Background: an optimization exercise with open tools, aiming at small area. Do not read the settings as production practice.
Function was checked by simulation only, so behaviour that the tests miss may differ from the original.
The series may have gaps, and a smaller design here may also do less where the tests do not look.

==> flow/config.mk <==
export PLATFORM = sky130hd
export DESIGN_NAME = SA
export DESIGN_NICKNAME = SA
export VERILOG_FILES = /design/flow/design.v
export SDC_FILE = /design/flow/constraint.sdc
export NUM_CORES = 4
export LEC_CHECK = 0
export CAP_MARGIN = 20
export CORE_MARGIN = 2
export CORE_UTILIZATION = 35
export PLACE_DENSITY = 0.55
export SLEW_MARGIN = 20
==> flow/design.v <==
module Counter #(
    parameter COUNT_NUM = 4
    )
    (
    input   clk,
    input   rst_n,
    input   start_i,
    output  done_o
    );
    localparam COUNT_LG2 = $clog2(COUNT_NUM);
    localparam IDLE = 2'b00;
    localparam RUN  = 2'b01;
    localparam DONE = 2'b10;
    reg [1:0] c_state, n_state;
    reg [COUNT_LG2-1:0] cnt_num;
    always @(posedge clk, negedge rst_n) begin
        if (!rst_n) begin
            c_state <= IDLE;
        end else begin
            c_state <= n_state;
        end
    end
    always @(*) begin 
        n_state = c_state;   
        case (c_state)
            IDLE    : begin
                if (start_i) begin
                    n_state = RUN;
                end
            end
            RUN     : begin
                if (cnt_num==COUNT_NUM-1) begin
                    n_state = DONE;
                end
            end
            DONE    : begin
                n_state = IDLE;
            end
            default : begin
                n_state = IDLE;
            end
        endcase
    end
    always @(posedge clk, negedge rst_n) begin
        if (!rst_n) begin
            cnt_num <= {(COUNT_LG2){1'b0}};
        end else begin
            case (c_state)
                IDLE    : cnt_num <= {(COUNT_LG2){1'b0}};
                RUN     : cnt_num <= cnt_num + 'd1;
                DONE    : cnt_num <= {(COUNT_LG2){1'b0}};
                default : cnt_num <= {(COUNT_LG2){1'b0}};
            endcase
        end
    end
    assign done_o = (c_state==DONE);
endmodule
module PE #(
    parameter DATA_WIDTH = 8,
    parameter PSUM_WIDTH = 32
    )
    (
    input   clk,
    input   rst_n,
    input   [DATA_WIDTH-1:0]        ifmap_i,
    input   [DATA_WIDTH-1:0]        weight_i,
    input   [PSUM_WIDTH-1:0]        psum_i,
    input                           ifmap_en_i,
    input                           weight_en_i,
    input                           psum_en_i,
    output  [DATA_WIDTH-1:0]        ifmap_o,
    output  [DATA_WIDTH-1:0]        weight_o,
    output  [PSUM_WIDTH-1:0]        psum_o,
    output                          weight_en_o,
    output                          psum_en_o
    );
    reg     [DATA_WIDTH-1:0]        ifmap_r;
    reg     [DATA_WIDTH-1:0]        weight_r;
    reg     [PSUM_WIDTH-1:0]        psum_r;
    reg     [(DATA_WIDTH*2)-1:0]    product_r;       
    reg                             weight_en_r;
    reg                             psum_en_r;
    always @(posedge clk, negedge rst_n) begin
        if (!rst_n) begin
            weight_en_r <= 1'b0;
            psum_en_r   <= 1'b0;
        end else begin
            weight_en_r <= weight_en_i;
            psum_en_r   <= psum_en_i;
        end
    end
    always @(posedge clk, negedge rst_n) begin
        if (!rst_n) begin
            ifmap_r <= {(DATA_WIDTH){1'b0}};
        end
        else if (ifmap_en_i) begin
            ifmap_r <= ifmap_i;
        end
    end
    always @(posedge clk, negedge rst_n) begin
        if (!rst_n) begin
            weight_r <= {(DATA_WIDTH){1'b0}};
        end 
        else if (weight_en_i) begin
            weight_r <= weight_i;
        end
    end
    always @(posedge clk, negedge rst_n) begin
        if (!rst_n) begin
            psum_r <= {(PSUM_WIDTH){1'b0}};
        end
        else if (psum_en_i) begin
            psum_r <= psum_i;        
        end
    end
    always @(posedge clk, negedge rst_n) begin
        if (!rst_n) begin
            product_r <= {(DATA_WIDTH*2){1'b0}};
        end else if (weight_en_i) begin
            product_r <= ifmap_r * weight_i;
        end
    end
    assign psum_o = product_r + psum_r;
    assign ifmap_o  = ifmap_r;
    assign weight_o = weight_r;
    assign weight_en_o  = weight_en_r;
    assign psum_en_o    = psum_en_r;
endmodule
module SA #(
    parameter PE_SIZE       = 8,
    parameter DATA_WIDTH    = 8,
    parameter PSUM_WIDTH    = 32
    )
    (
    input clk,
    input rst_n,
    input   [DATA_WIDTH*PE_SIZE-1:0]    ifmap_row_i,
    input   [DATA_WIDTH*PE_SIZE-1:0]    weight_col_i,
    input   [PSUM_WIDTH*PE_SIZE-1:0]    psum_row_i,
    input                               ifmap_preload_i,
    input   [PE_SIZE-1:0]               weight_en_col_i,
    input   [PE_SIZE-1:0]               psum_en_row_i,
    output  [DATA_WIDTH*PE_SIZE-1:0]    ifmap_row_o,
    output  [DATA_WIDTH*PE_SIZE-1:0]    weight_col_o,
    output  [PSUM_WIDTH*PE_SIZE-1:0]    psum_row_o,
    output  [PE_SIZE-1:0]               weight_en_col_o,      
    output  [PE_SIZE-1:0]               psum_en_row_o       
    );
    wire    [DATA_WIDTH*PE_SIZE-1:0]    ifmap_row_w         [0:PE_SIZE];
    wire    [DATA_WIDTH*PE_SIZE-1:0]    weight_col_w        [0:PE_SIZE];
    wire    [PSUM_WIDTH*PE_SIZE-1:0]    psum_row_w          [0:PE_SIZE];
    wire                                ifmap_en_w;
    wire    [PE_SIZE-1:0]               weight_en_col_w     [0:PE_SIZE];
    wire    [PE_SIZE-1:0]               psum_en_row_w       [0:PE_SIZE];
    assign ifmap_row_w[0]       = ifmap_row_i;
    assign weight_col_w[0]      = weight_col_i;
    assign psum_row_w[0]        = psum_row_i;
    assign weight_en_col_w[0]   = weight_en_col_i;
    assign psum_en_row_w[0]     = psum_en_row_i;
    wire preload_done_w;
    Counter #(
        .COUNT_NUM ( PE_SIZE-1 )
    )u_Counter(
        .clk     ( clk              ),
        .rst_n   ( rst_n            ),
        .start_i ( ifmap_preload_i  ),
        .done_o  ( preload_done_w   )
    );
    reg preload_r;
    always @(posedge clk, negedge rst_n) begin
        if (!rst_n) begin
            preload_r <= 1'b0;
        end else if (ifmap_preload_i) begin
            preload_r <= 1'b1;
        end else if (preload_done_w) begin
            preload_r <= 1'b0;
        end
    end 
    assign ifmap_en_w = (!preload_done_w) & (ifmap_preload_i | preload_r);
    genvar j, k;
    generate
        for (j=0; j < PE_SIZE; j=j+1) begin : GEN_COL_PE
            for (k=0; k < PE_SIZE; k=k+1) begin : GEN_ROW_PE
                PE #(
                    .DATA_WIDTH(DATA_WIDTH),
                    .PSUM_WIDTH(PSUM_WIDTH)
                ) PE_INST (   
                    .clk            ( clk   ), 
                    .rst_n          ( rst_n ), 
                    .ifmap_i        ( ifmap_row_w    [k][DATA_WIDTH*(PE_SIZE-j)-1 -: DATA_WIDTH] ), 
                    .weight_i       ( weight_col_w   [j][DATA_WIDTH*(PE_SIZE-k)-1 -: DATA_WIDTH] ), 
                    .psum_i         ( psum_row_w     [k][PSUM_WIDTH*(PE_SIZE-j)-1 -: PSUM_WIDTH] ), 
                    .ifmap_en_i     ( ifmap_en_w ), 
                    .weight_en_i    ( weight_en_col_w[j][(PE_SIZE-k)-1] ), 
                    .psum_en_i      ( psum_en_row_w  [k][(PE_SIZE-j)-1] ), 
                    .ifmap_o        ( ifmap_row_w    [k+1][DATA_WIDTH*(PE_SIZE-j)-1 -: DATA_WIDTH] ), 
                    .weight_o       ( weight_col_w   [j+1][DATA_WIDTH*(PE_SIZE-k)-1 -: DATA_WIDTH] ), 
                    .psum_o         ( psum_row_w     [k+1][PSUM_WIDTH*(PE_SIZE-j)-1 -: PSUM_WIDTH] ), 
                    .weight_en_o    ( weight_en_col_w[j+1][(PE_SIZE-k)-1] ), 
                    .psum_en_o      ( psum_en_row_w  [k+1][(PE_SIZE-j)-1] )
                );
            end
        end
    endgenerate
    assign ifmap_row_o  = ifmap_row_w   [PE_SIZE];
    assign weight_col_o = weight_col_w  [PE_SIZE];
    assign psum_row_o   = psum_row_w    [PE_SIZE];
    assign weight_en_col_o  = weight_en_col_w   [PE_SIZE];
    assign psum_en_row_o    = psum_en_row_w     [PE_SIZE];
endmodule
==> flow/constraint.sdc <==
create_clock -name core_clock -period 10.0 [get_ports {clk}]
set_input_delay 2.0000 -clock core_clock [delete_from_list [all_inputs] [get_ports {clk}]]
set_output_delay 2.0000 -clock core_clock [all_outputs]
set_load 0.01 [all_outputs]
==> flow/run.sh <==
#!/bin/bash
# synth_recipe.tcl (not shown) runs the flow's synth.tcl, then flattens the netlist and writes it again
# the make line also repeats each setting of config.mk as NAME=value (left out here)
make -C /OpenROAD-flow-scripts/flow DESIGN_CONFIG=/design/flow/config.mk WORK_HOME=/design/flow/orfs CLKGATE_MAP_FILE= SYNTH_SCRIPT=/design/flow/synth_recipe.tcl finish
==> run_1/routed.png <==
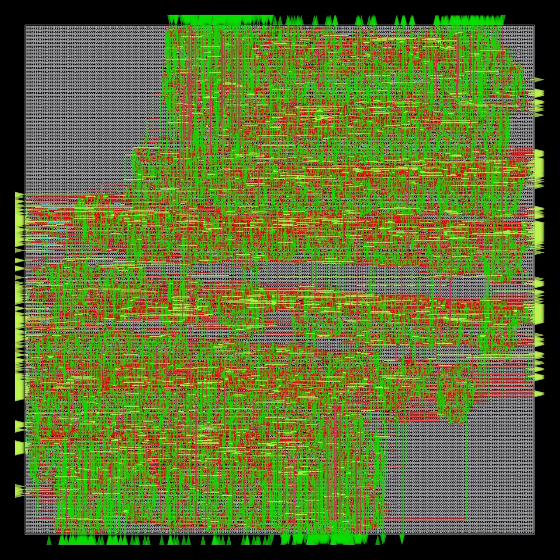
Detailed Route WL: 922.0 mm
DR vias: 243466
Routed WL per cell: 19.06 um

==> run_1/pinout.png <==
Scale bar: 200 um. Pins as bars across the die edge, other pins in gray.
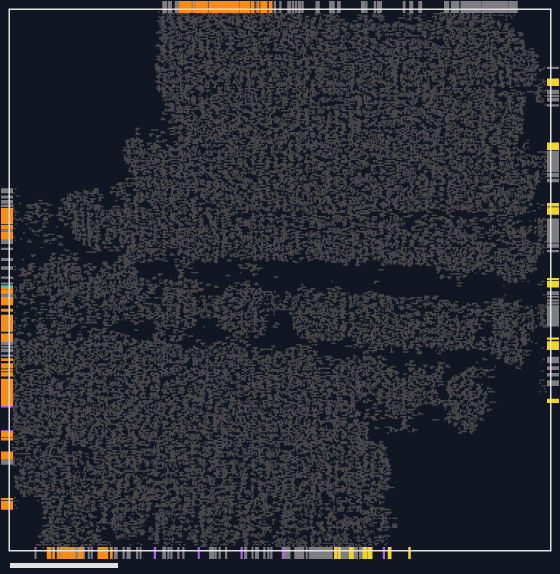
Key: `weight_en_col_i` = purple [pins 8, direction input, edge 6 bottom, 2 left]; `ifmap_row_o` = yellow [pins 64, direction output, edge 44 right, 20 bottom]; `psum_row_i` = orange [pins 256, direction input, edge 114 left, 100 top, 42 bottom]; `ifmap_preload_i` = cyan [pins 1, direction input, edge left]
All pins by edge: 252 top, 218 bottom, 167 left, 166 right.

==> run_1/port_trees.png <==
Scale bar: 200 um.
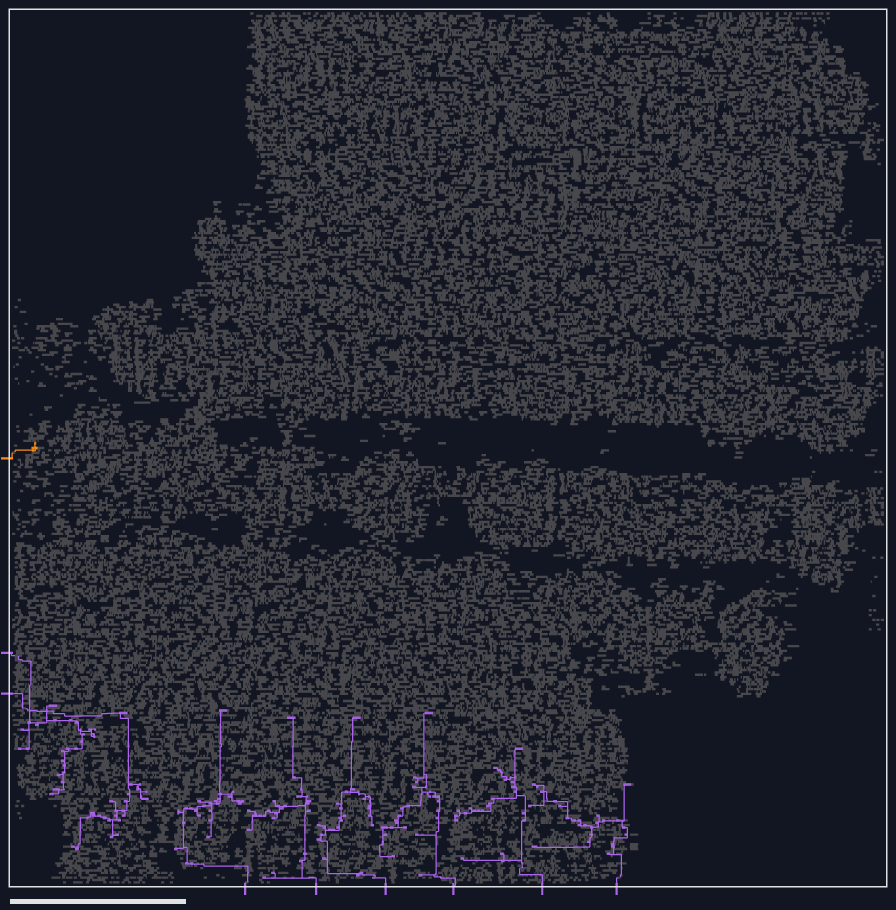
Key: `weight_en_col_i` = purple [bits 8, direction input, edge 6 bottom, 2 left, end cells 224, buffers 15, wire 3570 um]; `ifmap_preload_i` = orange [bits 1, direction input, edge left, end cells 3, buffers 1, wire 43.3 um]

==> reports/summary.txt, run 1 <==
ys flop type -> dfrtp_1
largest fanout on the critical path -> 6
GP Congestion -> 0.8694
H-tree depth -> 6
Final Skew -> 157.0 ps
Total GRT Usage -> 18.38%
antenna violations before repair -> 44
run status -> timing/DRC/antenna clean
fraction of registers with async set/reset -> 100.0%
TritonCTS clock tree -> yes
chip width -> 998.2 um
startpoint types -> register
crit path time final -> 7300 ps
Skew-Pair Late Insertion Delay -> 1080 ps
number of routed nets with antenna violations -> 0
CP most frequent cell -> a21oi_1
commonest non-fill, non-tap cells in the layout -> 4194 x dfrtp_1, 3913 x inv_1, 3330 x ha_1
largest stage delay on the critical path -> 910 ps
crit path cell chain -> ha_1, a21o_1, a21oi_1, o21ai_0, a21oi_1, a2111oi_0, o21ai_0, a21oi_1, nand2_1, xnor2_1, clkdlybuf4s50_1
total CTS buffers -> 555
R2R Setup Slk -> 5010 ps
Clock Path Buffers -> 5
HP Class -> register to register
Post CTS Setup Buffer Count -> 0
CTS-repair resized insts -> 0
DR iter-0 viols -> 14736
row count -> 365
Reg2Reg Depth -> 16
CP Class -> register to output port
Post-DP HPWL -> 724.6 mm
==> run 1: cell usage after synthesis, types with 126 or more instances <==
cell type,number
o21bai_1,271
o21ai_0,660
xnor2_1,1735
and2_1,3327
dfrtp_1,4230
clkbuf_1,765
nand4_1,170
and3_1,330
ha_1,3330
nor3_1,380
nand2b_1,138
nand2_1,1864
a21o_1,667
a31oi_1,126
nor2b_1,249
fa_1,2368
o21a_1,162
a21oi_1,2060
inv_1,3913
nand3_1,610
nor2_1,1803
mux2_2,2765
xor2_1,783
==> run 1: per-stage QoR <==
step                      cells  hold slack (ps)  utilization [%]  cell area, sq um  setup WS [ps]
after floorplan           34254            351.9                -            346000           4123
after detailed placement  47373            423.8            37.36            368500           3060
final                     48386            434.8            39.27            387400           2700
after global routing      48364            440.5            39.26            387300           2313
after global placement    47373            414.8            37.36            368500           3082
after CTS                 48354            435.3            39.26            387200           2610
==> run 1: cells by family after synthesis <==
kind of cell | after synthesis | share of synthesized area, %
AOI/OAI and AO/OA | 4865 | 8.860
xor gates and xnor gates | 2518 | 6.375
adders and majority gates | 5698 | 25.75
buffers and inverters | 4799 | 5.232
DFF | 4230 | 30.60
muxes | 2878 | 9.328
and+or+nand+nor | 9266 | 13.86
==> run 1: state kept, by name (all words and copies together), names as in the netlist <==
| register | count |
|---|---|
| GEN_COL_PE.GEN_ROW_PE.PE_INST.ifmap_r | 512 |
| GEN_COL_PE.GEN_ROW_PE.PE_INST.product_r | 1024 |
| GEN_COL_PE.GEN_ROW_PE.PE_INST.psum_en_r | 64 |
| GEN_COL_PE.GEN_ROW_PE.PE_INST.psum_r | 2048 |
| GEN_COL_PE.GEN_ROW_PE.PE_INST.weight_en_r | 64 |
| GEN_COL_PE.GEN_ROW_PE.PE_INST.weight_r | 512 |
| preload_r | 1 |
| u_Counter.c_state | 2 |
| u_Counter.cnt_num | 3 |
==> run 1: worst min path at each step <==
stage	startpoint	endpoint	slack, ps	cells past startpoint
6_report	u_Counter.c_state[1]	u_Counter.c_state[0]	430	1
5_1_grt	u_Counter.c_state[1]	u_Counter.c_state[0]	440	1
4_1_cts	u_Counter.c_state[1]	u_Counter.c_state[0]	440	1
3_5_place_dp	u_Counter.c_state[1]	u_Counter.c_state[0]	420	1
3_3_place_gp	u_Counter.c_state[1]	u_Counter.c_state[0]	410	1
2_1_floorplan	GEN_COL_PE[0].GEN_ROW_PE[1].PE_INST.psum_en_r	GEN_COL_PE[0].GEN_ROW_PE[2].PE_INST.psum_en_r	350	0
==> run 1: final cells by class <==
type | instances | area (sq um) | area share [%]
clock inverters | 225 | 2877 | 0.7426
multi-input cells | 25225 | 222000 | 57.32
diodes | 31 | 77.57 | 0.02003
well taps | 13028 | 16300 | 4.208
inverters | 3920 | 14710 | 3.799
flip-flops and latches | 4230 | 105900 | 27.34
repair buffers | 971 | 9627 | 2.485
clock buffers | 756 | 15850 | 4.091
==> run 1: routing by layer <==
layer | share of wire (%) | vias up | wire length, um | GRT usage (%)
met5 | 0.020 | - | 184 | 0
met4 | 2.7 | 28 | 24610 | 4.674
met3 | 4.0 | 1015 | 36510 | 2.142
met2 | 43 | 4098 | 392400 | 27.59
met1 | 51 | 122507 | 468300 | 28.01
li1 | - | 115818 | - | -
==> run_1/clock_wires.png <==
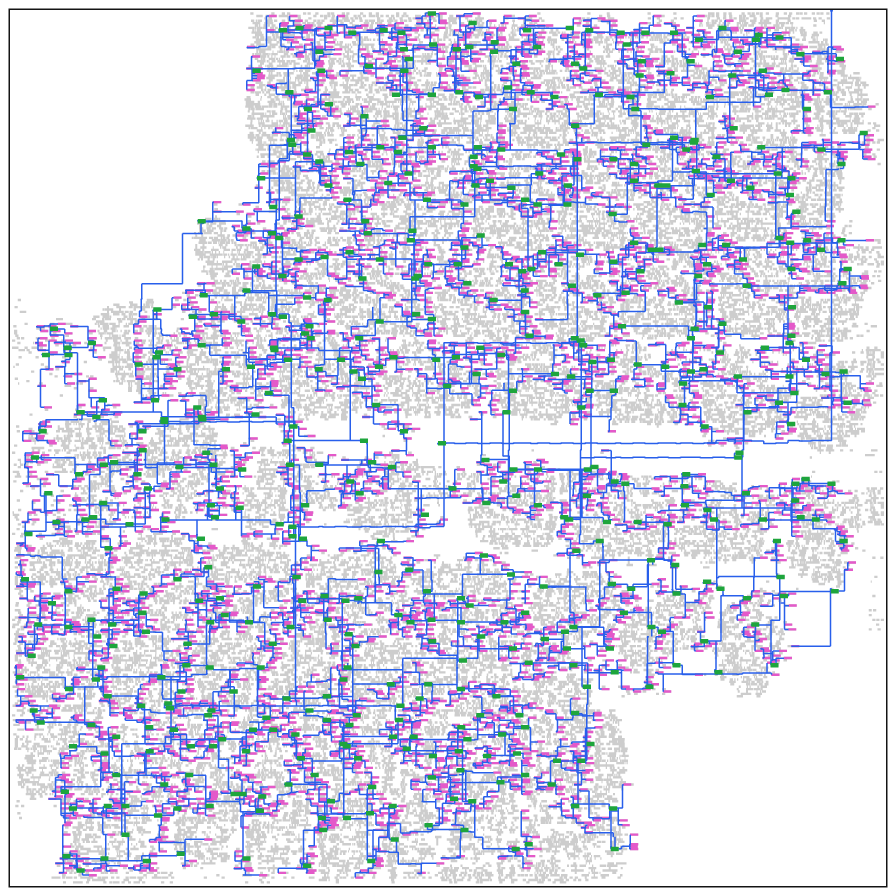

## Run 2: files that changed since run 1, shown whole
==> flow/design.v <==
module Counter #(
    parameter COUNT_NUM = 4
    )
    (
    input   clk,
    input   rst_n,
    input   start_i,
    output  done_o
    );
    localparam COUNT_LG2 = $clog2(COUNT_NUM);
    localparam IDLE = 2'b00;
    localparam RUN  = 2'b01;
    localparam DONE = 2'b10;
    reg [1:0] c_state, n_state;
    reg [COUNT_LG2-1:0] cnt_num;
    always @(posedge clk, negedge rst_n) begin
        if (!rst_n) begin
            c_state <= IDLE;
        end else begin
            c_state <= n_state;
        end
    end
    always @(*) begin 
        n_state = c_state;   
        case (c_state)
            IDLE    : begin
                if (start_i) begin
                    n_state = RUN;
                end
            end
            RUN     : begin
                if (cnt_num==COUNT_NUM-1) begin
                    n_state = DONE;
                end
            end
            DONE    : begin
                n_state = IDLE;
            end
            default : begin
                n_state = IDLE;
            end
        endcase
    end
    always @(posedge clk, negedge rst_n) begin
        if (!rst_n) begin
            cnt_num <= {(COUNT_LG2){1'b0}};
        end else begin
            case (c_state)
                IDLE    : cnt_num <= {(COUNT_LG2){1'b0}};
                RUN     : cnt_num <= cnt_num + 'd1;
                DONE    : cnt_num <= {(COUNT_LG2){1'b0}};
                default : cnt_num <= {(COUNT_LG2){1'b0}};
            endcase
        end
    end
    assign done_o = (c_state==DONE);
endmodule
module PE #(
    parameter DATA_WIDTH = 8,
    parameter WEIGHT_RST = 0
    )
    (
    input                           clk,
    input                           rst_n,
    input   [DATA_WIDTH-1:0]        ifmap_i,     
    input   [DATA_WIDTH-1:0]        weight_i,
    input                           weight_en_i,
    input   [15:0]                  lo_n_i,      
    output  [DATA_WIDTH-1:0]        weight_o,
    output  [16:0]                  sum_n_o      
    );
    reg     [DATA_WIDTH-1:0]        weight_r;
    reg     [DATA_WIDTH-1:0]        icopy_r;
    generate
        if (WEIGHT_RST) begin : G_WRST
            always @(posedge clk, negedge rst_n) begin
                if (!rst_n)
                    weight_r <= {(DATA_WIDTH){1'b0}};
                else if (weight_en_i)
                    weight_r <= weight_i;
            end
        end else begin : G_WNORST
            always @(posedge clk) begin
                if (weight_en_i)
                    weight_r <= weight_i;
            end
        end
    endgenerate
    always @(posedge clk, negedge rst_n) begin
        if (!rst_n)
            icopy_r <= {(DATA_WIDTH){1'b0}};
        else if (weight_en_i)
            icopy_r <= ifmap_i;
    end
    wire [7:0] ppn [0:7];
    genvar g;
    generate
        for (g = 0; g < 8; g = g + 1) begin : G_PP
            assign ppn[g] = ~(icopy_r & {8{weight_r[g]}});
        end
    endgenerate
    wire s1, c2;
    XNOR2 u_s1 (.a(ppn[0][5]), .b(ppn[1][4]), .y(s1));
    assign c2 = ppn[0][5] | ppn[1][4];
    wire s3, c4;
    FA u_s3 (.a(ppn[0][6]), .b(ppn[1][5]), .c(ppn[2][4]), .s(s3), .co(c4));
    wire s5, c6;
    XNOR2 u_s5 (.a(ppn[3][3]), .b(ppn[4][2]), .y(s5));
    assign c6 = ppn[3][3] | ppn[4][2];
    wire s7, c8;
    FA u_s7 (.a(ppn[0][7]), .b(ppn[1][6]), .c(ppn[2][5]), .s(s7), .co(c8));
    wire s9, c10;
    FA u_s9 (.a(ppn[3][4]), .b(ppn[4][3]), .c(ppn[5][2]), .s(s9), .co(c10));
    wire s11, c12;
    XNOR2 u_s11 (.a(ppn[6][1]), .b(ppn[7][0]), .y(s11));
    assign c12 = ppn[6][1] | ppn[7][0];
    wire s13, c14;
    FA u_s13 (.a(ppn[1][7]), .b(ppn[2][6]), .c(ppn[3][5]), .s(s13), .co(c14));
    wire s15, c16;
    FA u_s15 (.a(ppn[4][4]), .b(ppn[5][3]), .c(ppn[6][2]), .s(s15), .co(c16));
    wire s17, c18;
    XNOR2 u_s17 (.a(ppn[7][1]), .b(lo_n_i[8]), .y(s17));
    assign c18 = ppn[7][1] | lo_n_i[8];
    wire s19, c20;
    FA u_s19 (.a(ppn[2][7]), .b(ppn[3][6]), .c(ppn[4][5]), .s(s19), .co(c20));
    wire s21, c22;
    FA u_s21 (.a(ppn[5][4]), .b(ppn[6][3]), .c(ppn[7][2]), .s(s21), .co(c22));
    wire s23, c24;
    FA u_s23 (.a(ppn[3][7]), .b(ppn[4][6]), .c(ppn[5][5]), .s(s23), .co(c24));
    wire s25, c26;
    XNOR2 u_s25 (.a(ppn[0][3]), .b(ppn[1][2]), .y(s25));
    assign c26 = ppn[0][3] | ppn[1][2];
    wire s27, c28;
    FA u_s27 (.a(ppn[0][4]), .b(ppn[1][3]), .c(ppn[2][2]), .s(s27), .co(c28));
    wire s29, c30;
    XNOR2 u_s29 (.a(ppn[3][1]), .b(ppn[4][0]), .y(s29));
    assign c30 = ppn[3][1] | ppn[4][0];
    wire s31, c32;
    FA u_s31 (.a(s1), .b(ppn[2][3]), .c(ppn[3][2]), .s(s31), .co(c32));
    wire s33, c34;
    FA u_s33 (.a(ppn[4][1]), .b(ppn[5][0]), .c(lo_n_i[5]), .s(s33), .co(c34));
    wire s35, c36;
    FA u_s35 (.a(s3), .b(s5), .c(ppn[5][1]), .s(s35), .co(c36));
    wire s37, c38;
    FA u_s37 (.a(ppn[6][0]), .b(lo_n_i[6]), .c(c2), .s(s37), .co(c38));
    wire s39, c40;
    FA u_s39 (.a(s7), .b(s9), .c(s11), .s(s39), .co(c40));
    wire s41, c42;
    FA u_s41 (.a(lo_n_i[7]), .b(c4), .c(c6), .s(s41), .co(c42));
    wire s43, c44;
    FA u_s43 (.a(s13), .b(s15), .c(s17), .s(s43), .co(c44));
    wire s45, c46;
    FA u_s45 (.a(c8), .b(c10), .c(c12), .s(s45), .co(c46));
    wire s47, c48;
    FA u_s47 (.a(s19), .b(s21), .c(lo_n_i[9]), .s(s47), .co(c48));
    wire s49, c50;
    FA u_s49 (.a(c14), .b(c16), .c(c18), .s(s49), .co(c50));
    wire s51, c52;
    FA u_s51 (.a(s23), .b(ppn[6][4]), .c(ppn[7][3]), .s(s51), .co(c52));
    wire s53, c54;
    FA u_s53 (.a(lo_n_i[10]), .b(c20), .c(c22), .s(s53), .co(c54));
    wire s55, c56;
    FA u_s55 (.a(ppn[4][7]), .b(ppn[5][6]), .c(ppn[6][5]), .s(s55), .co(c56));
    wire s57, c58;
    FA u_s57 (.a(ppn[7][4]), .b(lo_n_i[11]), .c(c24), .s(s57), .co(c58));
    wire s59, c60;
    FA u_s59 (.a(ppn[5][7]), .b(ppn[6][6]), .c(ppn[7][5]), .s(s59), .co(c60));
    wire s61, c62;
    XNOR2 u_s61 (.a(ppn[0][2]), .b(ppn[1][1]), .y(s61));
    assign c62 = ppn[0][2] | ppn[1][1];
    wire s63, c64;
    FA u_s63 (.a(s25), .b(ppn[2][1]), .c(ppn[3][0]), .s(s63), .co(c64));
    wire s65, c66;
    FA u_s65 (.a(s27), .b(s29), .c(lo_n_i[4]), .s(s65), .co(c66));
    wire s67, c68;
    FA u_s67 (.a(s31), .b(s33), .c(c28), .s(s67), .co(c68));
    wire s69, c70;
    FA u_s69 (.a(s35), .b(s37), .c(c32), .s(s69), .co(c70));
    wire s71, c72;
    FA u_s71 (.a(s39), .b(s41), .c(c36), .s(s71), .co(c72));
    wire s73, c74;
    FA u_s73 (.a(s43), .b(s45), .c(c40), .s(s73), .co(c74));
    wire s75, c76;
    FA u_s75 (.a(s47), .b(s49), .c(c44), .s(s75), .co(c76));
    wire s77, c78;
    FA u_s77 (.a(s51), .b(s53), .c(c48), .s(s77), .co(c78));
    wire s79, c80;
    FA u_s79 (.a(s55), .b(s57), .c(c52), .s(s79), .co(c80));
    wire s81, c82;
    FA u_s81 (.a(s59), .b(lo_n_i[12]), .c(c56), .s(s81), .co(c82));
    wire s83, c84;
    FA u_s83 (.a(ppn[6][7]), .b(ppn[7][6]), .c(lo_n_i[13]), .s(s83), .co(c84));
    wire s85, c86;
    XNOR2 u_s85 (.a(ppn[0][1]), .b(ppn[1][0]), .y(s85));
    assign c86 = ppn[0][1] | ppn[1][0];
    wire s87, c88;
    FA u_s87 (.a(s61), .b(ppn[2][0]), .c(lo_n_i[2]), .s(s87), .co(c88));
    wire s89, c90;
    FA u_s89 (.a(s63), .b(lo_n_i[3]), .c(c62), .s(s89), .co(c90));
    wire s91, c92;
    FA u_s91 (.a(s65), .b(c26), .c(c64), .s(s91), .co(c92));
    wire s93, c94;
    FA u_s93 (.a(s67), .b(c30), .c(c66), .s(s93), .co(c94));
    wire s95, c96;
    FA u_s95 (.a(s69), .b(c34), .c(c68), .s(s95), .co(c96));
    wire s97, c98;
    FA u_s97 (.a(s71), .b(c38), .c(c70), .s(s97), .co(c98));
    wire s99, c100;
    FA u_s99 (.a(s73), .b(c42), .c(c72), .s(s99), .co(c100));
    wire s101, c102;
    FA u_s101 (.a(s75), .b(c46), .c(c74), .s(s101), .co(c102));
    wire s103, c104;
    FA u_s103 (.a(s77), .b(c50), .c(c76), .s(s103), .co(c104));
    wire s105, c106;
    FA u_s105 (.a(s79), .b(c54), .c(c78), .s(s105), .co(c106));
    wire s107, c108;
    FA u_s107 (.a(s81), .b(c58), .c(c80), .s(s107), .co(c108));
    wire s109, c110;
    FA u_s109 (.a(s83), .b(c60), .c(c82), .s(s109), .co(c110));
    wire s111, c112;
    FA u_s111 (.a(ppn[7][7]), .b(lo_n_i[14]), .c(c84), .s(s111), .co(c112));
    XNOR2 u_s113 (.a(ppn[0][0]), .b(lo_n_i[0]), .y(sum_n_o[0]));
    assign c114 = ppn[0][0] | lo_n_i[0];
    FA u_s115 (.a(s85), .b(lo_n_i[1]), .c(c114), .s(sum_n_o[1]), .co(c116));
    FA u_s117 (.a(s87), .b(c86), .c(c116), .s(sum_n_o[2]), .co(c118));
    FA u_s119 (.a(s89), .b(c88), .c(c118), .s(sum_n_o[3]), .co(c120));
    FA u_s121 (.a(s91), .b(c90), .c(c120), .s(sum_n_o[4]), .co(c122));
    FA u_s123 (.a(s93), .b(c92), .c(c122), .s(sum_n_o[5]), .co(c124));
    FA u_s125 (.a(s95), .b(c94), .c(c124), .s(sum_n_o[6]), .co(c126));
    FA u_s127 (.a(s97), .b(c96), .c(c126), .s(sum_n_o[7]), .co(c128));
    FA u_s129 (.a(s99), .b(c98), .c(c128), .s(sum_n_o[8]), .co(c130));
    FA u_s131 (.a(s101), .b(c100), .c(c130), .s(sum_n_o[9]), .co(c132));
    FA u_s133 (.a(s103), .b(c102), .c(c132), .s(sum_n_o[10]), .co(c134));
    FA u_s135 (.a(s105), .b(c104), .c(c134), .s(sum_n_o[11]), .co(c136));
    FA u_s137 (.a(s107), .b(c106), .c(c136), .s(sum_n_o[12]), .co(c138));
    FA u_s139 (.a(s109), .b(c108), .c(c138), .s(sum_n_o[13]), .co(c140));
    FA u_s141 (.a(s111), .b(c110), .c(c140), .s(sum_n_o[14]), .co(c142));
    FA u_s143 (.a(lo_n_i[15]), .b(c112), .c(c142), .s(sum_n_o[15]), .co(sum_n_o[16]));
    assign weight_o = weight_r;
endmodule
module FA (input a, input b, input c, output s, output co);
    assign s  = a ^ b ^ c;
    assign co = (a & b) | (a & c) | (b & c);
endmodule
module XNOR2 (input a, input b, output y);
    assign y = ~(a ^ b);
endmodule
module SA #(
    parameter PE_SIZE       = 8,
    parameter DATA_WIDTH    = 8,
    parameter PSUM_WIDTH    = 32
    )
    (
    input clk,
    input rst_n,
    input   [DATA_WIDTH*PE_SIZE-1:0]    ifmap_row_i,
    input   [DATA_WIDTH*PE_SIZE-1:0]    weight_col_i,
    input   [PSUM_WIDTH*PE_SIZE-1:0]    psum_row_i,
    input                               ifmap_preload_i,
    input   [PE_SIZE-1:0]               weight_en_col_i,
    input   [PE_SIZE-1:0]               psum_en_row_i,
    output  [DATA_WIDTH*PE_SIZE-1:0]    ifmap_row_o,
    output  [DATA_WIDTH*PE_SIZE-1:0]    weight_col_o,
    output  [PSUM_WIDTH*PE_SIZE-1:0]    psum_row_o,
    output  [PE_SIZE-1:0]               weight_en_col_o,
    output  [PE_SIZE-1:0]               psum_en_row_o
    );
    localparam N  = PE_SIZE;
    localparam DW = DATA_WIDTH;
    localparam HW = PSUM_WIDTH - 16;      
    localparam CW = $clog2(N);            
    wire preload_done_w;
    Counter #(
        .COUNT_NUM ( PE_SIZE-1 )
    ) u_Counter (
        .clk     ( clk              ),
        .rst_n   ( rst_n            ),
        .start_i ( ifmap_preload_i  ),
        .done_o  ( preload_done_w   )
    );
    reg preload_r;
    always @(posedge clk, negedge rst_n) begin
        if (!rst_n)
            preload_r <= 1'b0;
        else if (ifmap_preload_i)
            preload_r <= 1'b1;
        else if (preload_done_w)
            preload_r <= 1'b0;
    end
    wire ifmap_en_w = (!preload_done_w) & (ifmap_preload_i | preload_r);
    genvar j, k;
    generate
        for (j = 0; j < N; j = j + 1) begin : G_LANE
            reg  [DW-1:0] ifmap_r [0:N-1];
            reg  [N-1:0]  pen_r;
            wire [15:0]   lo_q  [0:N-1];
            wire [HW-1:0] hi_q  [0:N-1];
            wire [CW-1:0] cnt_q [0:N-1];
            wire [16:0]   sum_w [0:N-1];
            always @(posedge clk, negedge rst_n) begin
                if (!rst_n)
                    pen_r <= {N{1'b0}};
                else
                    pen_r <= {pen_r[N-2:0], psum_en_row_i[N-1-j]};
            end
            for (k = 0; k < N; k = k + 1) begin : G_STAGE
                always @(posedge clk, negedge rst_n) begin
                    if (!rst_n)
                        ifmap_r[k] <= {DW{1'b0}};
                    else if (ifmap_en_w)
                        ifmap_r[k] <= (k == 0) ? ifmap_row_i[DW*(N-j)-1 -: DW] : ifmap_r[k-1 < 0 ? 0 : k-1];
                end
                if (k < N-1) begin : G_MID
                    localparam KW = (k == 0) ? 1 : $clog2(k+1);
                    reg [15:0]   lo_r;
                    reg [HW-1:0] hi_r;
                    reg [KW-1:0] c_r;
                    always @(posedge clk) begin
                        if (k == 0) begin
                            lo_r <= ~psum_row_i[PSUM_WIDTH*(N-j)-1-HW -: 16];
                            hi_r <= psum_row_i[PSUM_WIDTH*(N-j)-1 -: HW];
                            c_r  <= {KW{1'b0}};
                        end else begin
                            lo_r <= G_STAGE[k-1 < 0 ? 0 : k-1].G_MID.lo_n;
                            hi_r <= hi_q[k-1 < 0 ? 0 : k-1];
                            c_r  <= G_STAGE[k-1 < 0 ? 0 : k-1].G_MID.c_n[KW-1:0];
                        end
                    end
                    wire [15:0]  lo_n = sum_w[k][15:0];
                    wire [KW:0]  c_n  = c_r + !sum_w[k][16];
                    assign lo_q[k]  = lo_r;
                    assign hi_q[k]  = hi_r;
                    assign cnt_q[k] = c_r;
                end else begin : G_LAST
                    reg [15:0]   lo_r;
                    reg [HW-1:0] hi_r;
                    reg [CW-1:0] c_r;
                    always @(posedge clk, negedge rst_n) begin
                        if (!rst_n) begin
                            lo_r <= 16'hffff;
                            hi_r <= {HW{1'b0}};
                            c_r  <= {CW{1'b0}};
                        end else if (pen_r[N-2]) begin
                            lo_r <= G_STAGE[N-2].G_MID.lo_n;
                            hi_r <= hi_q[N-2];
                            c_r  <= G_STAGE[N-2].G_MID.c_n;
                        end
                    end
                    assign lo_q[k]  = lo_r;
                    assign hi_q[k]  = hi_r;
                    assign cnt_q[k] = c_r;
                    assign psum_row_o[PSUM_WIDTH*(N-j)-1 -: PSUM_WIDTH] =
                        {hi_r + c_r + !sum_w[k][16], ~sum_w[k][15:0]};
                end
            end
            assign ifmap_row_o[DW*(N-j)-1 -: DW] = ifmap_r[N-1];
            assign psum_en_row_o[N-1-j] = pen_r[N-1];
        end
        for (k = 0; k < N; k = k + 1) begin : G_COL
            reg  [N-1:0]  wen_r;
            wire [DW-1:0] w_q [0:N-1];
            always @(posedge clk, negedge rst_n) begin
                if (!rst_n)
                    wen_r <= {N{1'b0}};
                else
                    wen_r <= {wen_r[N-2:0], weight_en_col_i[N-1-k]};
            end
            for (j = 0; j < N; j = j + 1) begin : G_PE
                PE #(
                    .DATA_WIDTH ( DW ),
                    .WEIGHT_RST ( j == N-1 )
                ) PE_INST (
                    .clk         ( clk ),
                    .rst_n       ( rst_n ),
                    .ifmap_i     ( G_LANE[j].ifmap_r[k] ),
                    .weight_i    ( (j == 0) ? weight_col_i[DW*(N-k)-1 -: DW] : w_q[j == 0 ? 0 : j-1] ),
                    .weight_en_i ( (j == 0) ? weight_en_col_i[N-1-k] : wen_r[j == 0 ? 0 : j-1] ),
                    .lo_n_i      ( G_LANE[j].lo_q[k] ),
                    .weight_o    ( w_q[j] ),
                    .sum_n_o     ( G_LANE[j].sum_w[k] )
                );
            end
            assign weight_col_o[DW*(N-k)-1 -: DW] = w_q[N-1];
            assign weight_en_col_o[N-1-k] = wen_r[N-1];
        end
    endgenerate
endmodule
==> flow/config.mk <==
export PLATFORM = sky130hd
export DESIGN_NAME = SA
export DESIGN_NICKNAME = SA
export VERILOG_FILES = /design/flow/design.v
export SDC_FILE = /design/flow/constraint.sdc
export NUM_CORES = 4
export LEC_CHECK = 0
export CAP_MARGIN = 20
export CORE_MARGIN = 2
export CORE_UTILIZATION = 35
export PLACE_DENSITY = 0.55
export SLEW_MARGIN = 20
export SYNTH_HIERARCHICAL = 1
==> run_2/clock_wires.png <==
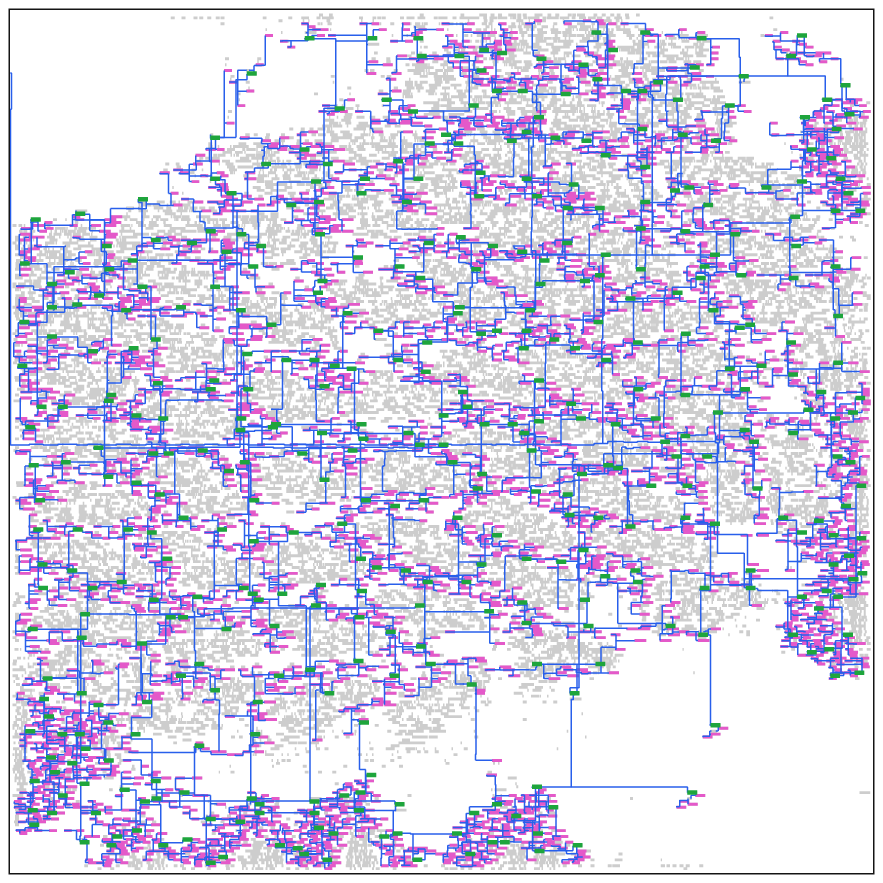
Key: flip-flops = magenta [count 3854]; clock wires = blue [length 55.6 mm]; clock-net drivers = green [count 434]
Position of the flops: spread over the die. There are 435 routed clock nets.

==> run_2/port_trees.png <==
Scale bar: 200 um.
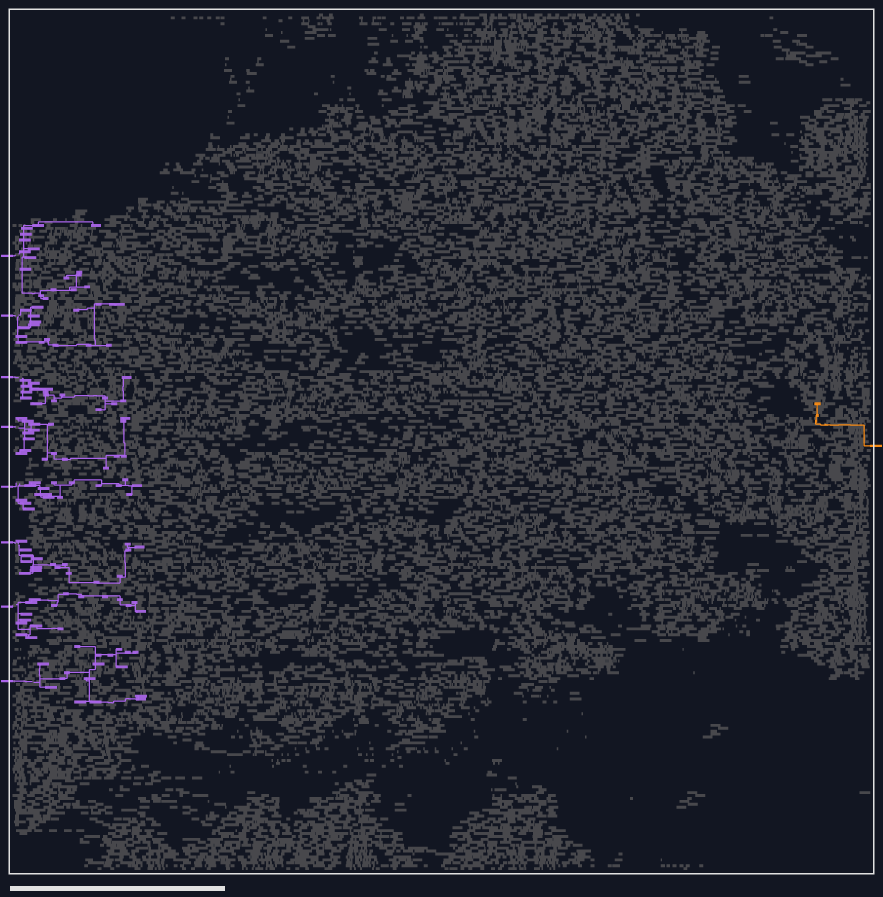
Key: `ifmap_preload_i` = orange [bits 1, direction input, edge right, end cells 3, buffers 1, wire 99.9 um]; `weight_en_col_i` = purple [bits 8, direction input, edge left, end cells 136, buffers 8, wire 2030 um]

==> run 2 against run 1 <==
Net effect:
- the layout now fails its checks (negative setup slack)
- final cell count is 47% lower
- highest routed layer unchanged
- fmax is 34% lower
- largest cell class unchanged
- critical path type unchanged
- synthesized cell count is 52% lower
- critical path depth is 14 higher
- first-iteration DRC count is 54% lower
- via count is 50% lower
==> reports/summary.txt, run 2 <==
run status -> complete, but fails checks
SO Viols -> negative setup slack
HP Class -> register to register
count leader, synth -> nand2_1
commonest non-fill, non-tap cells in the layout -> 4107 x nand2_1, 3913 x fa_1, 1904 x dfxtp_1
pin count of the biggest net entering global routing -> 145
TritonCTS clock tree -> yes
row count -> 293
most area-hungry cell type in the Yosys netlist -> fa_1
Syn-to-layout area delta -> 14.02%
DP Area -> 238000 sq um
chip width -> 802.9 um
CP Class -> register to output port
DR vias -> 122059
number of routed nets with antenna violations -> 0
Skew-Pair Late Insertion Delay -> 1050 ps
Final WS setup -> -1082 ps
Post-DP HPWL -> 410.9 mm
Clock Path Buffers -> 4
CP endpoint kind -> output port
Setup-failing EPs final -> 127
core box area -> 636400 sq um
commonest cells in the netlist -> 4153 x nand2_1, 4048 x fa_1, 1904 x dfxtp_1
largest fanout on the critical path -> 4
ys flop type -> dfxtp_1
H-tree depth -> 5
Port Buffers -> 802
crit path time final -> 11080 ps
Top Ports -> 803
DR iter-0 viols -> 6801
CTS sink count -> 3854
drt pass-1 iters -> 6
Chip Height -> 802.9 um
Detailed Route WL -> 537.9 mm
Place WS -> -954.0 ps
period utilisation layout -> 110.8%
Total GRT Usage -> 16.80%
design area -> 254700 sq um
antenna violations before repair -> 19
Area contributors post-synth -> fa_1 36%, dfxtp_1 17%, dfrtp_1 15%
Routed WL per cell -> 20.87 um
RSZ-0062 raised after global routing -> true
total CTS buffers -> 434
top cell type's share of synthesized area -> 36.27%
Largest regs -> G_LANE.G_STAGE.G_MID.hi_r: 896 flops, G_LANE.G_STAGE.G_MID.lo_r: 896 flops
fraction of registers with async set/reset -> 38.97%
GP Congestion -> 0.8290
min-delay src -> G_LANE[7].G_STAGE[2].G_MID.hi_r[1]
startpoint types -> register
Final Skew -> 91.32 ps
==> run_2/pinout.png <==
Scale bar: 200 um. Pins as bars across the die edge, other pins in gray.
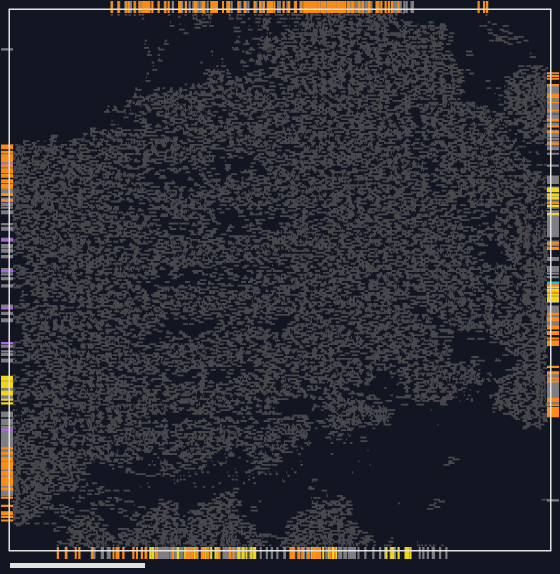
Key: `ifmap_row_o` = yellow [pins 64, direction output, edge 34 bottom, 16 right, 14 left]; `psum_row_i` = orange [pins 256, direction input, edge 105 top, 55 left, 50 bottom, 46 right]; `ifmap_preload_i` = cyan [pins 1, direction input, edge right]; `weight_en_col_i` = purple [pins 8, direction input, edge left]

[run 2: changes by cell type after synthesis, sizes merged, moves of 1431 or more]
cell,before,now
dfrtp,4230,1374
fa,2368,4048
and2,3329,7
a21oi,2066,20
nand2,1866,4153
inv,3913,357
dfxtp,0,1904
nor2,1803,24
mux2,2766,1335
ha,3330,98
[run 2: critical path, cell delays in order (launching register included)]
cell and delay, ps:
dfrtp_1 420, nand2_2 80, xnor2_2 140, fa_1 550
fa_1 460, fa_2 370, fa_2 400, fa_2 350
fa_2 350, fa_2 350, fa_2 360, fa_2 370
fa_2 360, fa_2 370, fa_2 360, fa_2 380
fa_2 380, fa_2 370, fa_2 370, fa_2 390
nor2b_4 140, o211a_1 200, buf_6 140, nand4_1 130
xnor2_2 170, buf_2 140
[run 2: path summary, 6_finish.rpt]
check                           depth (start not counted)                                   to  slack, ps
worst max-delay path                                   25                       psum_row_o[24]      -1080
worst min-delay path                                    0   G_LANE[7].G_STAGE[3].G_MID.hi_r[1]        290
worst max register to register                         22   G_LANE[6].G_STAGE[7].G_LAST.c_r[1]       1810
worst min register to register                          0   G_LANE[7].G_STAGE[3].G_MID.hi_r[1]        290
max in group asynchronous                               3  G_COL[2].G_PE[0].PE_INST.icopy_r[4]       7090
min in group asynchronous                               1   G_LANE[4].G_STAGE[7].G_LAST.c_r[2]        890
[run 2: per-layer routing]
| metal | global-route usage, % | wire, um | vias to the layer above |
|---|---|---|---|
| li1 | - | - | 52833 |
| met1 | 20.81 | 207200 | 65684 |
| met2 | 31.09 | 293900 | 2773 |
| met3 | 2.093 | 22370 | 757 |
| met4 | 3.977 | 14360 | 12 |
| met5 | 0 | 76 | - |
[run 2: layout make-up]
type                       count  area, sq um
clock buffer                 586        12370
inverter                     357         1344
sequential                  3854        89330
multi-input combinational  11131       127500
antenna                        7        17.52
clock inverter               240         2761
fill                       59669       381700
tap                         8407        10520
timing repair buffer        1186        10840
[run 2: repair_timing]
| item | CTS | global route |
|---|---|---|
| resized for setup | 831 | 132 |
| pin swaps | 130 | 106 |
| endpoints found under the setup margin | 150 | 140 |
| buffers inserted | 45 | 35 |
[run 2: logic make-up (layout without fill, tap and decap cells)]
family | count (synthesis) | in the layout | share of synthesized area (%)
buffers and inverters | 1558 | 2369 | 3.573
xor gates and xnor gates | 721 | 721 | 2.827
other | 0 | 7 | 0
muxes | 1335 | 1335 | 7.616
adders and majority gates | 4146 | 4146 | 36.82
and+or+nand+nor | 4859 | 4859 | 9.002
AOI/OAI and AO/OA | 70 | 70 | 0.1831
DFF | 3854 | 3854 | 39.98
[run 2: metrics by stage]
step                setup TNS [ps]  std cells  util (%)  hold slack, ps
detailed placement          -75040      24861     37.40           312.1
global route               -122540      25762     40.02           290.9
global placement            -63540      24861     37.40           309.5
CTS                        -108300      25732     39.89           277.9
floorplan                   -17.46      16543         -           309.6
finish                      -84600      25768     40.02           287.9
[run 2: per-module statistics from Yosys (local to each module, per instance), a selection]
module / copies in the design / cell area, sq um / flops+latches / cells inside
XNOR2: 576 / 8.758 / 0 / 1
FA: 4032 / 20.02 / 0 / 1
SA: 1 / 76190 / 2825 / 4549
==> run_2/routed.png <==
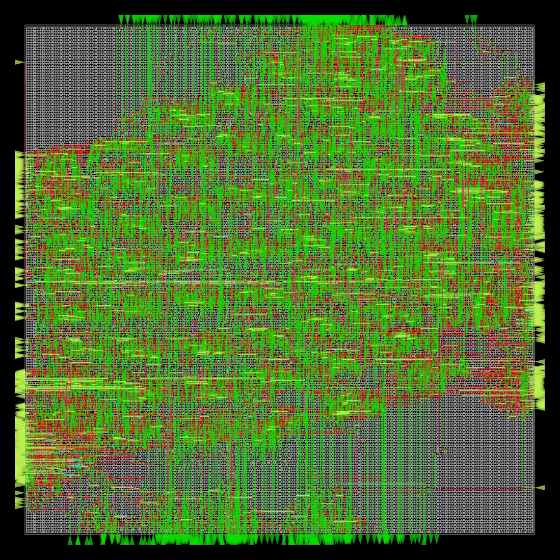

## Run 3: files that changed since run 2, shown whole
==> flow/design.v <==
module Counter #(
    parameter COUNT_NUM = 4
    )
    (
    input   clk,
    input   rst_n,
    input   start_i,
    output  done_o
    );
    localparam COUNT_LG2 = $clog2(COUNT_NUM);
    localparam IDLE = 2'b00;
    localparam RUN  = 2'b01;
    localparam DONE = 2'b10;
    reg [1:0] c_state, n_state;
    reg [COUNT_LG2-1:0] cnt_num;
    always @(posedge clk, negedge rst_n) begin
        if (!rst_n) begin
            c_state <= IDLE;
        end else begin
            c_state <= n_state;
        end
    end
    always @(*) begin 
        n_state = c_state;   
        case (c_state)
            IDLE    : begin
                if (start_i) begin
                    n_state = RUN;
                end
            end
            RUN     : begin
                if (cnt_num==COUNT_NUM-1) begin
                    n_state = DONE;
                end
            end
            DONE    : begin
                n_state = IDLE;
            end
            default : begin
                n_state = IDLE;
            end
        endcase
    end
    always @(posedge clk, negedge rst_n) begin
        if (!rst_n) begin
            cnt_num <= {(COUNT_LG2){1'b0}};
        end else begin
            case (c_state)
                IDLE    : cnt_num <= {(COUNT_LG2){1'b0}};
                RUN     : cnt_num <= cnt_num + 'd1;
                DONE    : cnt_num <= {(COUNT_LG2){1'b0}};
                default : cnt_num <= {(COUNT_LG2){1'b0}};
            endcase
        end
    end
    assign done_o = (c_state==DONE);
endmodule
module PE #(
    parameter DATA_WIDTH = 8,
    parameter WEIGHT_RST = 0
    )
    (
    input                           clk,
    input                           rst_n,
    input   [DATA_WIDTH-1:0]        ifmap_i,     
    input   [DATA_WIDTH-1:0]        weight_i,
    input                           weight_en_i,
    input   [15:0]                  lo_i,        
    output  [DATA_WIDTH-1:0]        weight_o,
    output  [16:0]                  sum_o        
    );
    reg     [DATA_WIDTH-1:0]        weight_r;
    reg     [DATA_WIDTH-1:0]        icopy_r;
    generate
        if (WEIGHT_RST) begin : G_WRST
            always @(posedge clk, negedge rst_n) begin
                if (!rst_n)
                    weight_r <= {(DATA_WIDTH){1'b0}};
                else if (weight_en_i)
                    weight_r <= weight_i;
            end
        end else begin : G_WNORST
            always @(posedge clk) begin
                if (weight_en_i)
                    weight_r <= weight_i;
            end
        end
    endgenerate
    always @(posedge clk, negedge rst_n) begin
        if (!rst_n)
            icopy_r <= {(DATA_WIDTH){1'b0}};
        else if (weight_en_i)
            icopy_r <= ifmap_i;
    end
    wire [7:0] pp [0:7];
    genvar g;
    generate
        for (g = 0; g < 8; g = g + 1) begin : G_PP
            assign pp[g] = icopy_r & {8{weight_r[g]}};
        end
    endgenerate
    wire s1, c2;
    assign s1 = pp[0][5] ^ pp[1][4];
    assign c2 = pp[0][5] & pp[1][4];
    wire s3, c4;
    assign s3 = pp[0][6] ^ pp[1][5] ^ pp[2][4];
    assign c4 = (pp[0][6] & pp[1][5]) | (pp[0][6] & pp[2][4]) | (pp[1][5] & pp[2][4]);
    wire s5, c6;
    assign s5 = pp[3][3] ^ pp[4][2];
    assign c6 = pp[3][3] & pp[4][2];
    wire s7, c8;
    assign s7 = pp[0][7] ^ pp[1][6] ^ pp[2][5];
    assign c8 = (pp[0][7] & pp[1][6]) | (pp[0][7] & pp[2][5]) | (pp[1][6] & pp[2][5]);
    wire s9, c10;
    assign s9 = pp[3][4] ^ pp[4][3] ^ pp[5][2];
    assign c10 = (pp[3][4] & pp[4][3]) | (pp[3][4] & pp[5][2]) | (pp[4][3] & pp[5][2]);
    wire s11, c12;
    assign s11 = pp[6][1] ^ pp[7][0];
    assign c12 = pp[6][1] & pp[7][0];
    wire s13, c14;
    assign s13 = pp[1][7] ^ pp[2][6] ^ pp[3][5];
    assign c14 = (pp[1][7] & pp[2][6]) | (pp[1][7] & pp[3][5]) | (pp[2][6] & pp[3][5]);
    wire s15, c16;
    assign s15 = pp[4][4] ^ pp[5][3] ^ pp[6][2];
    assign c16 = (pp[4][4] & pp[5][3]) | (pp[4][4] & pp[6][2]) | (pp[5][3] & pp[6][2]);
    wire s17, c18;
    assign s17 = pp[7][1] ^ lo_i[8];
    assign c18 = pp[7][1] & lo_i[8];
    wire s19, c20;
    assign s19 = pp[2][7] ^ pp[3][6] ^ pp[4][5];
    assign c20 = (pp[2][7] & pp[3][6]) | (pp[2][7] & pp[4][5]) | (pp[3][6] & pp[4][5]);
    wire s21, c22;
    assign s21 = pp[5][4] ^ pp[6][3] ^ pp[7][2];
    assign c22 = (pp[5][4] & pp[6][3]) | (pp[5][4] & pp[7][2]) | (pp[6][3] & pp[7][2]);
    wire s23, c24;
    assign s23 = pp[3][7] ^ pp[4][6] ^ pp[5][5];
    assign c24 = (pp[3][7] & pp[4][6]) | (pp[3][7] & pp[5][5]) | (pp[4][6] & pp[5][5]);
    wire s25, c26;
    assign s25 = pp[0][3] ^ pp[1][2];
    assign c26 = pp[0][3] & pp[1][2];
    wire s27, c28;
    assign s27 = pp[0][4] ^ pp[1][3] ^ pp[2][2];
    assign c28 = (pp[0][4] & pp[1][3]) | (pp[0][4] & pp[2][2]) | (pp[1][3] & pp[2][2]);
    wire s29, c30;
    assign s29 = pp[3][1] ^ pp[4][0];
    assign c30 = pp[3][1] & pp[4][0];
    wire s31, c32;
    assign s31 = s1 ^ pp[2][3] ^ pp[3][2];
    assign c32 = (s1 & pp[2][3]) | (s1 & pp[3][2]) | (pp[2][3] & pp[3][2]);
    wire s33, c34;
    assign s33 = pp[4][1] ^ pp[5][0] ^ lo_i[5];
    assign c34 = (pp[4][1] & pp[5][0]) | (pp[4][1] & lo_i[5]) | (pp[5][0] & lo_i[5]);
    wire s35, c36;
    assign s35 = s3 ^ s5 ^ pp[5][1];
    assign c36 = (s3 & s5) | (s3 & pp[5][1]) | (s5 & pp[5][1]);
    wire s37, c38;
    assign s37 = pp[6][0] ^ lo_i[6] ^ c2;
    assign c38 = (pp[6][0] & lo_i[6]) | (pp[6][0] & c2) | (lo_i[6] & c2);
    wire s39, c40;
    assign s39 = s7 ^ s9 ^ s11;
    assign c40 = (s7 & s9) | (s7 & s11) | (s9 & s11);
    wire s41, c42;
    assign s41 = lo_i[7] ^ c4 ^ c6;
    assign c42 = (lo_i[7] & c4) | (lo_i[7] & c6) | (c4 & c6);
    wire s43, c44;
    assign s43 = s13 ^ s15 ^ s17;
    assign c44 = (s13 & s15) | (s13 & s17) | (s15 & s17);
    wire s45, c46;
    assign s45 = c8 ^ c10 ^ c12;
    assign c46 = (c8 & c10) | (c8 & c12) | (c10 & c12);
    wire s47, c48;
    assign s47 = s19 ^ s21 ^ lo_i[9];
    assign c48 = (s19 & s21) | (s19 & lo_i[9]) | (s21 & lo_i[9]);
    wire s49, c50;
    assign s49 = c14 ^ c16 ^ c18;
    assign c50 = (c14 & c16) | (c14 & c18) | (c16 & c18);
    wire s51, c52;
    assign s51 = s23 ^ pp[6][4] ^ pp[7][3];
    assign c52 = (s23 & pp[6][4]) | (s23 & pp[7][3]) | (pp[6][4] & pp[7][3]);
    wire s53, c54;
    assign s53 = lo_i[10] ^ c20 ^ c22;
    assign c54 = (lo_i[10] & c20) | (lo_i[10] & c22) | (c20 & c22);
    wire s55, c56;
    assign s55 = pp[4][7] ^ pp[5][6] ^ pp[6][5];
    assign c56 = (pp[4][7] & pp[5][6]) | (pp[4][7] & pp[6][5]) | (pp[5][6] & pp[6][5]);
    wire s57, c58;
    assign s57 = pp[7][4] ^ lo_i[11] ^ c24;
    assign c58 = (pp[7][4] & lo_i[11]) | (pp[7][4] & c24) | (lo_i[11] & c24);
    wire s59, c60;
    assign s59 = pp[5][7] ^ pp[6][6] ^ pp[7][5];
    assign c60 = (pp[5][7] & pp[6][6]) | (pp[5][7] & pp[7][5]) | (pp[6][6] & pp[7][5]);
    wire s61, c62;
    assign s61 = pp[0][2] ^ pp[1][1];
    assign c62 = pp[0][2] & pp[1][1];
    wire s63, c64;
    assign s63 = s25 ^ pp[2][1] ^ pp[3][0];
    assign c64 = (s25 & pp[2][1]) | (s25 & pp[3][0]) | (pp[2][1] & pp[3][0]);
    wire s65, c66;
    assign s65 = s27 ^ s29 ^ lo_i[4];
    assign c66 = (s27 & s29) | (s27 & lo_i[4]) | (s29 & lo_i[4]);
    wire s67, c68;
    assign s67 = s31 ^ s33 ^ c28;
    assign c68 = (s31 & s33) | (s31 & c28) | (s33 & c28);
    wire s69, c70;
    assign s69 = s35 ^ s37 ^ c32;
    assign c70 = (s35 & s37) | (s35 & c32) | (s37 & c32);
    wire s71, c72;
    assign s71 = s39 ^ s41 ^ c36;
    assign c72 = (s39 & s41) | (s39 & c36) | (s41 & c36);
    wire s73, c74;
    assign s73 = s43 ^ s45 ^ c40;
    assign c74 = (s43 & s45) | (s43 & c40) | (s45 & c40);
    wire s75, c76;
    assign s75 = s47 ^ s49 ^ c44;
    assign c76 = (s47 & s49) | (s47 & c44) | (s49 & c44);
    wire s77, c78;
    assign s77 = s51 ^ s53 ^ c48;
    assign c78 = (s51 & s53) | (s51 & c48) | (s53 & c48);
    wire s79, c80;
    assign s79 = s55 ^ s57 ^ c52;
    assign c80 = (s55 & s57) | (s55 & c52) | (s57 & c52);
    wire s81, c82;
    assign s81 = s59 ^ lo_i[12] ^ c56;
    assign c82 = (s59 & lo_i[12]) | (s59 & c56) | (lo_i[12] & c56);
    wire s83, c84;
    assign s83 = pp[6][7] ^ pp[7][6] ^ lo_i[13];
    assign c84 = (pp[6][7] & pp[7][6]) | (pp[6][7] & lo_i[13]) | (pp[7][6] & lo_i[13]);
    wire s85, c86;
    assign s85 = pp[0][1] ^ pp[1][0];
    assign c86 = pp[0][1] & pp[1][0];
    wire s87, c88;
    assign s87 = s61 ^ pp[2][0] ^ lo_i[2];
    assign c88 = (s61 & pp[2][0]) | (s61 & lo_i[2]) | (pp[2][0] & lo_i[2]);
    wire s89, c90;
    assign s89 = s63 ^ lo_i[3] ^ c62;
    assign c90 = (s63 & lo_i[3]) | (s63 & c62) | (lo_i[3] & c62);
    wire s91, c92;
    assign s91 = s65 ^ c26 ^ c64;
    assign c92 = (s65 & c26) | (s65 & c64) | (c26 & c64);
    wire s93, c94;
    assign s93 = s67 ^ c30 ^ c66;
    assign c94 = (s67 & c30) | (s67 & c66) | (c30 & c66);
    wire s95, c96;
    assign s95 = s69 ^ c34 ^ c68;
    assign c96 = (s69 & c34) | (s69 & c68) | (c34 & c68);
    wire s97, c98;
    assign s97 = s71 ^ c38 ^ c70;
    assign c98 = (s71 & c38) | (s71 & c70) | (c38 & c70);
    wire s99, c100;
    assign s99 = s73 ^ c42 ^ c72;
    assign c100 = (s73 & c42) | (s73 & c72) | (c42 & c72);
    wire s101, c102;
    assign s101 = s75 ^ c46 ^ c74;
    assign c102 = (s75 & c46) | (s75 & c74) | (c46 & c74);
    wire s103, c104;
    assign s103 = s77 ^ c50 ^ c76;
    assign c104 = (s77 & c50) | (s77 & c76) | (c50 & c76);
    wire s105, c106;
    assign s105 = s79 ^ c54 ^ c78;
    assign c106 = (s79 & c54) | (s79 & c78) | (c54 & c78);
    wire s107, c108;
    assign s107 = s81 ^ c58 ^ c80;
    assign c108 = (s81 & c58) | (s81 & c80) | (c58 & c80);
    wire s109, c110;
    assign s109 = s83 ^ c60 ^ c82;
    assign c110 = (s83 & c60) | (s83 & c82) | (c60 & c82);
    wire s111, c112;
    assign s111 = pp[7][7] ^ lo_i[14] ^ c84;
    assign c112 = (pp[7][7] & lo_i[14]) | (pp[7][7] & c84) | (lo_i[14] & c84);
    wire s113, c114;
    assign s113 = pp[0][0] ^ lo_i[0];
    assign c114 = pp[0][0] & lo_i[0];
    wire s115, c116;
    assign s115 = s85 ^ lo_i[1] ^ c114;
    assign c116 = (s85 & lo_i[1]) | (s85 & c114) | (lo_i[1] & c114);
    wire s117, c118;
    assign s117 = s87 ^ c86 ^ c116;
    assign c118 = (s87 & c86) | (s87 & c116) | (c86 & c116);
    wire s119, c120;
    assign s119 = s89 ^ c88 ^ c118;
    assign c120 = (s89 & c88) | (s89 & c118) | (c88 & c118);
    wire s121, c122;
    assign s121 = s91 ^ c90 ^ c120;
    assign c122 = (s91 & c90) | (s91 & c120) | (c90 & c120);
    wire s123, c124;
    assign s123 = s93 ^ c92 ^ c122;
    assign c124 = (s93 & c92) | (s93 & c122) | (c92 & c122);
    wire s125, c126;
    assign s125 = s95 ^ c94 ^ c124;
    assign c126 = (s95 & c94) | (s95 & c124) | (c94 & c124);
    wire s127, c128;
    assign s127 = s97 ^ c96 ^ c126;
    assign c128 = (s97 & c96) | (s97 & c126) | (c96 & c126);
    wire s129, c130;
    assign s129 = s99 ^ c98 ^ c128;
    assign c130 = (s99 & c98) | (s99 & c128) | (c98 & c128);
    wire s131, c132;
    assign s131 = s101 ^ c100 ^ c130;
    assign c132 = (s101 & c100) | (s101 & c130) | (c100 & c130);
    wire s133, c134;
    assign s133 = s103 ^ c102 ^ c132;
    assign c134 = (s103 & c102) | (s103 & c132) | (c102 & c132);
    wire s135, c136;
    assign s135 = s105 ^ c104 ^ c134;
    assign c136 = (s105 & c104) | (s105 & c134) | (c104 & c134);
    wire s137, c138;
    assign s137 = s107 ^ c106 ^ c136;
    assign c138 = (s107 & c106) | (s107 & c136) | (c106 & c136);
    wire s139, c140;
    assign s139 = s109 ^ c108 ^ c138;
    assign c140 = (s109 & c108) | (s109 & c138) | (c108 & c138);
    wire s141, c142;
    assign s141 = s111 ^ c110 ^ c140;
    assign c142 = (s111 & c110) | (s111 & c140) | (c110 & c140);
    wire s143, c144;
    assign s143 = lo_i[15] ^ c112 ^ c142;
    assign c144 = (lo_i[15] & c112) | (lo_i[15] & c142) | (c112 & c142);
    assign sum_o = {c144, s143, s141, s139, s137, s135, s133, s131, s129, s127, s125, s123, s121, s119, s117, s115, s113};
    assign weight_o = weight_r;
endmodule
module SA #(
    parameter PE_SIZE       = 8,
    parameter DATA_WIDTH    = 8,
    parameter PSUM_WIDTH    = 32
    )
    (
    input clk,
    input rst_n,
    input   [DATA_WIDTH*PE_SIZE-1:0]    ifmap_row_i,
    input   [DATA_WIDTH*PE_SIZE-1:0]    weight_col_i,
    input   [PSUM_WIDTH*PE_SIZE-1:0]    psum_row_i,
    input                               ifmap_preload_i,
    input   [PE_SIZE-1:0]               weight_en_col_i,
    input   [PE_SIZE-1:0]               psum_en_row_i,
    output  [DATA_WIDTH*PE_SIZE-1:0]    ifmap_row_o,
    output  [DATA_WIDTH*PE_SIZE-1:0]    weight_col_o,
    output  [PSUM_WIDTH*PE_SIZE-1:0]    psum_row_o,
    output  [PE_SIZE-1:0]               weight_en_col_o,
    output  [PE_SIZE-1:0]               psum_en_row_o
    );
    localparam N  = PE_SIZE;
    localparam DW = DATA_WIDTH;
    localparam HW = PSUM_WIDTH - 16;      
    localparam CW = $clog2(N);            
    wire preload_done_w;
    Counter #(
        .COUNT_NUM ( PE_SIZE-1 )
    ) u_Counter (
        .clk     ( clk              ),
        .rst_n   ( rst_n            ),
        .start_i ( ifmap_preload_i  ),
        .done_o  ( preload_done_w   )
    );
    reg preload_r;
    always @(posedge clk, negedge rst_n) begin
        if (!rst_n)
            preload_r <= 1'b0;
        else if (ifmap_preload_i)
            preload_r <= 1'b1;
        else if (preload_done_w)
            preload_r <= 1'b0;
    end
    wire ifmap_en_w = (!preload_done_w) & (ifmap_preload_i | preload_r);
    genvar j, k;
    generate
        for (j = 0; j < N; j = j + 1) begin : G_LANE
            reg  [DW-1:0] ifmap_r [0:N-1];
            reg  [N-1:0]  pen_r;
            wire [15:0]   lo_q  [0:N-1];
            wire [HW-1:0] hi_q  [0:N-1];
            wire [CW-1:0] cnt_q [0:N-1];
            wire [16:0]   sum_w [0:N-1];
            always @(posedge clk, negedge rst_n) begin
                if (!rst_n)
                    pen_r <= {N{1'b0}};
                else
                    pen_r <= {pen_r[N-2:0], psum_en_row_i[N-1-j]};
            end
            for (k = 0; k < N; k = k + 1) begin : G_STAGE
                always @(posedge clk, negedge rst_n) begin
                    if (!rst_n)
                        ifmap_r[k] <= {DW{1'b0}};
                    else if (ifmap_en_w)
                        ifmap_r[k] <= (k == 0) ? ifmap_row_i[DW*(N-j)-1 -: DW] : ifmap_r[k-1 < 0 ? 0 : k-1];
                end
                if (k < N-1) begin : G_MID
                    localparam KW = (k == 0) ? 1 : $clog2(k+1);
                    reg [15:0]   lo_r;
                    reg [HW-1:0] hi_r;
                    reg [KW-1:0] c_r;
                    always @(posedge clk) begin
                        if (k == 0) begin
                            lo_r <= psum_row_i[PSUM_WIDTH*(N-j)-1-HW -: 16];
                            hi_r <= psum_row_i[PSUM_WIDTH*(N-j)-1 -: HW];
                            c_r  <= {KW{1'b0}};
                        end else begin
                            lo_r <= G_STAGE[k-1 < 0 ? 0 : k-1].G_MID.lo_n;
                            hi_r <= hi_q[k-1 < 0 ? 0 : k-1];
                            c_r  <= G_STAGE[k-1 < 0 ? 0 : k-1].G_MID.c_n[KW-1:0];
                        end
                    end
                    wire [15:0]  lo_n = sum_w[k][15:0];
                    wire [KW:0]  c_n  = c_r + sum_w[k][16];
                    assign lo_q[k]  = lo_r;
                    assign hi_q[k]  = hi_r;
                    assign cnt_q[k] = c_r;
                end else begin : G_LAST
                    reg [15:0]   lo_r;
                    reg [HW-1:0] hi_r;
                    reg [CW-1:0] c_r;
                    always @(posedge clk, negedge rst_n) begin
                        if (!rst_n) begin
                            lo_r <= 16'd0;
                            hi_r <= {HW{1'b0}};
                            c_r  <= {CW{1'b0}};
                        end else if (pen_r[N-2]) begin
                            lo_r <= G_STAGE[N-2].G_MID.lo_n;
                            hi_r <= hi_q[N-2];
                            c_r  <= G_STAGE[N-2].G_MID.c_n;
                        end
                    end
                    assign lo_q[k]  = lo_r;
                    assign hi_q[k]  = hi_r;
                    assign cnt_q[k] = c_r;
                    assign psum_row_o[PSUM_WIDTH*(N-j)-1 -: PSUM_WIDTH] =
                        {hi_r + c_r + sum_w[k][16], sum_w[k][15:0]};
                end
            end
            assign ifmap_row_o[DW*(N-j)-1 -: DW] = ifmap_r[N-1];
            assign psum_en_row_o[N-1-j] = pen_r[N-1];
        end
        for (k = 0; k < N; k = k + 1) begin : G_COL
            reg  [N-1:0]  wen_r;
            wire [DW-1:0] w_q [0:N-1];
            always @(posedge clk, negedge rst_n) begin
                if (!rst_n)
                    wen_r <= {N{1'b0}};
                else
                    wen_r <= {wen_r[N-2:0], weight_en_col_i[N-1-k]};
            end
            for (j = 0; j < N; j = j + 1) begin : G_PE
                PE #(
                    .DATA_WIDTH ( DW ),
                    .WEIGHT_RST ( j == N-1 )
                ) PE_INST (
                    .clk         ( clk ),
                    .rst_n       ( rst_n ),
                    .ifmap_i     ( G_LANE[j].ifmap_r[k] ),
                    .weight_i    ( (j == 0) ? weight_col_i[DW*(N-k)-1 -: DW] : w_q[j == 0 ? 0 : j-1] ),
                    .weight_en_i ( (j == 0) ? weight_en_col_i[N-1-k] : wen_r[j == 0 ? 0 : j-1] ),
                    .lo_i        ( G_LANE[j].lo_q[k] ),
                    .weight_o    ( w_q[j] ),
                    .sum_o       ( G_LANE[j].sum_w[k] )
                );
            end
            assign weight_col_o[DW*(N-k)-1 -: DW] = w_q[N-1];
            assign weight_en_col_o[N-1-k] = wen_r[N-1];
        end
    endgenerate
endmodule
==> flow/config.mk <==
export PLATFORM = sky130hd
export DESIGN_NAME = SA
export DESIGN_NICKNAME = SA
export VERILOG_FILES = /design/flow/design.v
export SDC_FILE = /design/flow/constraint.sdc
export NUM_CORES = 4
export LEC_CHECK = 0
export CAP_MARGIN = 20
export CORE_MARGIN = 2
export CORE_UTILIZATION = 35
export PLACE_DENSITY = 0.55
export SLEW_MARGIN = 20
==> run_3/routed.png <==
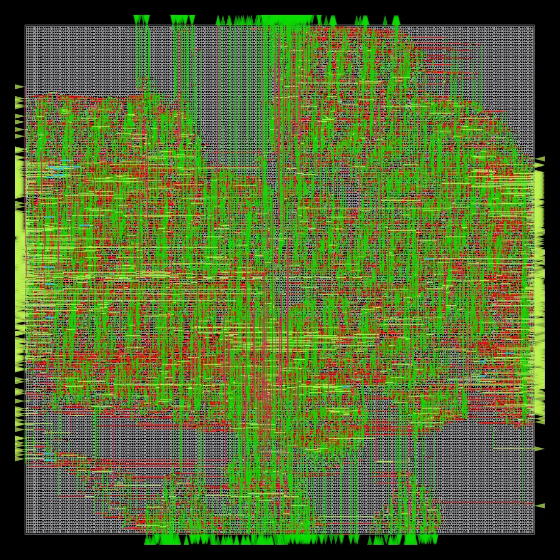
met2 WL: 292.0 mm
Routed WL per cell: 20.08 um
Total GRT Usage: 17.55%

==> run_3/clock_wires.png <==
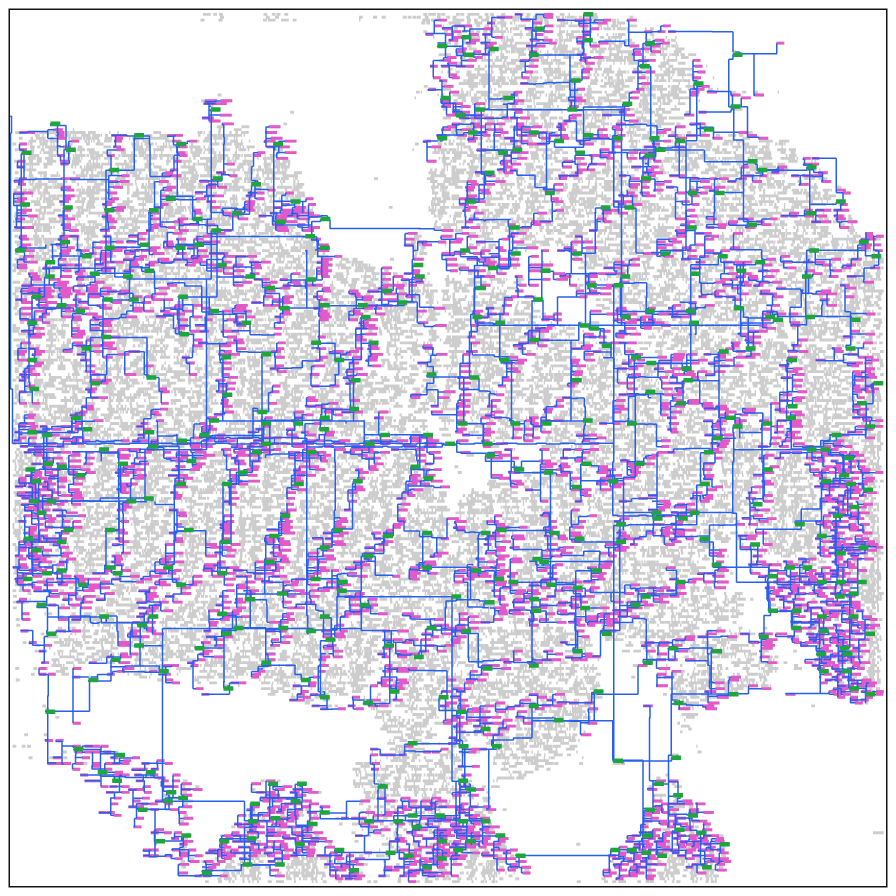
Key: clock-net drivers = green [count 440]; clock wires = blue [length 55.1 mm]; flip-flops = magenta [count 3854]
There are 441 routed clock nets. Position of the flops: spread over the die.
Final Skew: 107.4 ps
Skew-Pair Late Insertion Delay: 1070 ps

==> run_3/pinout.png <==
Scale bar: 200 um. Pins as bars across the die edge, other pins in gray.
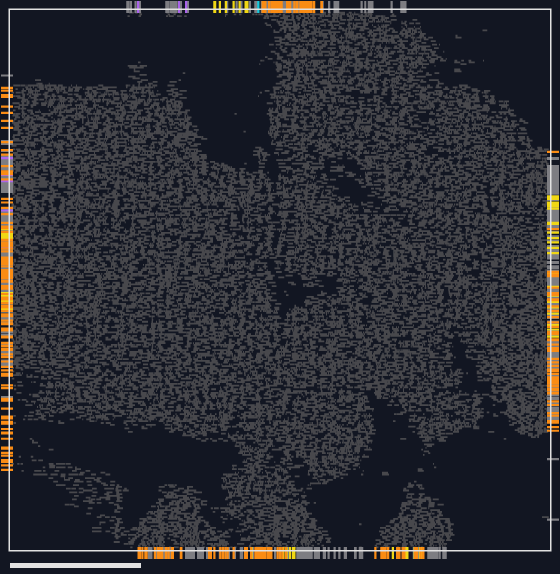
Key: `ifmap_row_o` = yellow [pins 64, direction output, edge 24 right, 16 bottom, 16 left, 8 top]; `weight_en_col_i` = purple [pins 8, direction input, edge 5 left, 3 top]; `ifmap_preload_i` = cyan [pins 1, direction input, edge top]; `psum_row_i` = orange [pins 256, direction input, edge 98 left, 66 bottom, 48 right, 44 top]

==> run 3 against run 2 <==
Net effect:
- still fails the layout checks on negative setup slack
- critical endpoint is now psum_row_o[250]
- first-iteration DRC count down 20%
- final cell count up 15%
- utilization up 0.48 points
- critical path depth up 7
- worst setup slack better by 210 ps
- highest routed layer unchanged
- sequential share of layout area down 2.5 points
==> reports/summary.txt, run 3 <==
run status -> complete, but fails checks
SO Viols -> negative setup slack
core box area -> 675600 sq um
DP Area -> 256500 sq um
Reg2Reg Depth -> 27
adder-cell share of the synthesized area -> 37.75%
reg-to-reg endpoint -> G_LANE[0].G_STAGE[7].G_LAST.c_r[2]
Final WS setup -> -869.0 ps
Detailed Route WL -> 595.4 mm
pin count of the biggest net entering global routing -> 125
Setup-failing EPs final -> 120
crit path to -> psum_row_o[250]
largest family of logic cells by synthesized area -> adder cells
Clock Path Buffers -> 4
DR iter-0 viols -> 5420
Syn-to-layout area delta -> 15.47%
row count -> 302
top cell type's share of synthesized area -> 34.19%
commonest non-fill, non-tap cells in the layout -> 4184 x inv_1, 3924 x fa_1, 2983 x and2_1
commonest cells in the netlist -> 4256 x inv_1, 4048 x fa_1, 3026 x and2_1
chip width -> 826.9 um
largest stage delay on the critical path -> 510 ps
multiplexer share of the synthesized area -> 6.133%
startpoint types -> register
design area -> 273700 sq um
-- run 3: changes by cell type in the layout (fill, tap and decap cells not counted), sizes merged, moves of 452 or more --
cell | before | now
and2 | 7 | 3026
ha | 98 | 674
inv | 399 | 4305
nand2 | 4153 | 1173
nand4 | 471 | 19
xnor2 | 673 | 89
-- run 3: area by class of cell --
class | instances | area [sq um] | area share, %
inverters | 4256 | 15980 | 5.839
diodes | 27 | 67.56 | 0.02469
repair buffers | 1104 | 10180 | 3.722
well taps | 8968 | 11220 | 4.100
clock inverters | 251 | 3029 | 1.107
clock buffers | 586 | 12680 | 4.632
flip-flops and latches | 3854 | 89170 | 32.58
multi-input cells | 10603 | 131300 | 47.99
-- run 3: kinds of logic after synthesis --
family,count (synthesis)
fa+ha+maj,4722
simple gates,4335
mux,1294
compound gates,107
buf+inv,4575
xor+xnor,145
flops,3854
-- run 3: metrics by stage --
stage | cells | utilization, %
final | 29649 | 40.50
after global routing | 29629 | 40.50
after CTS | 29593 | 40.37
after detailed placement | 28720 | 37.96
after global placement | 28720 | 37.96
after floorplan | 19032 | -
-- run 3: what timing repair did --
item	in CTS	in global routing
gates resized for setup	795	186
hold buffers	0	0
endpoints found under the setup margin	157	138
buffers inserted	39	35
pin swaps	197	81
-- run 3: layer usage --
metal | part of all wire [%] | GRT usage (%) | up-vias | wire length [um]
li1 | - | - | 58611 | -
met1 | 43 | 23.10 | 68664 | 255600
met2 | 49 | 29.94 | 2277 | 292000
met3 | 4.5 | 2.711 | 817 | 26820
met4 | 3.5 | 5.327 | 38 | 20740
met5 | 0.039 | 0 | - | 231
-- run 3: how the worst min path moves through the flow --
stage	depth (start not counted)	startpoint	slack (ps)	endpoint
after global placement	0	G_LANE[6].G_STAGE[1].G_MID.hi_r[10]	310	G_LANE[6].G_STAGE[2].G_MID.hi_r[10]
after CTS	0	G_LANE[7].G_STAGE[4].G_MID.hi_r[4]	270	G_LANE[7].G_STAGE[5].G_MID.hi_r[4]
final	0	G_LANE[7].G_STAGE[4].G_MID.hi_r[4]	270	G_LANE[7].G_STAGE[5].G_MID.hi_r[4]
after floorplan	0	G_LANE[0].G_STAGE[0].G_MID.hi_r[0]	310	G_LANE[0].G_STAGE[1].G_MID.hi_r[0]
after detailed placement	0	G_LANE[0].G_STAGE[0].G_MID.hi_r[1]	310	G_LANE[0].G_STAGE[1].G_MID.hi_r[1]
after global routing	0	G_LANE[0].G_STAGE[5].G_MID.hi_r[14]	280	G_LANE[0].G_STAGE[6].G_MID.hi_r[14]
-- run 3: critical path, delay by kind of cell, from the launching register on --
family,cells,cell delay [ps]
adder cells (fa/ha/maj),18,6030
XOR/XNOR,1,120
AND/OR/NAND/NOR,3,490
buffers and inverters,9,560
AO/OA/AOI/OAI,1,190
flip-flops,1,400
==> run_3/port_trees.png <==
Scale bar: 200 um.
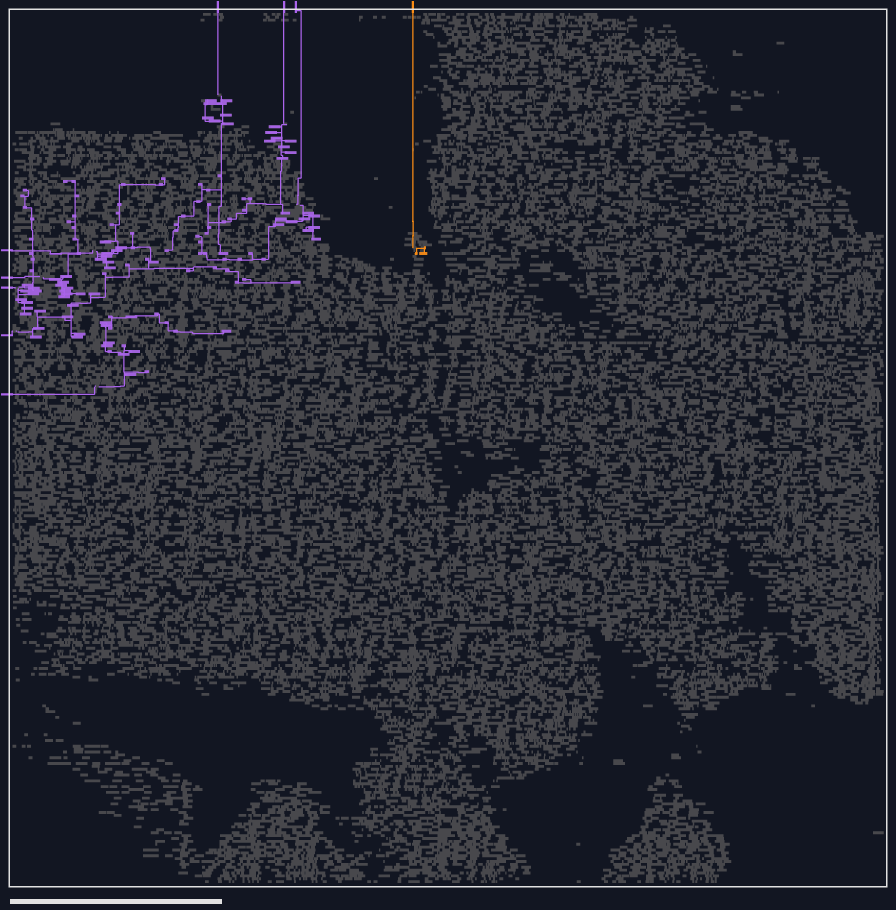

==> run 4: too many edits to list; what changed since run 3 <==
flow/design.v: 460 -> 681 lines; modules unchanged: 0
  Counter: edited, 57 -> 67 lines
  PE: edited, 263 -> 185 lines
  PE_LAST: new, 236 lines
  FA: new, 4 lines
  XNOR2: new, 3 lines
  SA: edited, 140 -> 186 lines
==> module Counter as of run 4 <==
module Counter #(
    parameter COUNT_NUM = 4
    )
    (
    input   clk,
    input   rst_n,
    input   start_i,
    output  done_o,
    output  done_n_o         
    );
    localparam COUNT_LG2 = $clog2(COUNT_NUM);
    localparam IDLE = 2'b00;
    localparam RUN  = 2'b01;
    localparam DONE = 2'b10;
    reg [1:0] c_state, n_state;
    reg [COUNT_LG2-1:0] cnt_num;
    always @(posedge clk, negedge rst_n) begin
        if (!rst_n) begin
            c_state <= IDLE;
        end else begin
            c_state <= n_state;
        end
    end
    always @(*) begin 
        n_state = c_state;   
        case (c_state)
            IDLE    : begin
                if (start_i) begin
                    n_state = RUN;
                end
            end
            RUN     : begin
                if (cnt_num==COUNT_NUM-1) begin
                    n_state = DONE;
                end
            end
            DONE    : begin
                n_state = IDLE;
            end
            default : begin
                n_state = IDLE;
            end
        endcase
    end
    always @(posedge clk, negedge rst_n) begin
        if (!rst_n) begin
            cnt_num <= {(COUNT_LG2){1'b0}};
        end else begin
            case (c_state)
                IDLE    : cnt_num <= {(COUNT_LG2){1'b0}};
                RUN     : cnt_num <= cnt_num + 'd1;
                DONE    : cnt_num <= {(COUNT_LG2){1'b0}};
                default : cnt_num <= {(COUNT_LG2){1'b0}};
            endcase
        end
    end
    reg done_nr;
    always @(posedge clk, negedge rst_n) begin
        if (!rst_n) begin
            done_nr <= 1'b1;
        end else begin
            done_nr <= (n_state!=DONE);
        end
    end
    assign done_o = (c_state==DONE);
    assign done_n_o = done_nr;
endmodule
==> module XNOR2 as of run 4 <==
module XNOR2 (input a, input b, output y);
    assign y = ~(a ^ b);
endmodule
==> module PE as of run 4 <==
module PE #(
    parameter DATA_WIDTH = 8,
    parameter WEIGHT_RST = 0
    )
    (
    input                           clk,
    input                           rst_n,
    input   [DATA_WIDTH-1:0]        ifmap_i,     
    input   [DATA_WIDTH-1:0]        weight_i,
    input                           weight_en_i,
    input                           weight_hold_i,   
    input   [15:0]                  lo_n_i,      
    output  [DATA_WIDTH-1:0]        weight_o,
    output  [16:0]                  sum_n_o      
    );
    reg     [DATA_WIDTH-1:0]        weight_r;
    reg     [DATA_WIDTH-1:0]        icopy_r;
    wire    [DATA_WIDTH-1:0]        en_m   = {(DATA_WIDTH){weight_en_i}};
    wire    [DATA_WIDTH-1:0]        hold_m = {(DATA_WIDTH){weight_hold_i}};
    generate
        if (WEIGHT_RST) begin : G_WRST
            always @(posedge clk, negedge rst_n) begin
                if (!rst_n)
                    weight_r <= {(DATA_WIDTH){1'b0}};
                else
                    weight_r <= (weight_i & en_m) | (weight_r & hold_m);
            end
        end else begin : G_WNORST
            always @(posedge clk) begin
                weight_r <= (weight_i & en_m) | (weight_r & hold_m);
            end
        end
    endgenerate
    always @(posedge clk, negedge rst_n) begin
        if (!rst_n)
            icopy_r <= {(DATA_WIDTH){1'b0}};
        else
            icopy_r <= (ifmap_i & en_m) | (icopy_r & hold_m);
    end
    wire [7:0] ppn [0:7];
    genvar g;
    generate
        for (g = 0; g < 8; g = g + 1) begin : G_PP
            assign ppn[g] = ~(icopy_r & {8{weight_r[g]}});
        end
    endgenerate
    wire s1, c2;
    XNOR2 u_s1 (.a(ppn[0][5]), .b(ppn[1][4]), .y(s1));
    assign c2 = ppn[0][5] | ppn[1][4];
    wire s3, c4;
    FA u_s3 (.a(ppn[0][6]), .b(ppn[1][5]), .c(ppn[2][4]), .s(s3), .co(c4));
    wire s5, c6;
    XNOR2 u_s5 (.a(ppn[3][3]), .b(ppn[4][2]), .y(s5));
    assign c6 = ppn[3][3] | ppn[4][2];
    wire s7, c8;
    FA u_s7 (.a(ppn[0][7]), .b(ppn[1][6]), .c(ppn[2][5]), .s(s7), .co(c8));
    wire s9, c10;
    FA u_s9 (.a(ppn[3][4]), .b(ppn[4][3]), .c(ppn[5][2]), .s(s9), .co(c10));
    wire s11, c12;
    XNOR2 u_s11 (.a(ppn[6][1]), .b(ppn[7][0]), .y(s11));
    assign c12 = ppn[6][1] | ppn[7][0];
    wire s13, c14;
    FA u_s13 (.a(ppn[1][7]), .b(ppn[2][6]), .c(ppn[3][5]), .s(s13), .co(c14));
    wire s15, c16;
    FA u_s15 (.a(ppn[4][4]), .b(ppn[5][3]), .c(ppn[6][2]), .s(s15), .co(c16));
    wire s17, c18;
    XNOR2 u_s17 (.a(ppn[7][1]), .b(lo_n_i[8]), .y(s17));
    assign c18 = ppn[7][1] | lo_n_i[8];
    wire s19, c20;
    FA u_s19 (.a(ppn[2][7]), .b(ppn[3][6]), .c(ppn[4][5]), .s(s19), .co(c20));
    wire s21, c22;
    FA u_s21 (.a(ppn[5][4]), .b(ppn[6][3]), .c(ppn[7][2]), .s(s21), .co(c22));
    wire s23, c24;
    FA u_s23 (.a(ppn[3][7]), .b(ppn[4][6]), .c(ppn[5][5]), .s(s23), .co(c24));
    wire s25, c26;
    XNOR2 u_s25 (.a(ppn[0][3]), .b(ppn[1][2]), .y(s25));
    assign c26 = ppn[0][3] | ppn[1][2];
    wire s27, c28;
    FA u_s27 (.a(ppn[0][4]), .b(ppn[1][3]), .c(ppn[2][2]), .s(s27), .co(c28));
    wire s29, c30;
    XNOR2 u_s29 (.a(ppn[3][1]), .b(ppn[4][0]), .y(s29));
    assign c30 = ppn[3][1] | ppn[4][0];
    wire s31, c32;
    FA u_s31 (.a(s1), .b(ppn[2][3]), .c(ppn[3][2]), .s(s31), .co(c32));
    wire s33, c34;
    FA u_s33 (.a(ppn[4][1]), .b(ppn[5][0]), .c(lo_n_i[5]), .s(s33), .co(c34));
    wire s35, c36;
    FA u_s35 (.a(s3), .b(s5), .c(ppn[5][1]), .s(s35), .co(c36));
    wire s37, c38;
    FA u_s37 (.a(ppn[6][0]), .b(lo_n_i[6]), .c(c2), .s(s37), .co(c38));
    wire s39, c40;
    FA u_s39 (.a(s7), .b(s9), .c(s11), .s(s39), .co(c40));
    wire s41, c42;
    FA u_s41 (.a(lo_n_i[7]), .b(c4), .c(c6), .s(s41), .co(c42));
    wire s43, c44;
    FA u_s43 (.a(s13), .b(s15), .c(s17), .s(s43), .co(c44));
    wire s45, c46;
    FA u_s45 (.a(c8), .b(c10), .c(c12), .s(s45), .co(c46));
    wire s47, c48;
    FA u_s47 (.a(s19), .b(s21), .c(lo_n_i[9]), .s(s47), .co(c48));
    wire s49, c50;
    FA u_s49 (.a(c14), .b(c16), .c(c18), .s(s49), .co(c50));
    wire s51, c52;
    FA u_s51 (.a(s23), .b(ppn[6][4]), .c(ppn[7][3]), .s(s51), .co(c52));
    wire s53, c54;
    FA u_s53 (.a(lo_n_i[10]), .b(c20), .c(c22), .s(s53), .co(c54));
    wire s55, c56;
    FA u_s55 (.a(ppn[4][7]), .b(ppn[5][6]), .c(ppn[6][5]), .s(s55), .co(c56));
    wire s57, c58;
    FA u_s57 (.a(ppn[7][4]), .b(lo_n_i[11]), .c(c24), .s(s57), .co(c58));
    wire s59, c60;
    FA u_s59 (.a(ppn[5][7]), .b(ppn[6][6]), .c(ppn[7][5]), .s(s59), .co(c60));
    wire s61, c62;
    XNOR2 u_s61 (.a(ppn[0][2]), .b(ppn[1][1]), .y(s61));
    assign c62 = ppn[0][2] | ppn[1][1];
    wire s63, c64;
    FA u_s63 (.a(s25), .b(ppn[2][1]), .c(ppn[3][0]), .s(s63), .co(c64));
    wire s65, c66;
    FA u_s65 (.a(s27), .b(s29), .c(lo_n_i[4]), .s(s65), .co(c66));
    wire s67, c68;
    FA u_s67 (.a(s31), .b(s33), .c(c28), .s(s67), .co(c68));
    wire s69, c70;
    FA u_s69 (.a(s35), .b(s37), .c(c32), .s(s69), .co(c70));
    wire s71, c72;
    FA u_s71 (.a(s39), .b(s41), .c(c36), .s(s71), .co(c72));
    wire s73, c74;
    FA u_s73 (.a(s43), .b(s45), .c(c40), .s(s73), .co(c74));
    wire s75, c76;
    FA u_s75 (.a(s47), .b(s49), .c(c44), .s(s75), .co(c76));
    wire s77, c78;
    FA u_s77 (.a(s51), .b(s53), .c(c48), .s(s77), .co(c78));
    wire s79, c80;
    FA u_s79 (.a(s55), .b(s57), .c(c52), .s(s79), .co(c80));
    wire s81, c82;
    FA u_s81 (.a(s59), .b(lo_n_i[12]), .c(c56), .s(s81), .co(c82));
    wire s83, c84;
    FA u_s83 (.a(ppn[6][7]), .b(ppn[7][6]), .c(lo_n_i[13]), .s(s83), .co(c84));
    wire s85, c86;
    XNOR2 u_s85 (.a(ppn[0][1]), .b(ppn[1][0]), .y(s85));
    assign c86 = ppn[0][1] | ppn[1][0];
    wire s87, c88;
    FA u_s87 (.a(s61), .b(ppn[2][0]), .c(lo_n_i[2]), .s(s87), .co(c88));
    wire s89, c90;
    FA u_s89 (.a(s63), .b(lo_n_i[3]), .c(c62), .s(s89), .co(c90));
    wire s91, c92;
    FA u_s91 (.a(s65), .b(c26), .c(c64), .s(s91), .co(c92));
    wire s93, c94;
    FA u_s93 (.a(s67), .b(c30), .c(c66), .s(s93), .co(c94));
    wire s95, c96;
    FA u_s95 (.a(s69), .b(c34), .c(c68), .s(s95), .co(c96));
    wire s97, c98;
    FA u_s97 (.a(s71), .b(c38), .c(c70), .s(s97), .co(c98));
    wire s99, c100;
    FA u_s99 (.a(s73), .b(c42), .c(c72), .s(s99), .co(c100));
    wire s101, c102;
    FA u_s101 (.a(s75), .b(c46), .c(c74), .s(s101), .co(c102));
    wire s103, c104;
    FA u_s103 (.a(s77), .b(c50), .c(c76), .s(s103), .co(c104));
    wire s105, c106;
    FA u_s105 (.a(s79), .b(c54), .c(c78), .s(s105), .co(c106));
    wire s107, c108;
    FA u_s107 (.a(s81), .b(c58), .c(c80), .s(s107), .co(c108));
    wire s109, c110;
    FA u_s109 (.a(s83), .b(c60), .c(c82), .s(s109), .co(c110));
    wire s111, c112;
    FA u_s111 (.a(ppn[7][7]), .b(lo_n_i[14]), .c(c84), .s(s111), .co(c112));
    XNOR2 u_s113 (.a(ppn[0][0]), .b(lo_n_i[0]), .y(sum_n_o[0]));
    assign c114 = ppn[0][0] | lo_n_i[0];
    FA u_s115 (.a(s85), .b(lo_n_i[1]), .c(c114), .s(sum_n_o[1]), .co(c116));
    FA u_s117 (.a(s87), .b(c86), .c(c116), .s(sum_n_o[2]), .co(c118));
    FA u_s119 (.a(s89), .b(c88), .c(c118), .s(sum_n_o[3]), .co(c120));
    FA u_s121 (.a(s91), .b(c90), .c(c120), .s(sum_n_o[4]), .co(c122));
    FA u_s123 (.a(s93), .b(c92), .c(c122), .s(sum_n_o[5]), .co(c124));
    FA u_s125 (.a(s95), .b(c94), .c(c124), .s(sum_n_o[6]), .co(c126));
    FA u_s127 (.a(s97), .b(c96), .c(c126), .s(sum_n_o[7]), .co(c128));
    FA u_s129 (.a(s99), .b(c98), .c(c128), .s(sum_n_o[8]), .co(c130));
    FA u_s131 (.a(s101), .b(c100), .c(c130), .s(sum_n_o[9]), .co(c132));
    FA u_s133 (.a(s103), .b(c102), .c(c132), .s(sum_n_o[10]), .co(c134));
    FA u_s135 (.a(s105), .b(c104), .c(c134), .s(sum_n_o[11]), .co(c136));
    FA u_s137 (.a(s107), .b(c106), .c(c136), .s(sum_n_o[12]), .co(c138));
    FA u_s139 (.a(s109), .b(c108), .c(c138), .s(sum_n_o[13]), .co(c140));
    FA u_s141 (.a(s111), .b(c110), .c(c140), .s(sum_n_o[14]), .co(c142));
    FA u_s143 (.a(lo_n_i[15]), .b(c112), .c(c142), .s(sum_n_o[15]), .co(sum_n_o[16]));
    assign weight_o = weight_r;
endmodule
==> module FA as of run 4 <==
module FA (input a, input b, input c, output s, output co);
    assign s  = a ^ b ^ c;
    assign co = (a & b) | (a & c) | (b & c);
endmodule
--- a/flow/config.mk
+++ b/flow/config.mk
@@ -9,4 +9,6 @@
 export CORE_MARGIN = 2
 export CORE_UTILIZATION = 35
+export CTS_BUF_LIST = sky130_fd_sc_hd__clkbuf_8
 export PLACE_DENSITY = 0.55
 export SLEW_MARGIN = 20
+export SYNTH_HIERARCHICAL = 1
==> run_4/port_trees.png <==
Scale bar: 200 um.
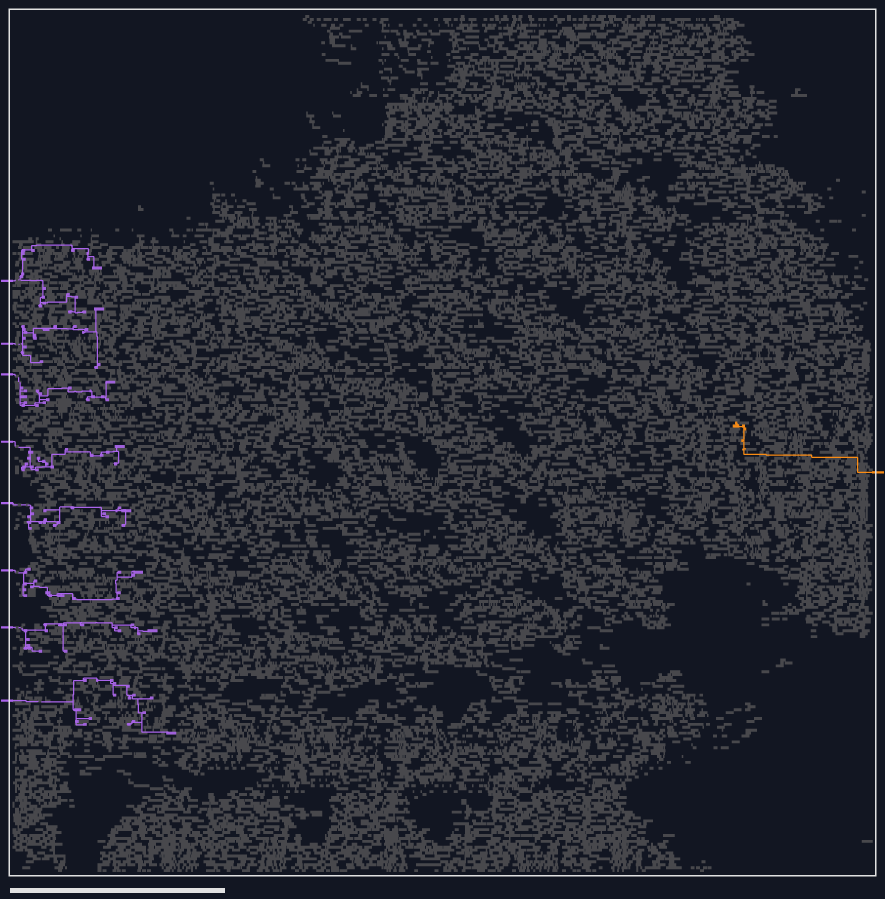
Key: `weight_en_col_i` = purple [bits 8, direction input, edge left, end cells 144, buffers 13, wire 1820 um]; `ifmap_preload_i` = orange [bits 1, direction input, edge right, end cells 5, buffers 1, wire 184 um]

==> run_4/clock_wires.png <==
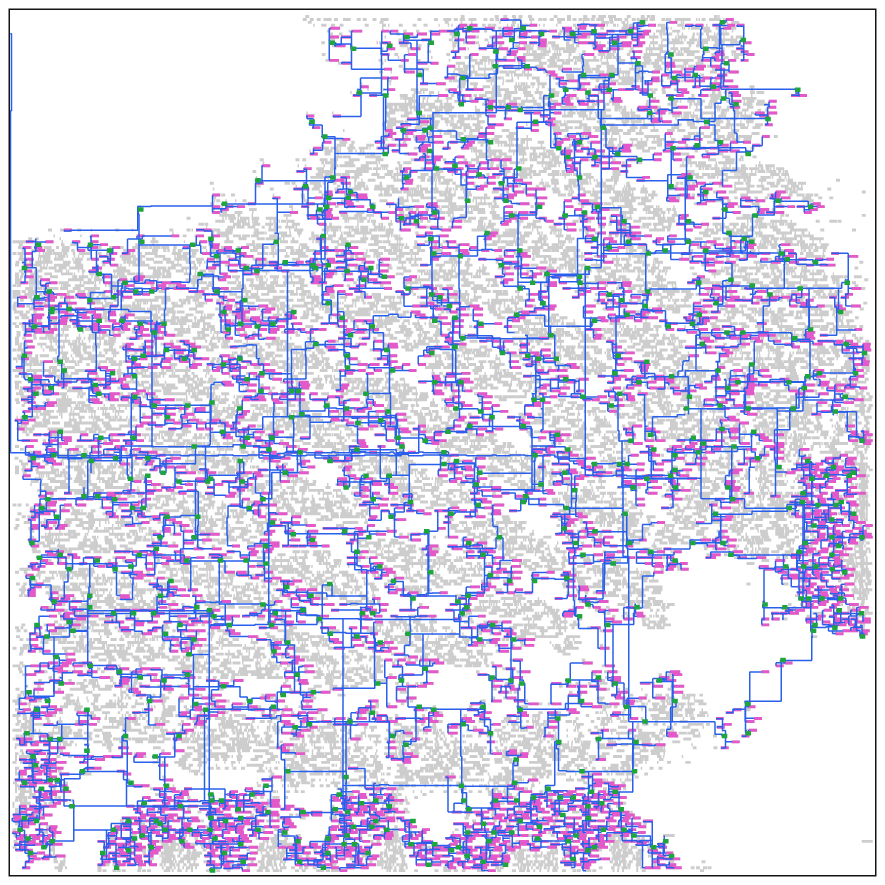
Key: clock-net drivers = green [count 706]; clock wires = blue [length 59.4 mm]; flip-flops = magenta [count 3920]
There are 707 routed clock nets. Position of the flops: spread over the die.
Final Skew: 66.86 ps
Skew-Pair Late Insertion Delay: 1290 ps

==> run 4 against run 3 <==
Net effect:
- still fails the layout checks on negative setup slack
- synthesized cell count shrank 7.5%
- clock skew down 41 ps
- clock-buffer cell count grew 279
- worst hold slack improved by 31 ps
- cell area decreased by 7.4%
- fmax is 4.0% higher
- synthesized area shrank 5.4%
- critical path type unchanged
- largest cell class unchanged
==> reports/summary.txt, run 4 <==
run status -> complete, but fails checks
SO Viols -> negative setup slack
Syn-to-layout area delta -> 12.96%
Final WS setup -> -455.5 ps
number of routed nets with antenna violations -> 0
period utilisation layout -> 104.6%
placed cells -> 25520
Total GRT Usage -> 17.61%
largest fanout on the critical path -> 4
H-tree depth -> 6
TritonCTS clock tree -> yes
ys flop type -> dfxtp_1
DR vias -> 132799
count leader, synth -> nand2_1
Setup-failing EPs final -> 79
Top Ports -> 803
CP max-delay cell -> fa_1
CP endpoint kind -> output port
CP most frequent cell -> fa_2
antenna violations before repair -> 43
Largest regs -> G_LANE.G_STAGE.G_MID.hi_r: 896 flops, G_LANE.G_STAGE.G_MID.lo_r: 896 flops, G_LANE.ifmap_r: 512 flops
startpoint types -> register
commonest cells in the netlist -> 4133 x nand2_1, 4096 x fa_1, 2352 x dfxtp_1
largest stage delay on the critical path -> 560 ps
most area-hungry cell type in the Yosys netlist -> fa_1
Area contributors post-synth -> fa_1 37%, dfxtp_1 21%, dfrtp_1 15%
GP Congestion -> 0.8297
commonest non-fill, non-tap cells in the layout -> 4091 x nand2_1, 3924 x fa_1, 2315 x dfxtp_1
hold_buf cts -> 0
row count -> 293
Routed WL per cell -> 21.10 um
Final Non-Filler Cells -> 26988
crit path time final -> 10460 ps
core box area -> 637500 sq um
Crit path buffers/inverters -> 6
==> run_4/pinout.png <==
Scale bar: 200 um. Pins as bars across the die edge, other pins in gray.
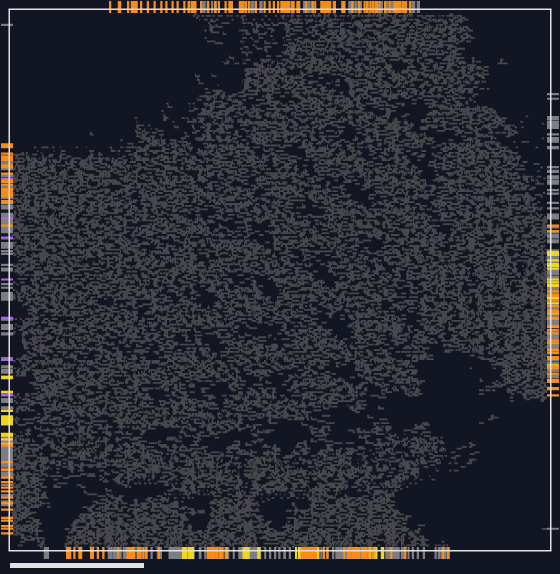
Key: `psum_row_i` = orange [pins 256, direction input, edge 103 top, 82 bottom, 42 left, 29 right]; `weight_en_col_i` = purple [pins 8, direction input, edge left]; `ifmap_row_o` = yellow [pins 64, direction output, edge 31 bottom, 17 right, 16 left]; `ifmap_preload_i` = cyan [pins 1, direction input, edge right]
Chip Height: 804.4 um
chip width: 804.4 um

-- run 4: cell count changes after synthesis, sizes merged, moves of 170 or more --
cell    change
nand2    +2961
ha        -560
edfxtp    -448
and2     -3022
a22o     +1816
inv      -3811
clkbuf    +170
nand4     +448
xnor2     +576
dfxtp     +448
buf      +1056
mux2     -1192
dfstp     +194
-- run 4: cell families after synthesis --
family	Yosys count	share of synthesized area [%]
AND/OR/NAND/NOR	4839	8.948
adder cells (fa/ha/maj)	4210	37.21
flip-flops	3920	38.61
buffers and inverters	1990	4.800
AO/OA/AOI/OAI	1855	7.229
XOR/XNOR	728	2.844
multiplexers	72	0.3616
-- run 4: worst register-to-register path: stages (launching register included) --
cell and delay [ps]:
dfxtp_1 800, nand2_1 160, xnor2_1 270, fa_1 460, fa_1 520, fa_1 440
fa_1 380, fa_1 390, fa_1 380, fa_1 380, fa_1 400, fa_1 400
fa_1 400, fa_1 390, fa_1 390, fa_1 390, fa_1 380, fa_1 360
inv_1 60, ha_1 140, ha_1 150, xor2_1 420, a22o_1 200
-- run 4: final timing paths --
| kind | start | end | slack [ps] | cells after the start |
|---|---|---|---|---|
| max | G_COL[7].G_PE[7].G_LASTPE.PE_INST.weight_r[1] | psum_row_o[26] | -460 | 26 |
| min | G_LANE[1].G_STAGE[3].G_MID.hi_r[12] | G_LANE[1].G_STAGE[4].G_MID.hi_r[12] | 300 | 0 |
| max reg2reg | G_COL[6].G_PE[4].G_MIDPE.PE_INST.weight_r[1] | G_LANE[4].G_STAGE[7].G_LAST.c_r[2] | 1680 | 22 |
| min reg2reg | G_LANE[1].G_STAGE[3].G_MID.hi_r[12] | G_LANE[1].G_STAGE[4].G_MID.hi_r[12] | 300 | 0 |
| max in group asynchronous | rst_n | G_COL[0].G_PE[7].G_MIDPE.PE_INST.weight_r[2] | 7320 | 3 |
| min in group asynchronous | rst_n | G_LANE[5].G_STAGE[7].G_LAST.hi_r[13] | 610 | 1 |
-- run 4: modules after synthesis (local to each module, per instance), a selection --
| module | area, sq um | copies in the design | flip-flops and latches | cells inside |
|---|---|---|---|---|
| FA | 20.02 | 4080 | 0 | 1 |
| XNOR2 | 8.758 | 584 | 0 | 1 |
| SA | 76410 | 1 | 2890 | 4746 |
-- run 4: timing repair --
item,4_1_cts,5_1_grt
gates cloned,0,0
setup endpoints to repair,136,123
buffers inserted,96,42
pin swaps,182,117
resized for setup,837,183
-- run 4: layout make-up --
cell class	count	area (sq um)
diodes	11	27.53
clock buffers	865	11910
clock inverters	459	3440
fillers	60224	384200
inverters	445	1673
multi-input cells	11704	128200
flip-flops and latches	3920	86660
well taps	8407	10520
repair buffers	1177	10830
-- run 4: stage by stage --
step                TNS, ps  hold WS (ps)  cell area, sq um  setup slack [ps]
global route         -46620         285.0            253300            -779.8
global placement     -107.8         309.6            235700            -87.59
finish               -13220         301.4            253300            -455.5
detailed placement    -1063         312.1            235700            -222.9
floorplan                 0         309.6            224200             556.5
CTS                  -32680         295.6            252200            -715.6
-- run 4: layer usage --
metal / wire length, um / track usage [%]
met5: 113 / 0
met4: 16110 / 4.696
met3: 26590 / 2.468
met2: 306000 / 31.86
met1: 220600 / 22.01
==> run_4/routed.png <==
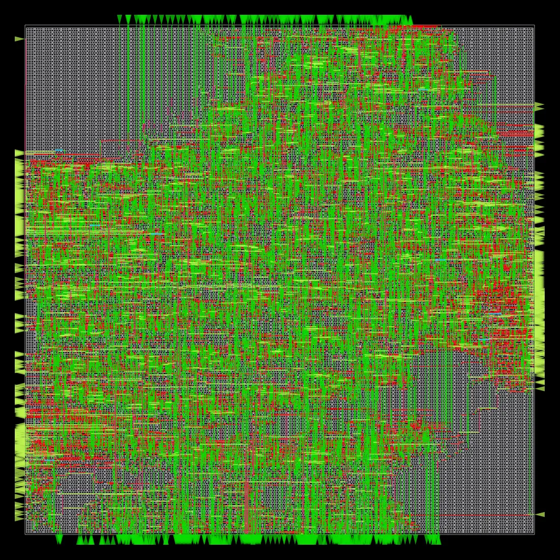

--- run 5: outline of the changes from run 4 ---
flow/design.v: 681 -> 726 lines; modules unchanged: 3
  PE: edited, 185 -> 187 lines
  PE_LAST: edited, 236 -> 255 lines
  SA: edited, 186 -> 210 lines
--- a/flow/config.mk
+++ b/flow/config.mk
@@ -8,7 +8,7 @@
 export CAP_MARGIN = 20
 export CORE_MARGIN = 2
-export CORE_UTILIZATION = 35
+export CORE_UTILIZATION = 55
 export CTS_BUF_LIST = sky130_fd_sc_hd__clkbuf_8
-export PLACE_DENSITY = 0.55
+export PLACE_DENSITY = 0.7
 export SLEW_MARGIN = 20
 export SYNTH_HIERARCHICAL = 1
==> run_5/routed.png <==
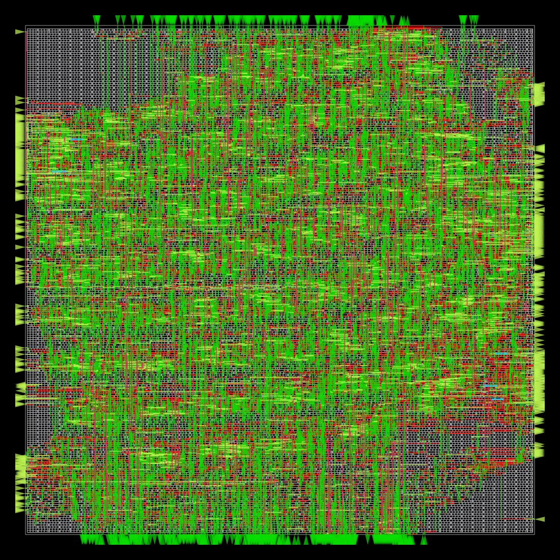
DR vias: 136487
top sig layer: met5
met2 WL: 271.3 mm
Total GRT Usage: 25.30%

==> run_5/port_trees.png <==
Scale bar: 200 um.
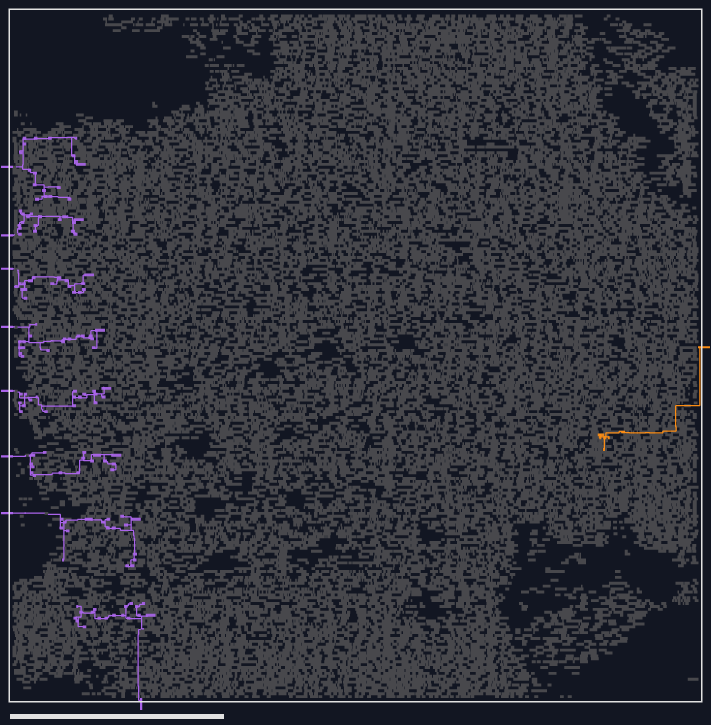
Key: `weight_en_col_i` = purple [bits 8, direction input, edge 7 left, 1 bottom, end cells 144, buffers 8, wire 1590 um]; `ifmap_preload_i` = orange [bits 1, direction input, edge right, end cells 5, buffers 1, wire 204 um]
Top Ports: 803
Port Buffers: 802

==> run_5/pinout.png <==
Scale bar: 200 um. Pins as bars across the die edge, other pins in gray.
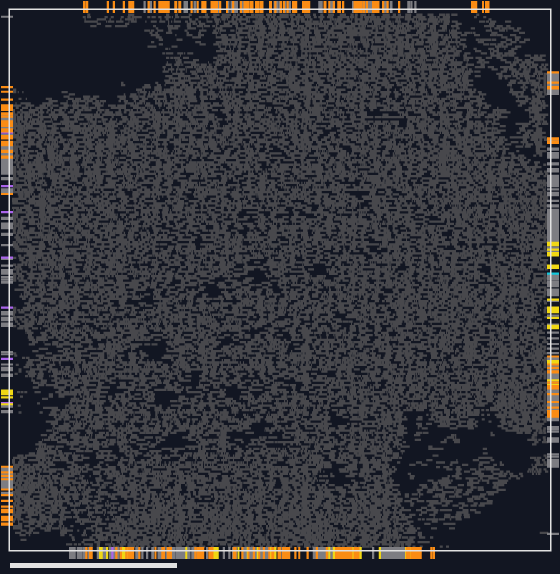
Key: `psum_row_i` = orange [pins 256, direction input, edge 107 top, 80 bottom, 45 left, 24 right]; `ifmap_row_o` = yellow [pins 64, direction output, edge 38 bottom, 20 right, 6 left]; `ifmap_preload_i` = cyan [pins 1, direction input, edge right]; `weight_en_col_i` = purple [pins 8, direction input, edge 7 left, 1 bottom]
All pins by edge: 286 bottom, 199 right, 170 top, 148 left.

==> run 5 against run 4 <==
Net effect:
- now clean on timing, DRC and antenna
- fmax grew 17%
- utilization increased by 21 points
- highest routed layer unchanged
- worst hold slack worse by 6.7 ps
- global-route usage up 7.7 points
- synthesized cell count up 1.5%
- die area fell by 35%
==> reports/summary.txt, run 5 <==
CP endpoint kind -> output port
chip width -> 646.2 um
reg-to-reg endpoint -> G_LANE[6].G_STAGE[7].G_LAST.c_r[2]
GP Congestion -> 0.8922
Post CTS Setup Buffer Count -> 0
largest fanout on the critical path -> 10
Final TNS setup -> 0 ps
Largest regs -> G_LANE.G_STAGE.G_MID.hi_r: 896 flops, G_LANE.G_STAGE.G_MID.lo_r: 896 flops, G_LANE.ifmap_r: 512 flops
most area-hungry cell type in the Yosys netlist -> fa_1
drt pass-1 iters -> 6
Detailed Route WL -> 520.3 mm
number of routed nets with antenna violations -> 0
startpoint types -> register
Post-DP HPWL -> 386.8 mm
period utilisation layout -> 89.48%
CTS-repair resized insts -> 0
Worst Hold Path EP -> G_LANE[6].G_STAGE[1].G_MID.hi_r[0]
antenna violations before repair -> 15
run status -> timing/DRC/antenna clean
Reg2Reg Launch Point -> G_COL[6].G_PE[6].G_MIDPE.PE_INST.weight_r[0]
Setup-failing EPs final -> 0
total CTS buffers -> 658
run 5: changes by cell type in the layout (fill, tap and decap cells not counted), sizes merged, moves of 96 or more:
cell           before   now
a32o                0   448
buf               495    47
dfstp             194   322
a22o             1816  1383
ha                114   210
dfrtp            1374   806
and2                4   136
dfxtp            2352  2864
clkdlybuf4s50     674   801
run 5: per-module statistics from Yosys, one instance, submodules excluded, a selection:
module  times used  flops+latches  area (sq um)
FA            4080              0         20.02
SA               1           2898         75600
XNOR2          584              0         8.758
run 5: worst max-delay path by stage:
stage	to	slack, ps	cells after the start
final	psum_row_o[94]	1050	13
after global placement	G_COL[7].G_PE[0].G_LASTPE.PE_INST.prod_n_r[14]	1210	17
after detailed placement	G_COL[7].G_PE[0].G_LASTPE.PE_INST.prod_n_r[14]	1200	17
after CTS	psum_row_o[94]	920	13
after floorplan	G_COL[7].G_PE[0].G_LASTPE.PE_INST.prod_n_r[14]	2010	16
after global routing	psum_row_o[94]	690	13
run 5: per-stage QoR:
stage	hold slack [ps]	setup WS [ps]	area (sq um)
4_1_cts	283.6	918.1	247100
3_5_place_dp	312.1	1204	232700
6_report	294.6	1052	247200
2_1_floorplan	309.6	2014	226900
3_3_place_gp	309.6	1214	232700
5_1_grt	284.8	692.9	247100
run 5: worst max-delay path, stage by stage, from the launching register on:
cell and delay (ps):
dfstp_2 380, or2_2 300, fa_1 390, fa_1 390, fa_1 400, fa_1 400, fa_1 390, fa_1 390
fa_1 600, mux2i_1 620, nand4b_4 260, nor4_1 420, xor2_1 190, clkdlybuf4s50_1 560
run 5: final cells by class:
type                       count  area (sq um)  share of cell area [%]
inverter                     382          1434                  0.5802
antenna                       15         37.54                 0.01519
sequential                  3992         85980                   34.79
clock buffer                 784         10790                   4.366
clock inverter               442          3577                   1.447
timing repair buffer         848          8541                   3.456
tap                         5451          6820                   2.760
multi-input combinational  11959        130000                   52.59
run 5: per-layer routing:
layer  share of wire (%)  routed length (um)  vias up  global-route usage, %
met5               0.013                  69        -                      0
met4                 4.5               23420       10                  10.61
met3                 5.9               30860     1246                  3.273
met2                  52              271300     5185                  43.98
met1                  37              194600    71721                  32.01
li1                    -                   -    58325                      -
run 5: cells by family (layout without fill, tap and decap cells):
family          Yosys count  in the layout  share of synthesized area, %
simple gates           5000           5000                         9.461
xor+xnor                745            745                         2.876
mux                      72             72                        0.3177
flops                  3992           3992                         37.89
compound gates         1836           1836                         7.333
fa+ha+maj              4306           4306                         37.30
buf+inv                1929           2456                         4.815
other cells               0             15                             0
==> run_5/clock_wires.png <==
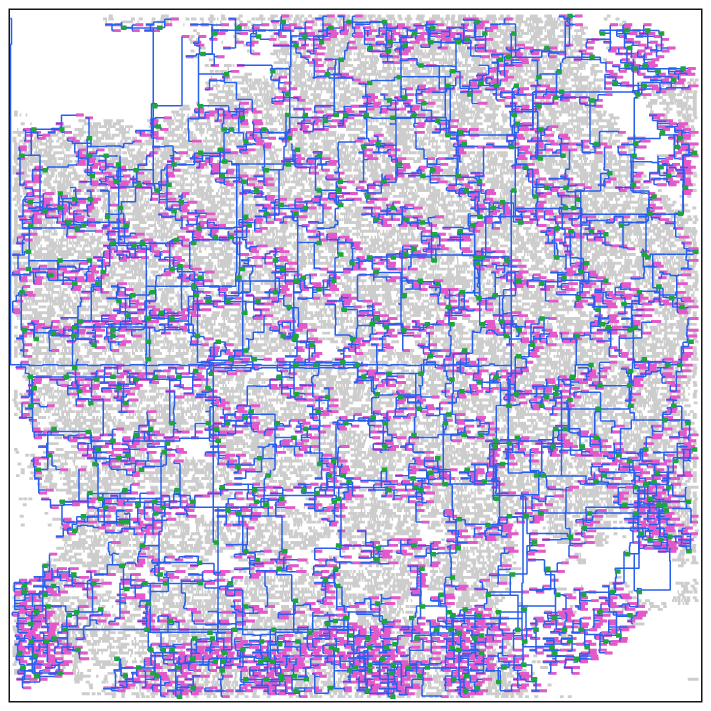

==> run 5 -> run 6 <==
==> flow/flow/run.sh (new file) <==
#!/bin/bash
# Own layout flow: the standard layout (standard.sh runs the ORFS flow,
# synthesis through finish, with its scripts unchanged) with two settings
# changed:
#  - the input and output ports are buffered with sky130_fd_sc_hd__buf_1
#    rather than the buffer cell buffer_ports picks by default (every port
#    still gets its own buffer);
#  - clock tree synthesis builds the tree from clkbuf_8 with clusters of up
#    to 14 sinks and no dummy loads.
# ORFS writes each step's full log under orfs/logs/; make's own output
# goes to standard_make.log in the work folder.
set -euo pipefail
cd "$(dirname "$0")/.."
export BUFFER_PORTS_ARGS="-buffer_cell sky130_fd_sc_hd__buf_1"
export CTS_ARGS="-sink_clustering_enable -repair_clock_nets -sink_clustering_size 14 -sink_clustering_max_diameter 60 -buf_list sky130_fd_sc_hd__clkbuf_8 -dont_use_dummy_load"
bash standard.sh finish > standard_make.log 2>&1
==> flow/standard.sh (new file) <==
#!/bin/bash
# synth_recipe.tcl (not shown) runs the flow's synth.tcl, then flattens the netlist and writes it again
# the make line also repeats each setting of config.mk as NAME=value (left out here)
make -C /OpenROAD-flow-scripts/flow DESIGN_CONFIG=/design/flow/config.mk WORK_HOME=/design/flow/orfs CLKGATE_MAP_FILE= SYNTH_SCRIPT=/design/flow/synth_recipe.tcl "${@:-finish}"
--- a/flow/config.mk
+++ b/flow/config.mk
@@ -9,5 +9,4 @@
 export CORE_MARGIN = 2
 export CORE_UTILIZATION = 55
-export CTS_BUF_LIST = sky130_fd_sc_hd__clkbuf_8
 export PLACE_DENSITY = 0.7
 export SLEW_MARGIN = 20
removed: flow/run.sh
==> run_6/clock_wires.png <==
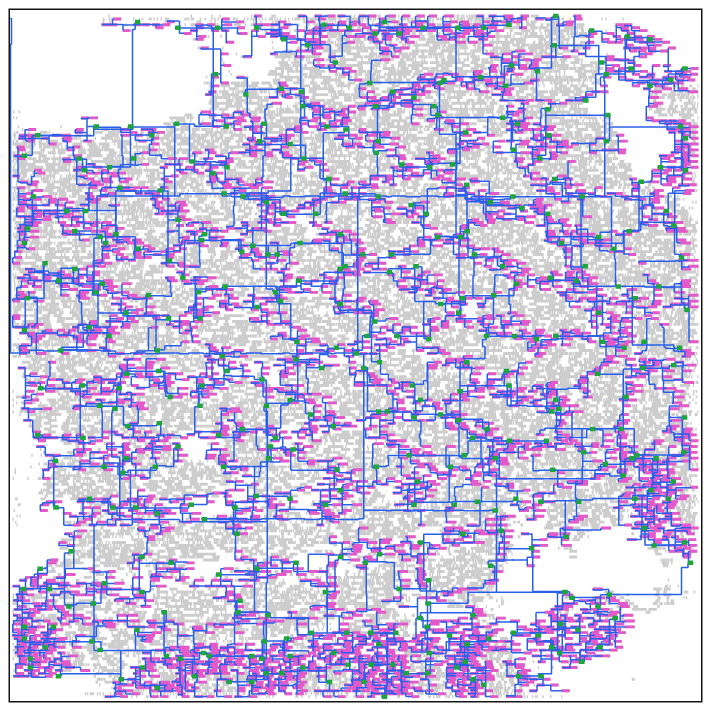
Key: clock-net drivers = green [count 396]; flip-flops = magenta [count 3992]; clock wires = blue [length 47.5 mm]
Position of the flops: spread over the die.
Final Skew: 124.1 ps
Skew-Pair Late Insertion Delay: 1160 ps

==> run_6/routed.png <==
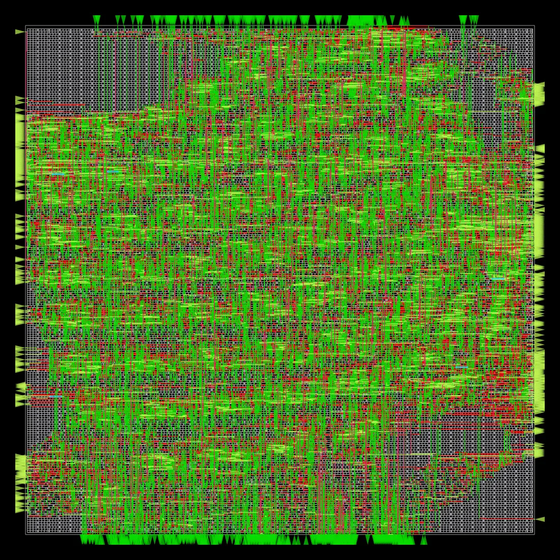
DR vias: 133665
Total GRT Usage: 24.77%
met2 WL: 265.7 mm
met1 WL: 193.1 mm
routed wire length on met3: 30.11 mm

==> run 6 against run 5 <==
Net effect:
- synthesized cell count unchanged
- routed wire length is 1.9% lower
- non-clock buffer count is 6 higher
- cell area decreased by 5.6%
- largest cell class unchanged
==> reports/summary.txt, run 6 <==
TritonCTS clock tree -> yes
fraction of registers with async set/reset -> 28.26%
CP Class -> register to output port
Post CTS Setup Buffer Count -> 0
most area-hungry cell type in the Yosys netlist -> fa_1
H-tree depth -> 5
crit path time final -> 8558 ps
number of routed nets with antenna violations -> 0
CP endpoint kind -> output port
Clock Path Buffers -> 4
antenna violations before repair -> 18
commonest non-fill, non-tap cells in the layout -> 4111 x nand2_1, 4096 x fa_1, 2864 x dfxtp_1
HP Class -> register to register
CTS sink count -> 3992
DR iter-0 viols -> 10775
Routed WL per cell -> 22.15 um
count leader, synth -> nand2_1
GP Congestion -> 0.8912
run status -> timing/DRC/antenna clean
Fillers -> 33545
Top Ports -> 803
Hold Path Stages -> 0
pin count of the biggest net entering global routing -> 141
top cell type's share of synthesized area -> 36.15%
Syn-to-layout area delta -> 2.818%
core box area -> 410200 sq um
sequential cell area -> 85980 sq um
drt pass-1 iters -> 6
Port Buffers -> 802
area of the multi-input gates -> 130000 sq um
period utilisation layout -> 85.58%
hold_buf cts -> 0
CTS-repair resized insts -> 0
Setup-failing EPs final -> 0
Post-DP HPWL -> 385.9 mm
Largest regs -> G_LANE.G_STAGE.G_MID.hi_r: 896 flops, G_LANE.G_STAGE.G_MID.lo_r: 896 flops, G_LANE.ifmap_r: 512 flops
==> run_6/pinout.png <==
Scale bar: 200 um. Pins as bars across the die edge, other pins in gray.
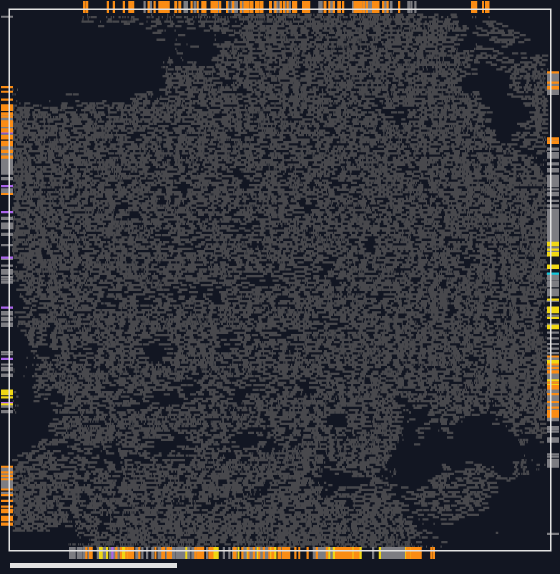
Key: `ifmap_preload_i` = cyan [pins 1, direction input, edge right]; `ifmap_row_o` = yellow [pins 64, direction output, edge 38 bottom, 20 right, 6 left]; `psum_row_i` = orange [pins 256, direction input, edge 107 top, 80 bottom, 45 left, 24 right]; `weight_en_col_i` = purple [pins 8, direction input, edge 7 left, 1 bottom]
All pins by edge: 286 bottom, 199 right, 170 top, 148 left.
chip width: 646.2 um
Chip Height: 646.2 um

[run 6: worst max-delay path: stages, from the launching register on]
cell and delay [ps]:
dfstp_2 390, or2_2 300, fa_1 390, fa_1 400
fa_1 390, fa_1 390, fa_1 400, fa_1 390
fa_1 610, mux2i_1 650, nand4b_4 270, nor4_1 390
xor2_1 230, buf_1 170
[run 6: metal layers]
| metal | vias to the layer above | routed length [um] | share of wire [%] | global-route usage, % |
|---|---|---|---|---|
| met5 | - | 68 | 0.013 | 0 |
| met1 | 70610 | 193100 | 38 | 31.95 |
| met4 | 10 | 21650 | 4.2 | 9.043 |
| li1 | 57186 | - | - | - |
| met2 | 4780 | 265700 | 52 | 43.07 |
| met3 | 1079 | 30110 | 5.9 | 3.114 |
[run 6: logic make-up (layout without fill, tap and decap cells)]
| kind of cell | Yosys count | count (layout) | share of synthesized area [%] |
|---|---|---|---|
| other cells | 0 | 20 | 0 |
| mux | 72 | 72 | 0.3177 |
| compound gates | 1836 | 1836 | 7.333 |
| fa+ha+maj | 4306 | 4306 | 37.30 |
| flops | 3992 | 3992 | 37.89 |
| simple gates | 5000 | 5000 | 9.461 |
| xor+xnor | 745 | 745 | 2.876 |
| buf+inv | 1929 | 1632 | 4.815 |
[run 6: per-module statistics from Yosys (local to each module, per instance), a selection]
module | copies in the design | flip-flops and latches | cells inside | area (sq um)
SA | 1 | 2898 | 4812 | 75600
FA | 4080 | 0 | 1 | 20.02
XNOR2 | 584 | 0 | 1 | 8.758
[run 6: path summary, 6_finish.rpt]
check                                                 endpoint  slack (ps)                                     startpoint
setup / recovery                                psum_row_o[93]        1440  G_COL[7].G_PE[5].G_LASTPE.PE_INST.prod_n_r[0]
hold / removal             G_LANE[6].G_STAGE[6].G_MID.hi_r[11]         200            G_LANE[6].G_STAGE[5].G_MID.hi_r[11]
setup reg to reg            G_LANE[7].G_STAGE[7].G_LAST.c_r[1]        2020   G_COL[6].G_PE[7].G_MIDPE.PE_INST.weight_r[0]
hold reg to reg            G_LANE[6].G_STAGE[6].G_MID.hi_r[11]         200            G_LANE[6].G_STAGE[5].G_MID.hi_r[11]
max in group asynchronous                    G_COL[0].wen_r[1]        6830                                          rst_n
min in group asynchronous                    G_COL[7].wen_r[4]         940                                          rst_n
[run 6: final cells by class]
cell class / count / share of cell area (%)
Timing Repair Buffer: 854 / 1.519
Multi-Input combinational cell: 11959 / 55.72
Inverter: 382 / 0.6147
Clock buffer: 396 / 2.337
Sequential cell: 3992 / 36.86
Tap cell: 5451 / 2.924
Antenna cell: 20 / 0.02146
[run 6: stage by stage]
step | utilization, % | std cells | instance area (sq um) | hold slack (ps) | setup WS [ps]
global placement | 55.53 | 22638 | 227800 | 309.6 | 1565
finish | 56.87 | 23054 | 233300 | 204.6 | 1442
CTS | 56.85 | 23034 | 233200 | 208.9 | 1273
floorplan | - | 17880 | 226900 | 309.6 | 2014
detailed placement | 55.53 | 22638 | 227800 | 312.1 | 1591
global route | 56.87 | 23052 | 233200 | 208.3 | 1029

[static timing again, ports no longer ideal]
How much do the figures lean on ideal ports? The routed layouts below were timed once more, with nothing changed but the port constraints.
Step 1 assumes that a clkbuf_16 drives the clock port and a buf_2 every other input.
Step 2, shift: input delay + t, output delay - t, t = (earliest + latest rising clock arrival at the registers) / 2. This alone moves slack from input paths to output paths.
Three values: ideal, step 1, step 2; two values: the first two.
run | shift t [ns] | setup slack, ns | clock arrival spread, ns | slew at the worst register clock pin (ns)
run 1 | 1.157 | 2.700 / 2.544 / 3.088 | 0.159 / 0.158 | 0.07 / 0.07
run 2 | 1.124 | -1.082 / -1.203 / -0.079 | 0.099 / 0.099 | 0.07 / 0.07
run 3 | 1.157 | -0.869 / -0.997 / 0.161 | 0.129 / 0.129 | 0.07 / 0.07
run 4 | 1.373 | -0.455 / -0.581 / 0.792 | 0.093 / 0.093 | 0.08 / 0.08
run 5 | 1.341 | 1.052 / 0.945 / 1.223 | 0.103 / 0.103 | 0.08 / 0.08
run 6 | 1.235 | 1.442 / 1.329 / 1.582 | 0.163 / 0.162 | 0.10 / 0.10
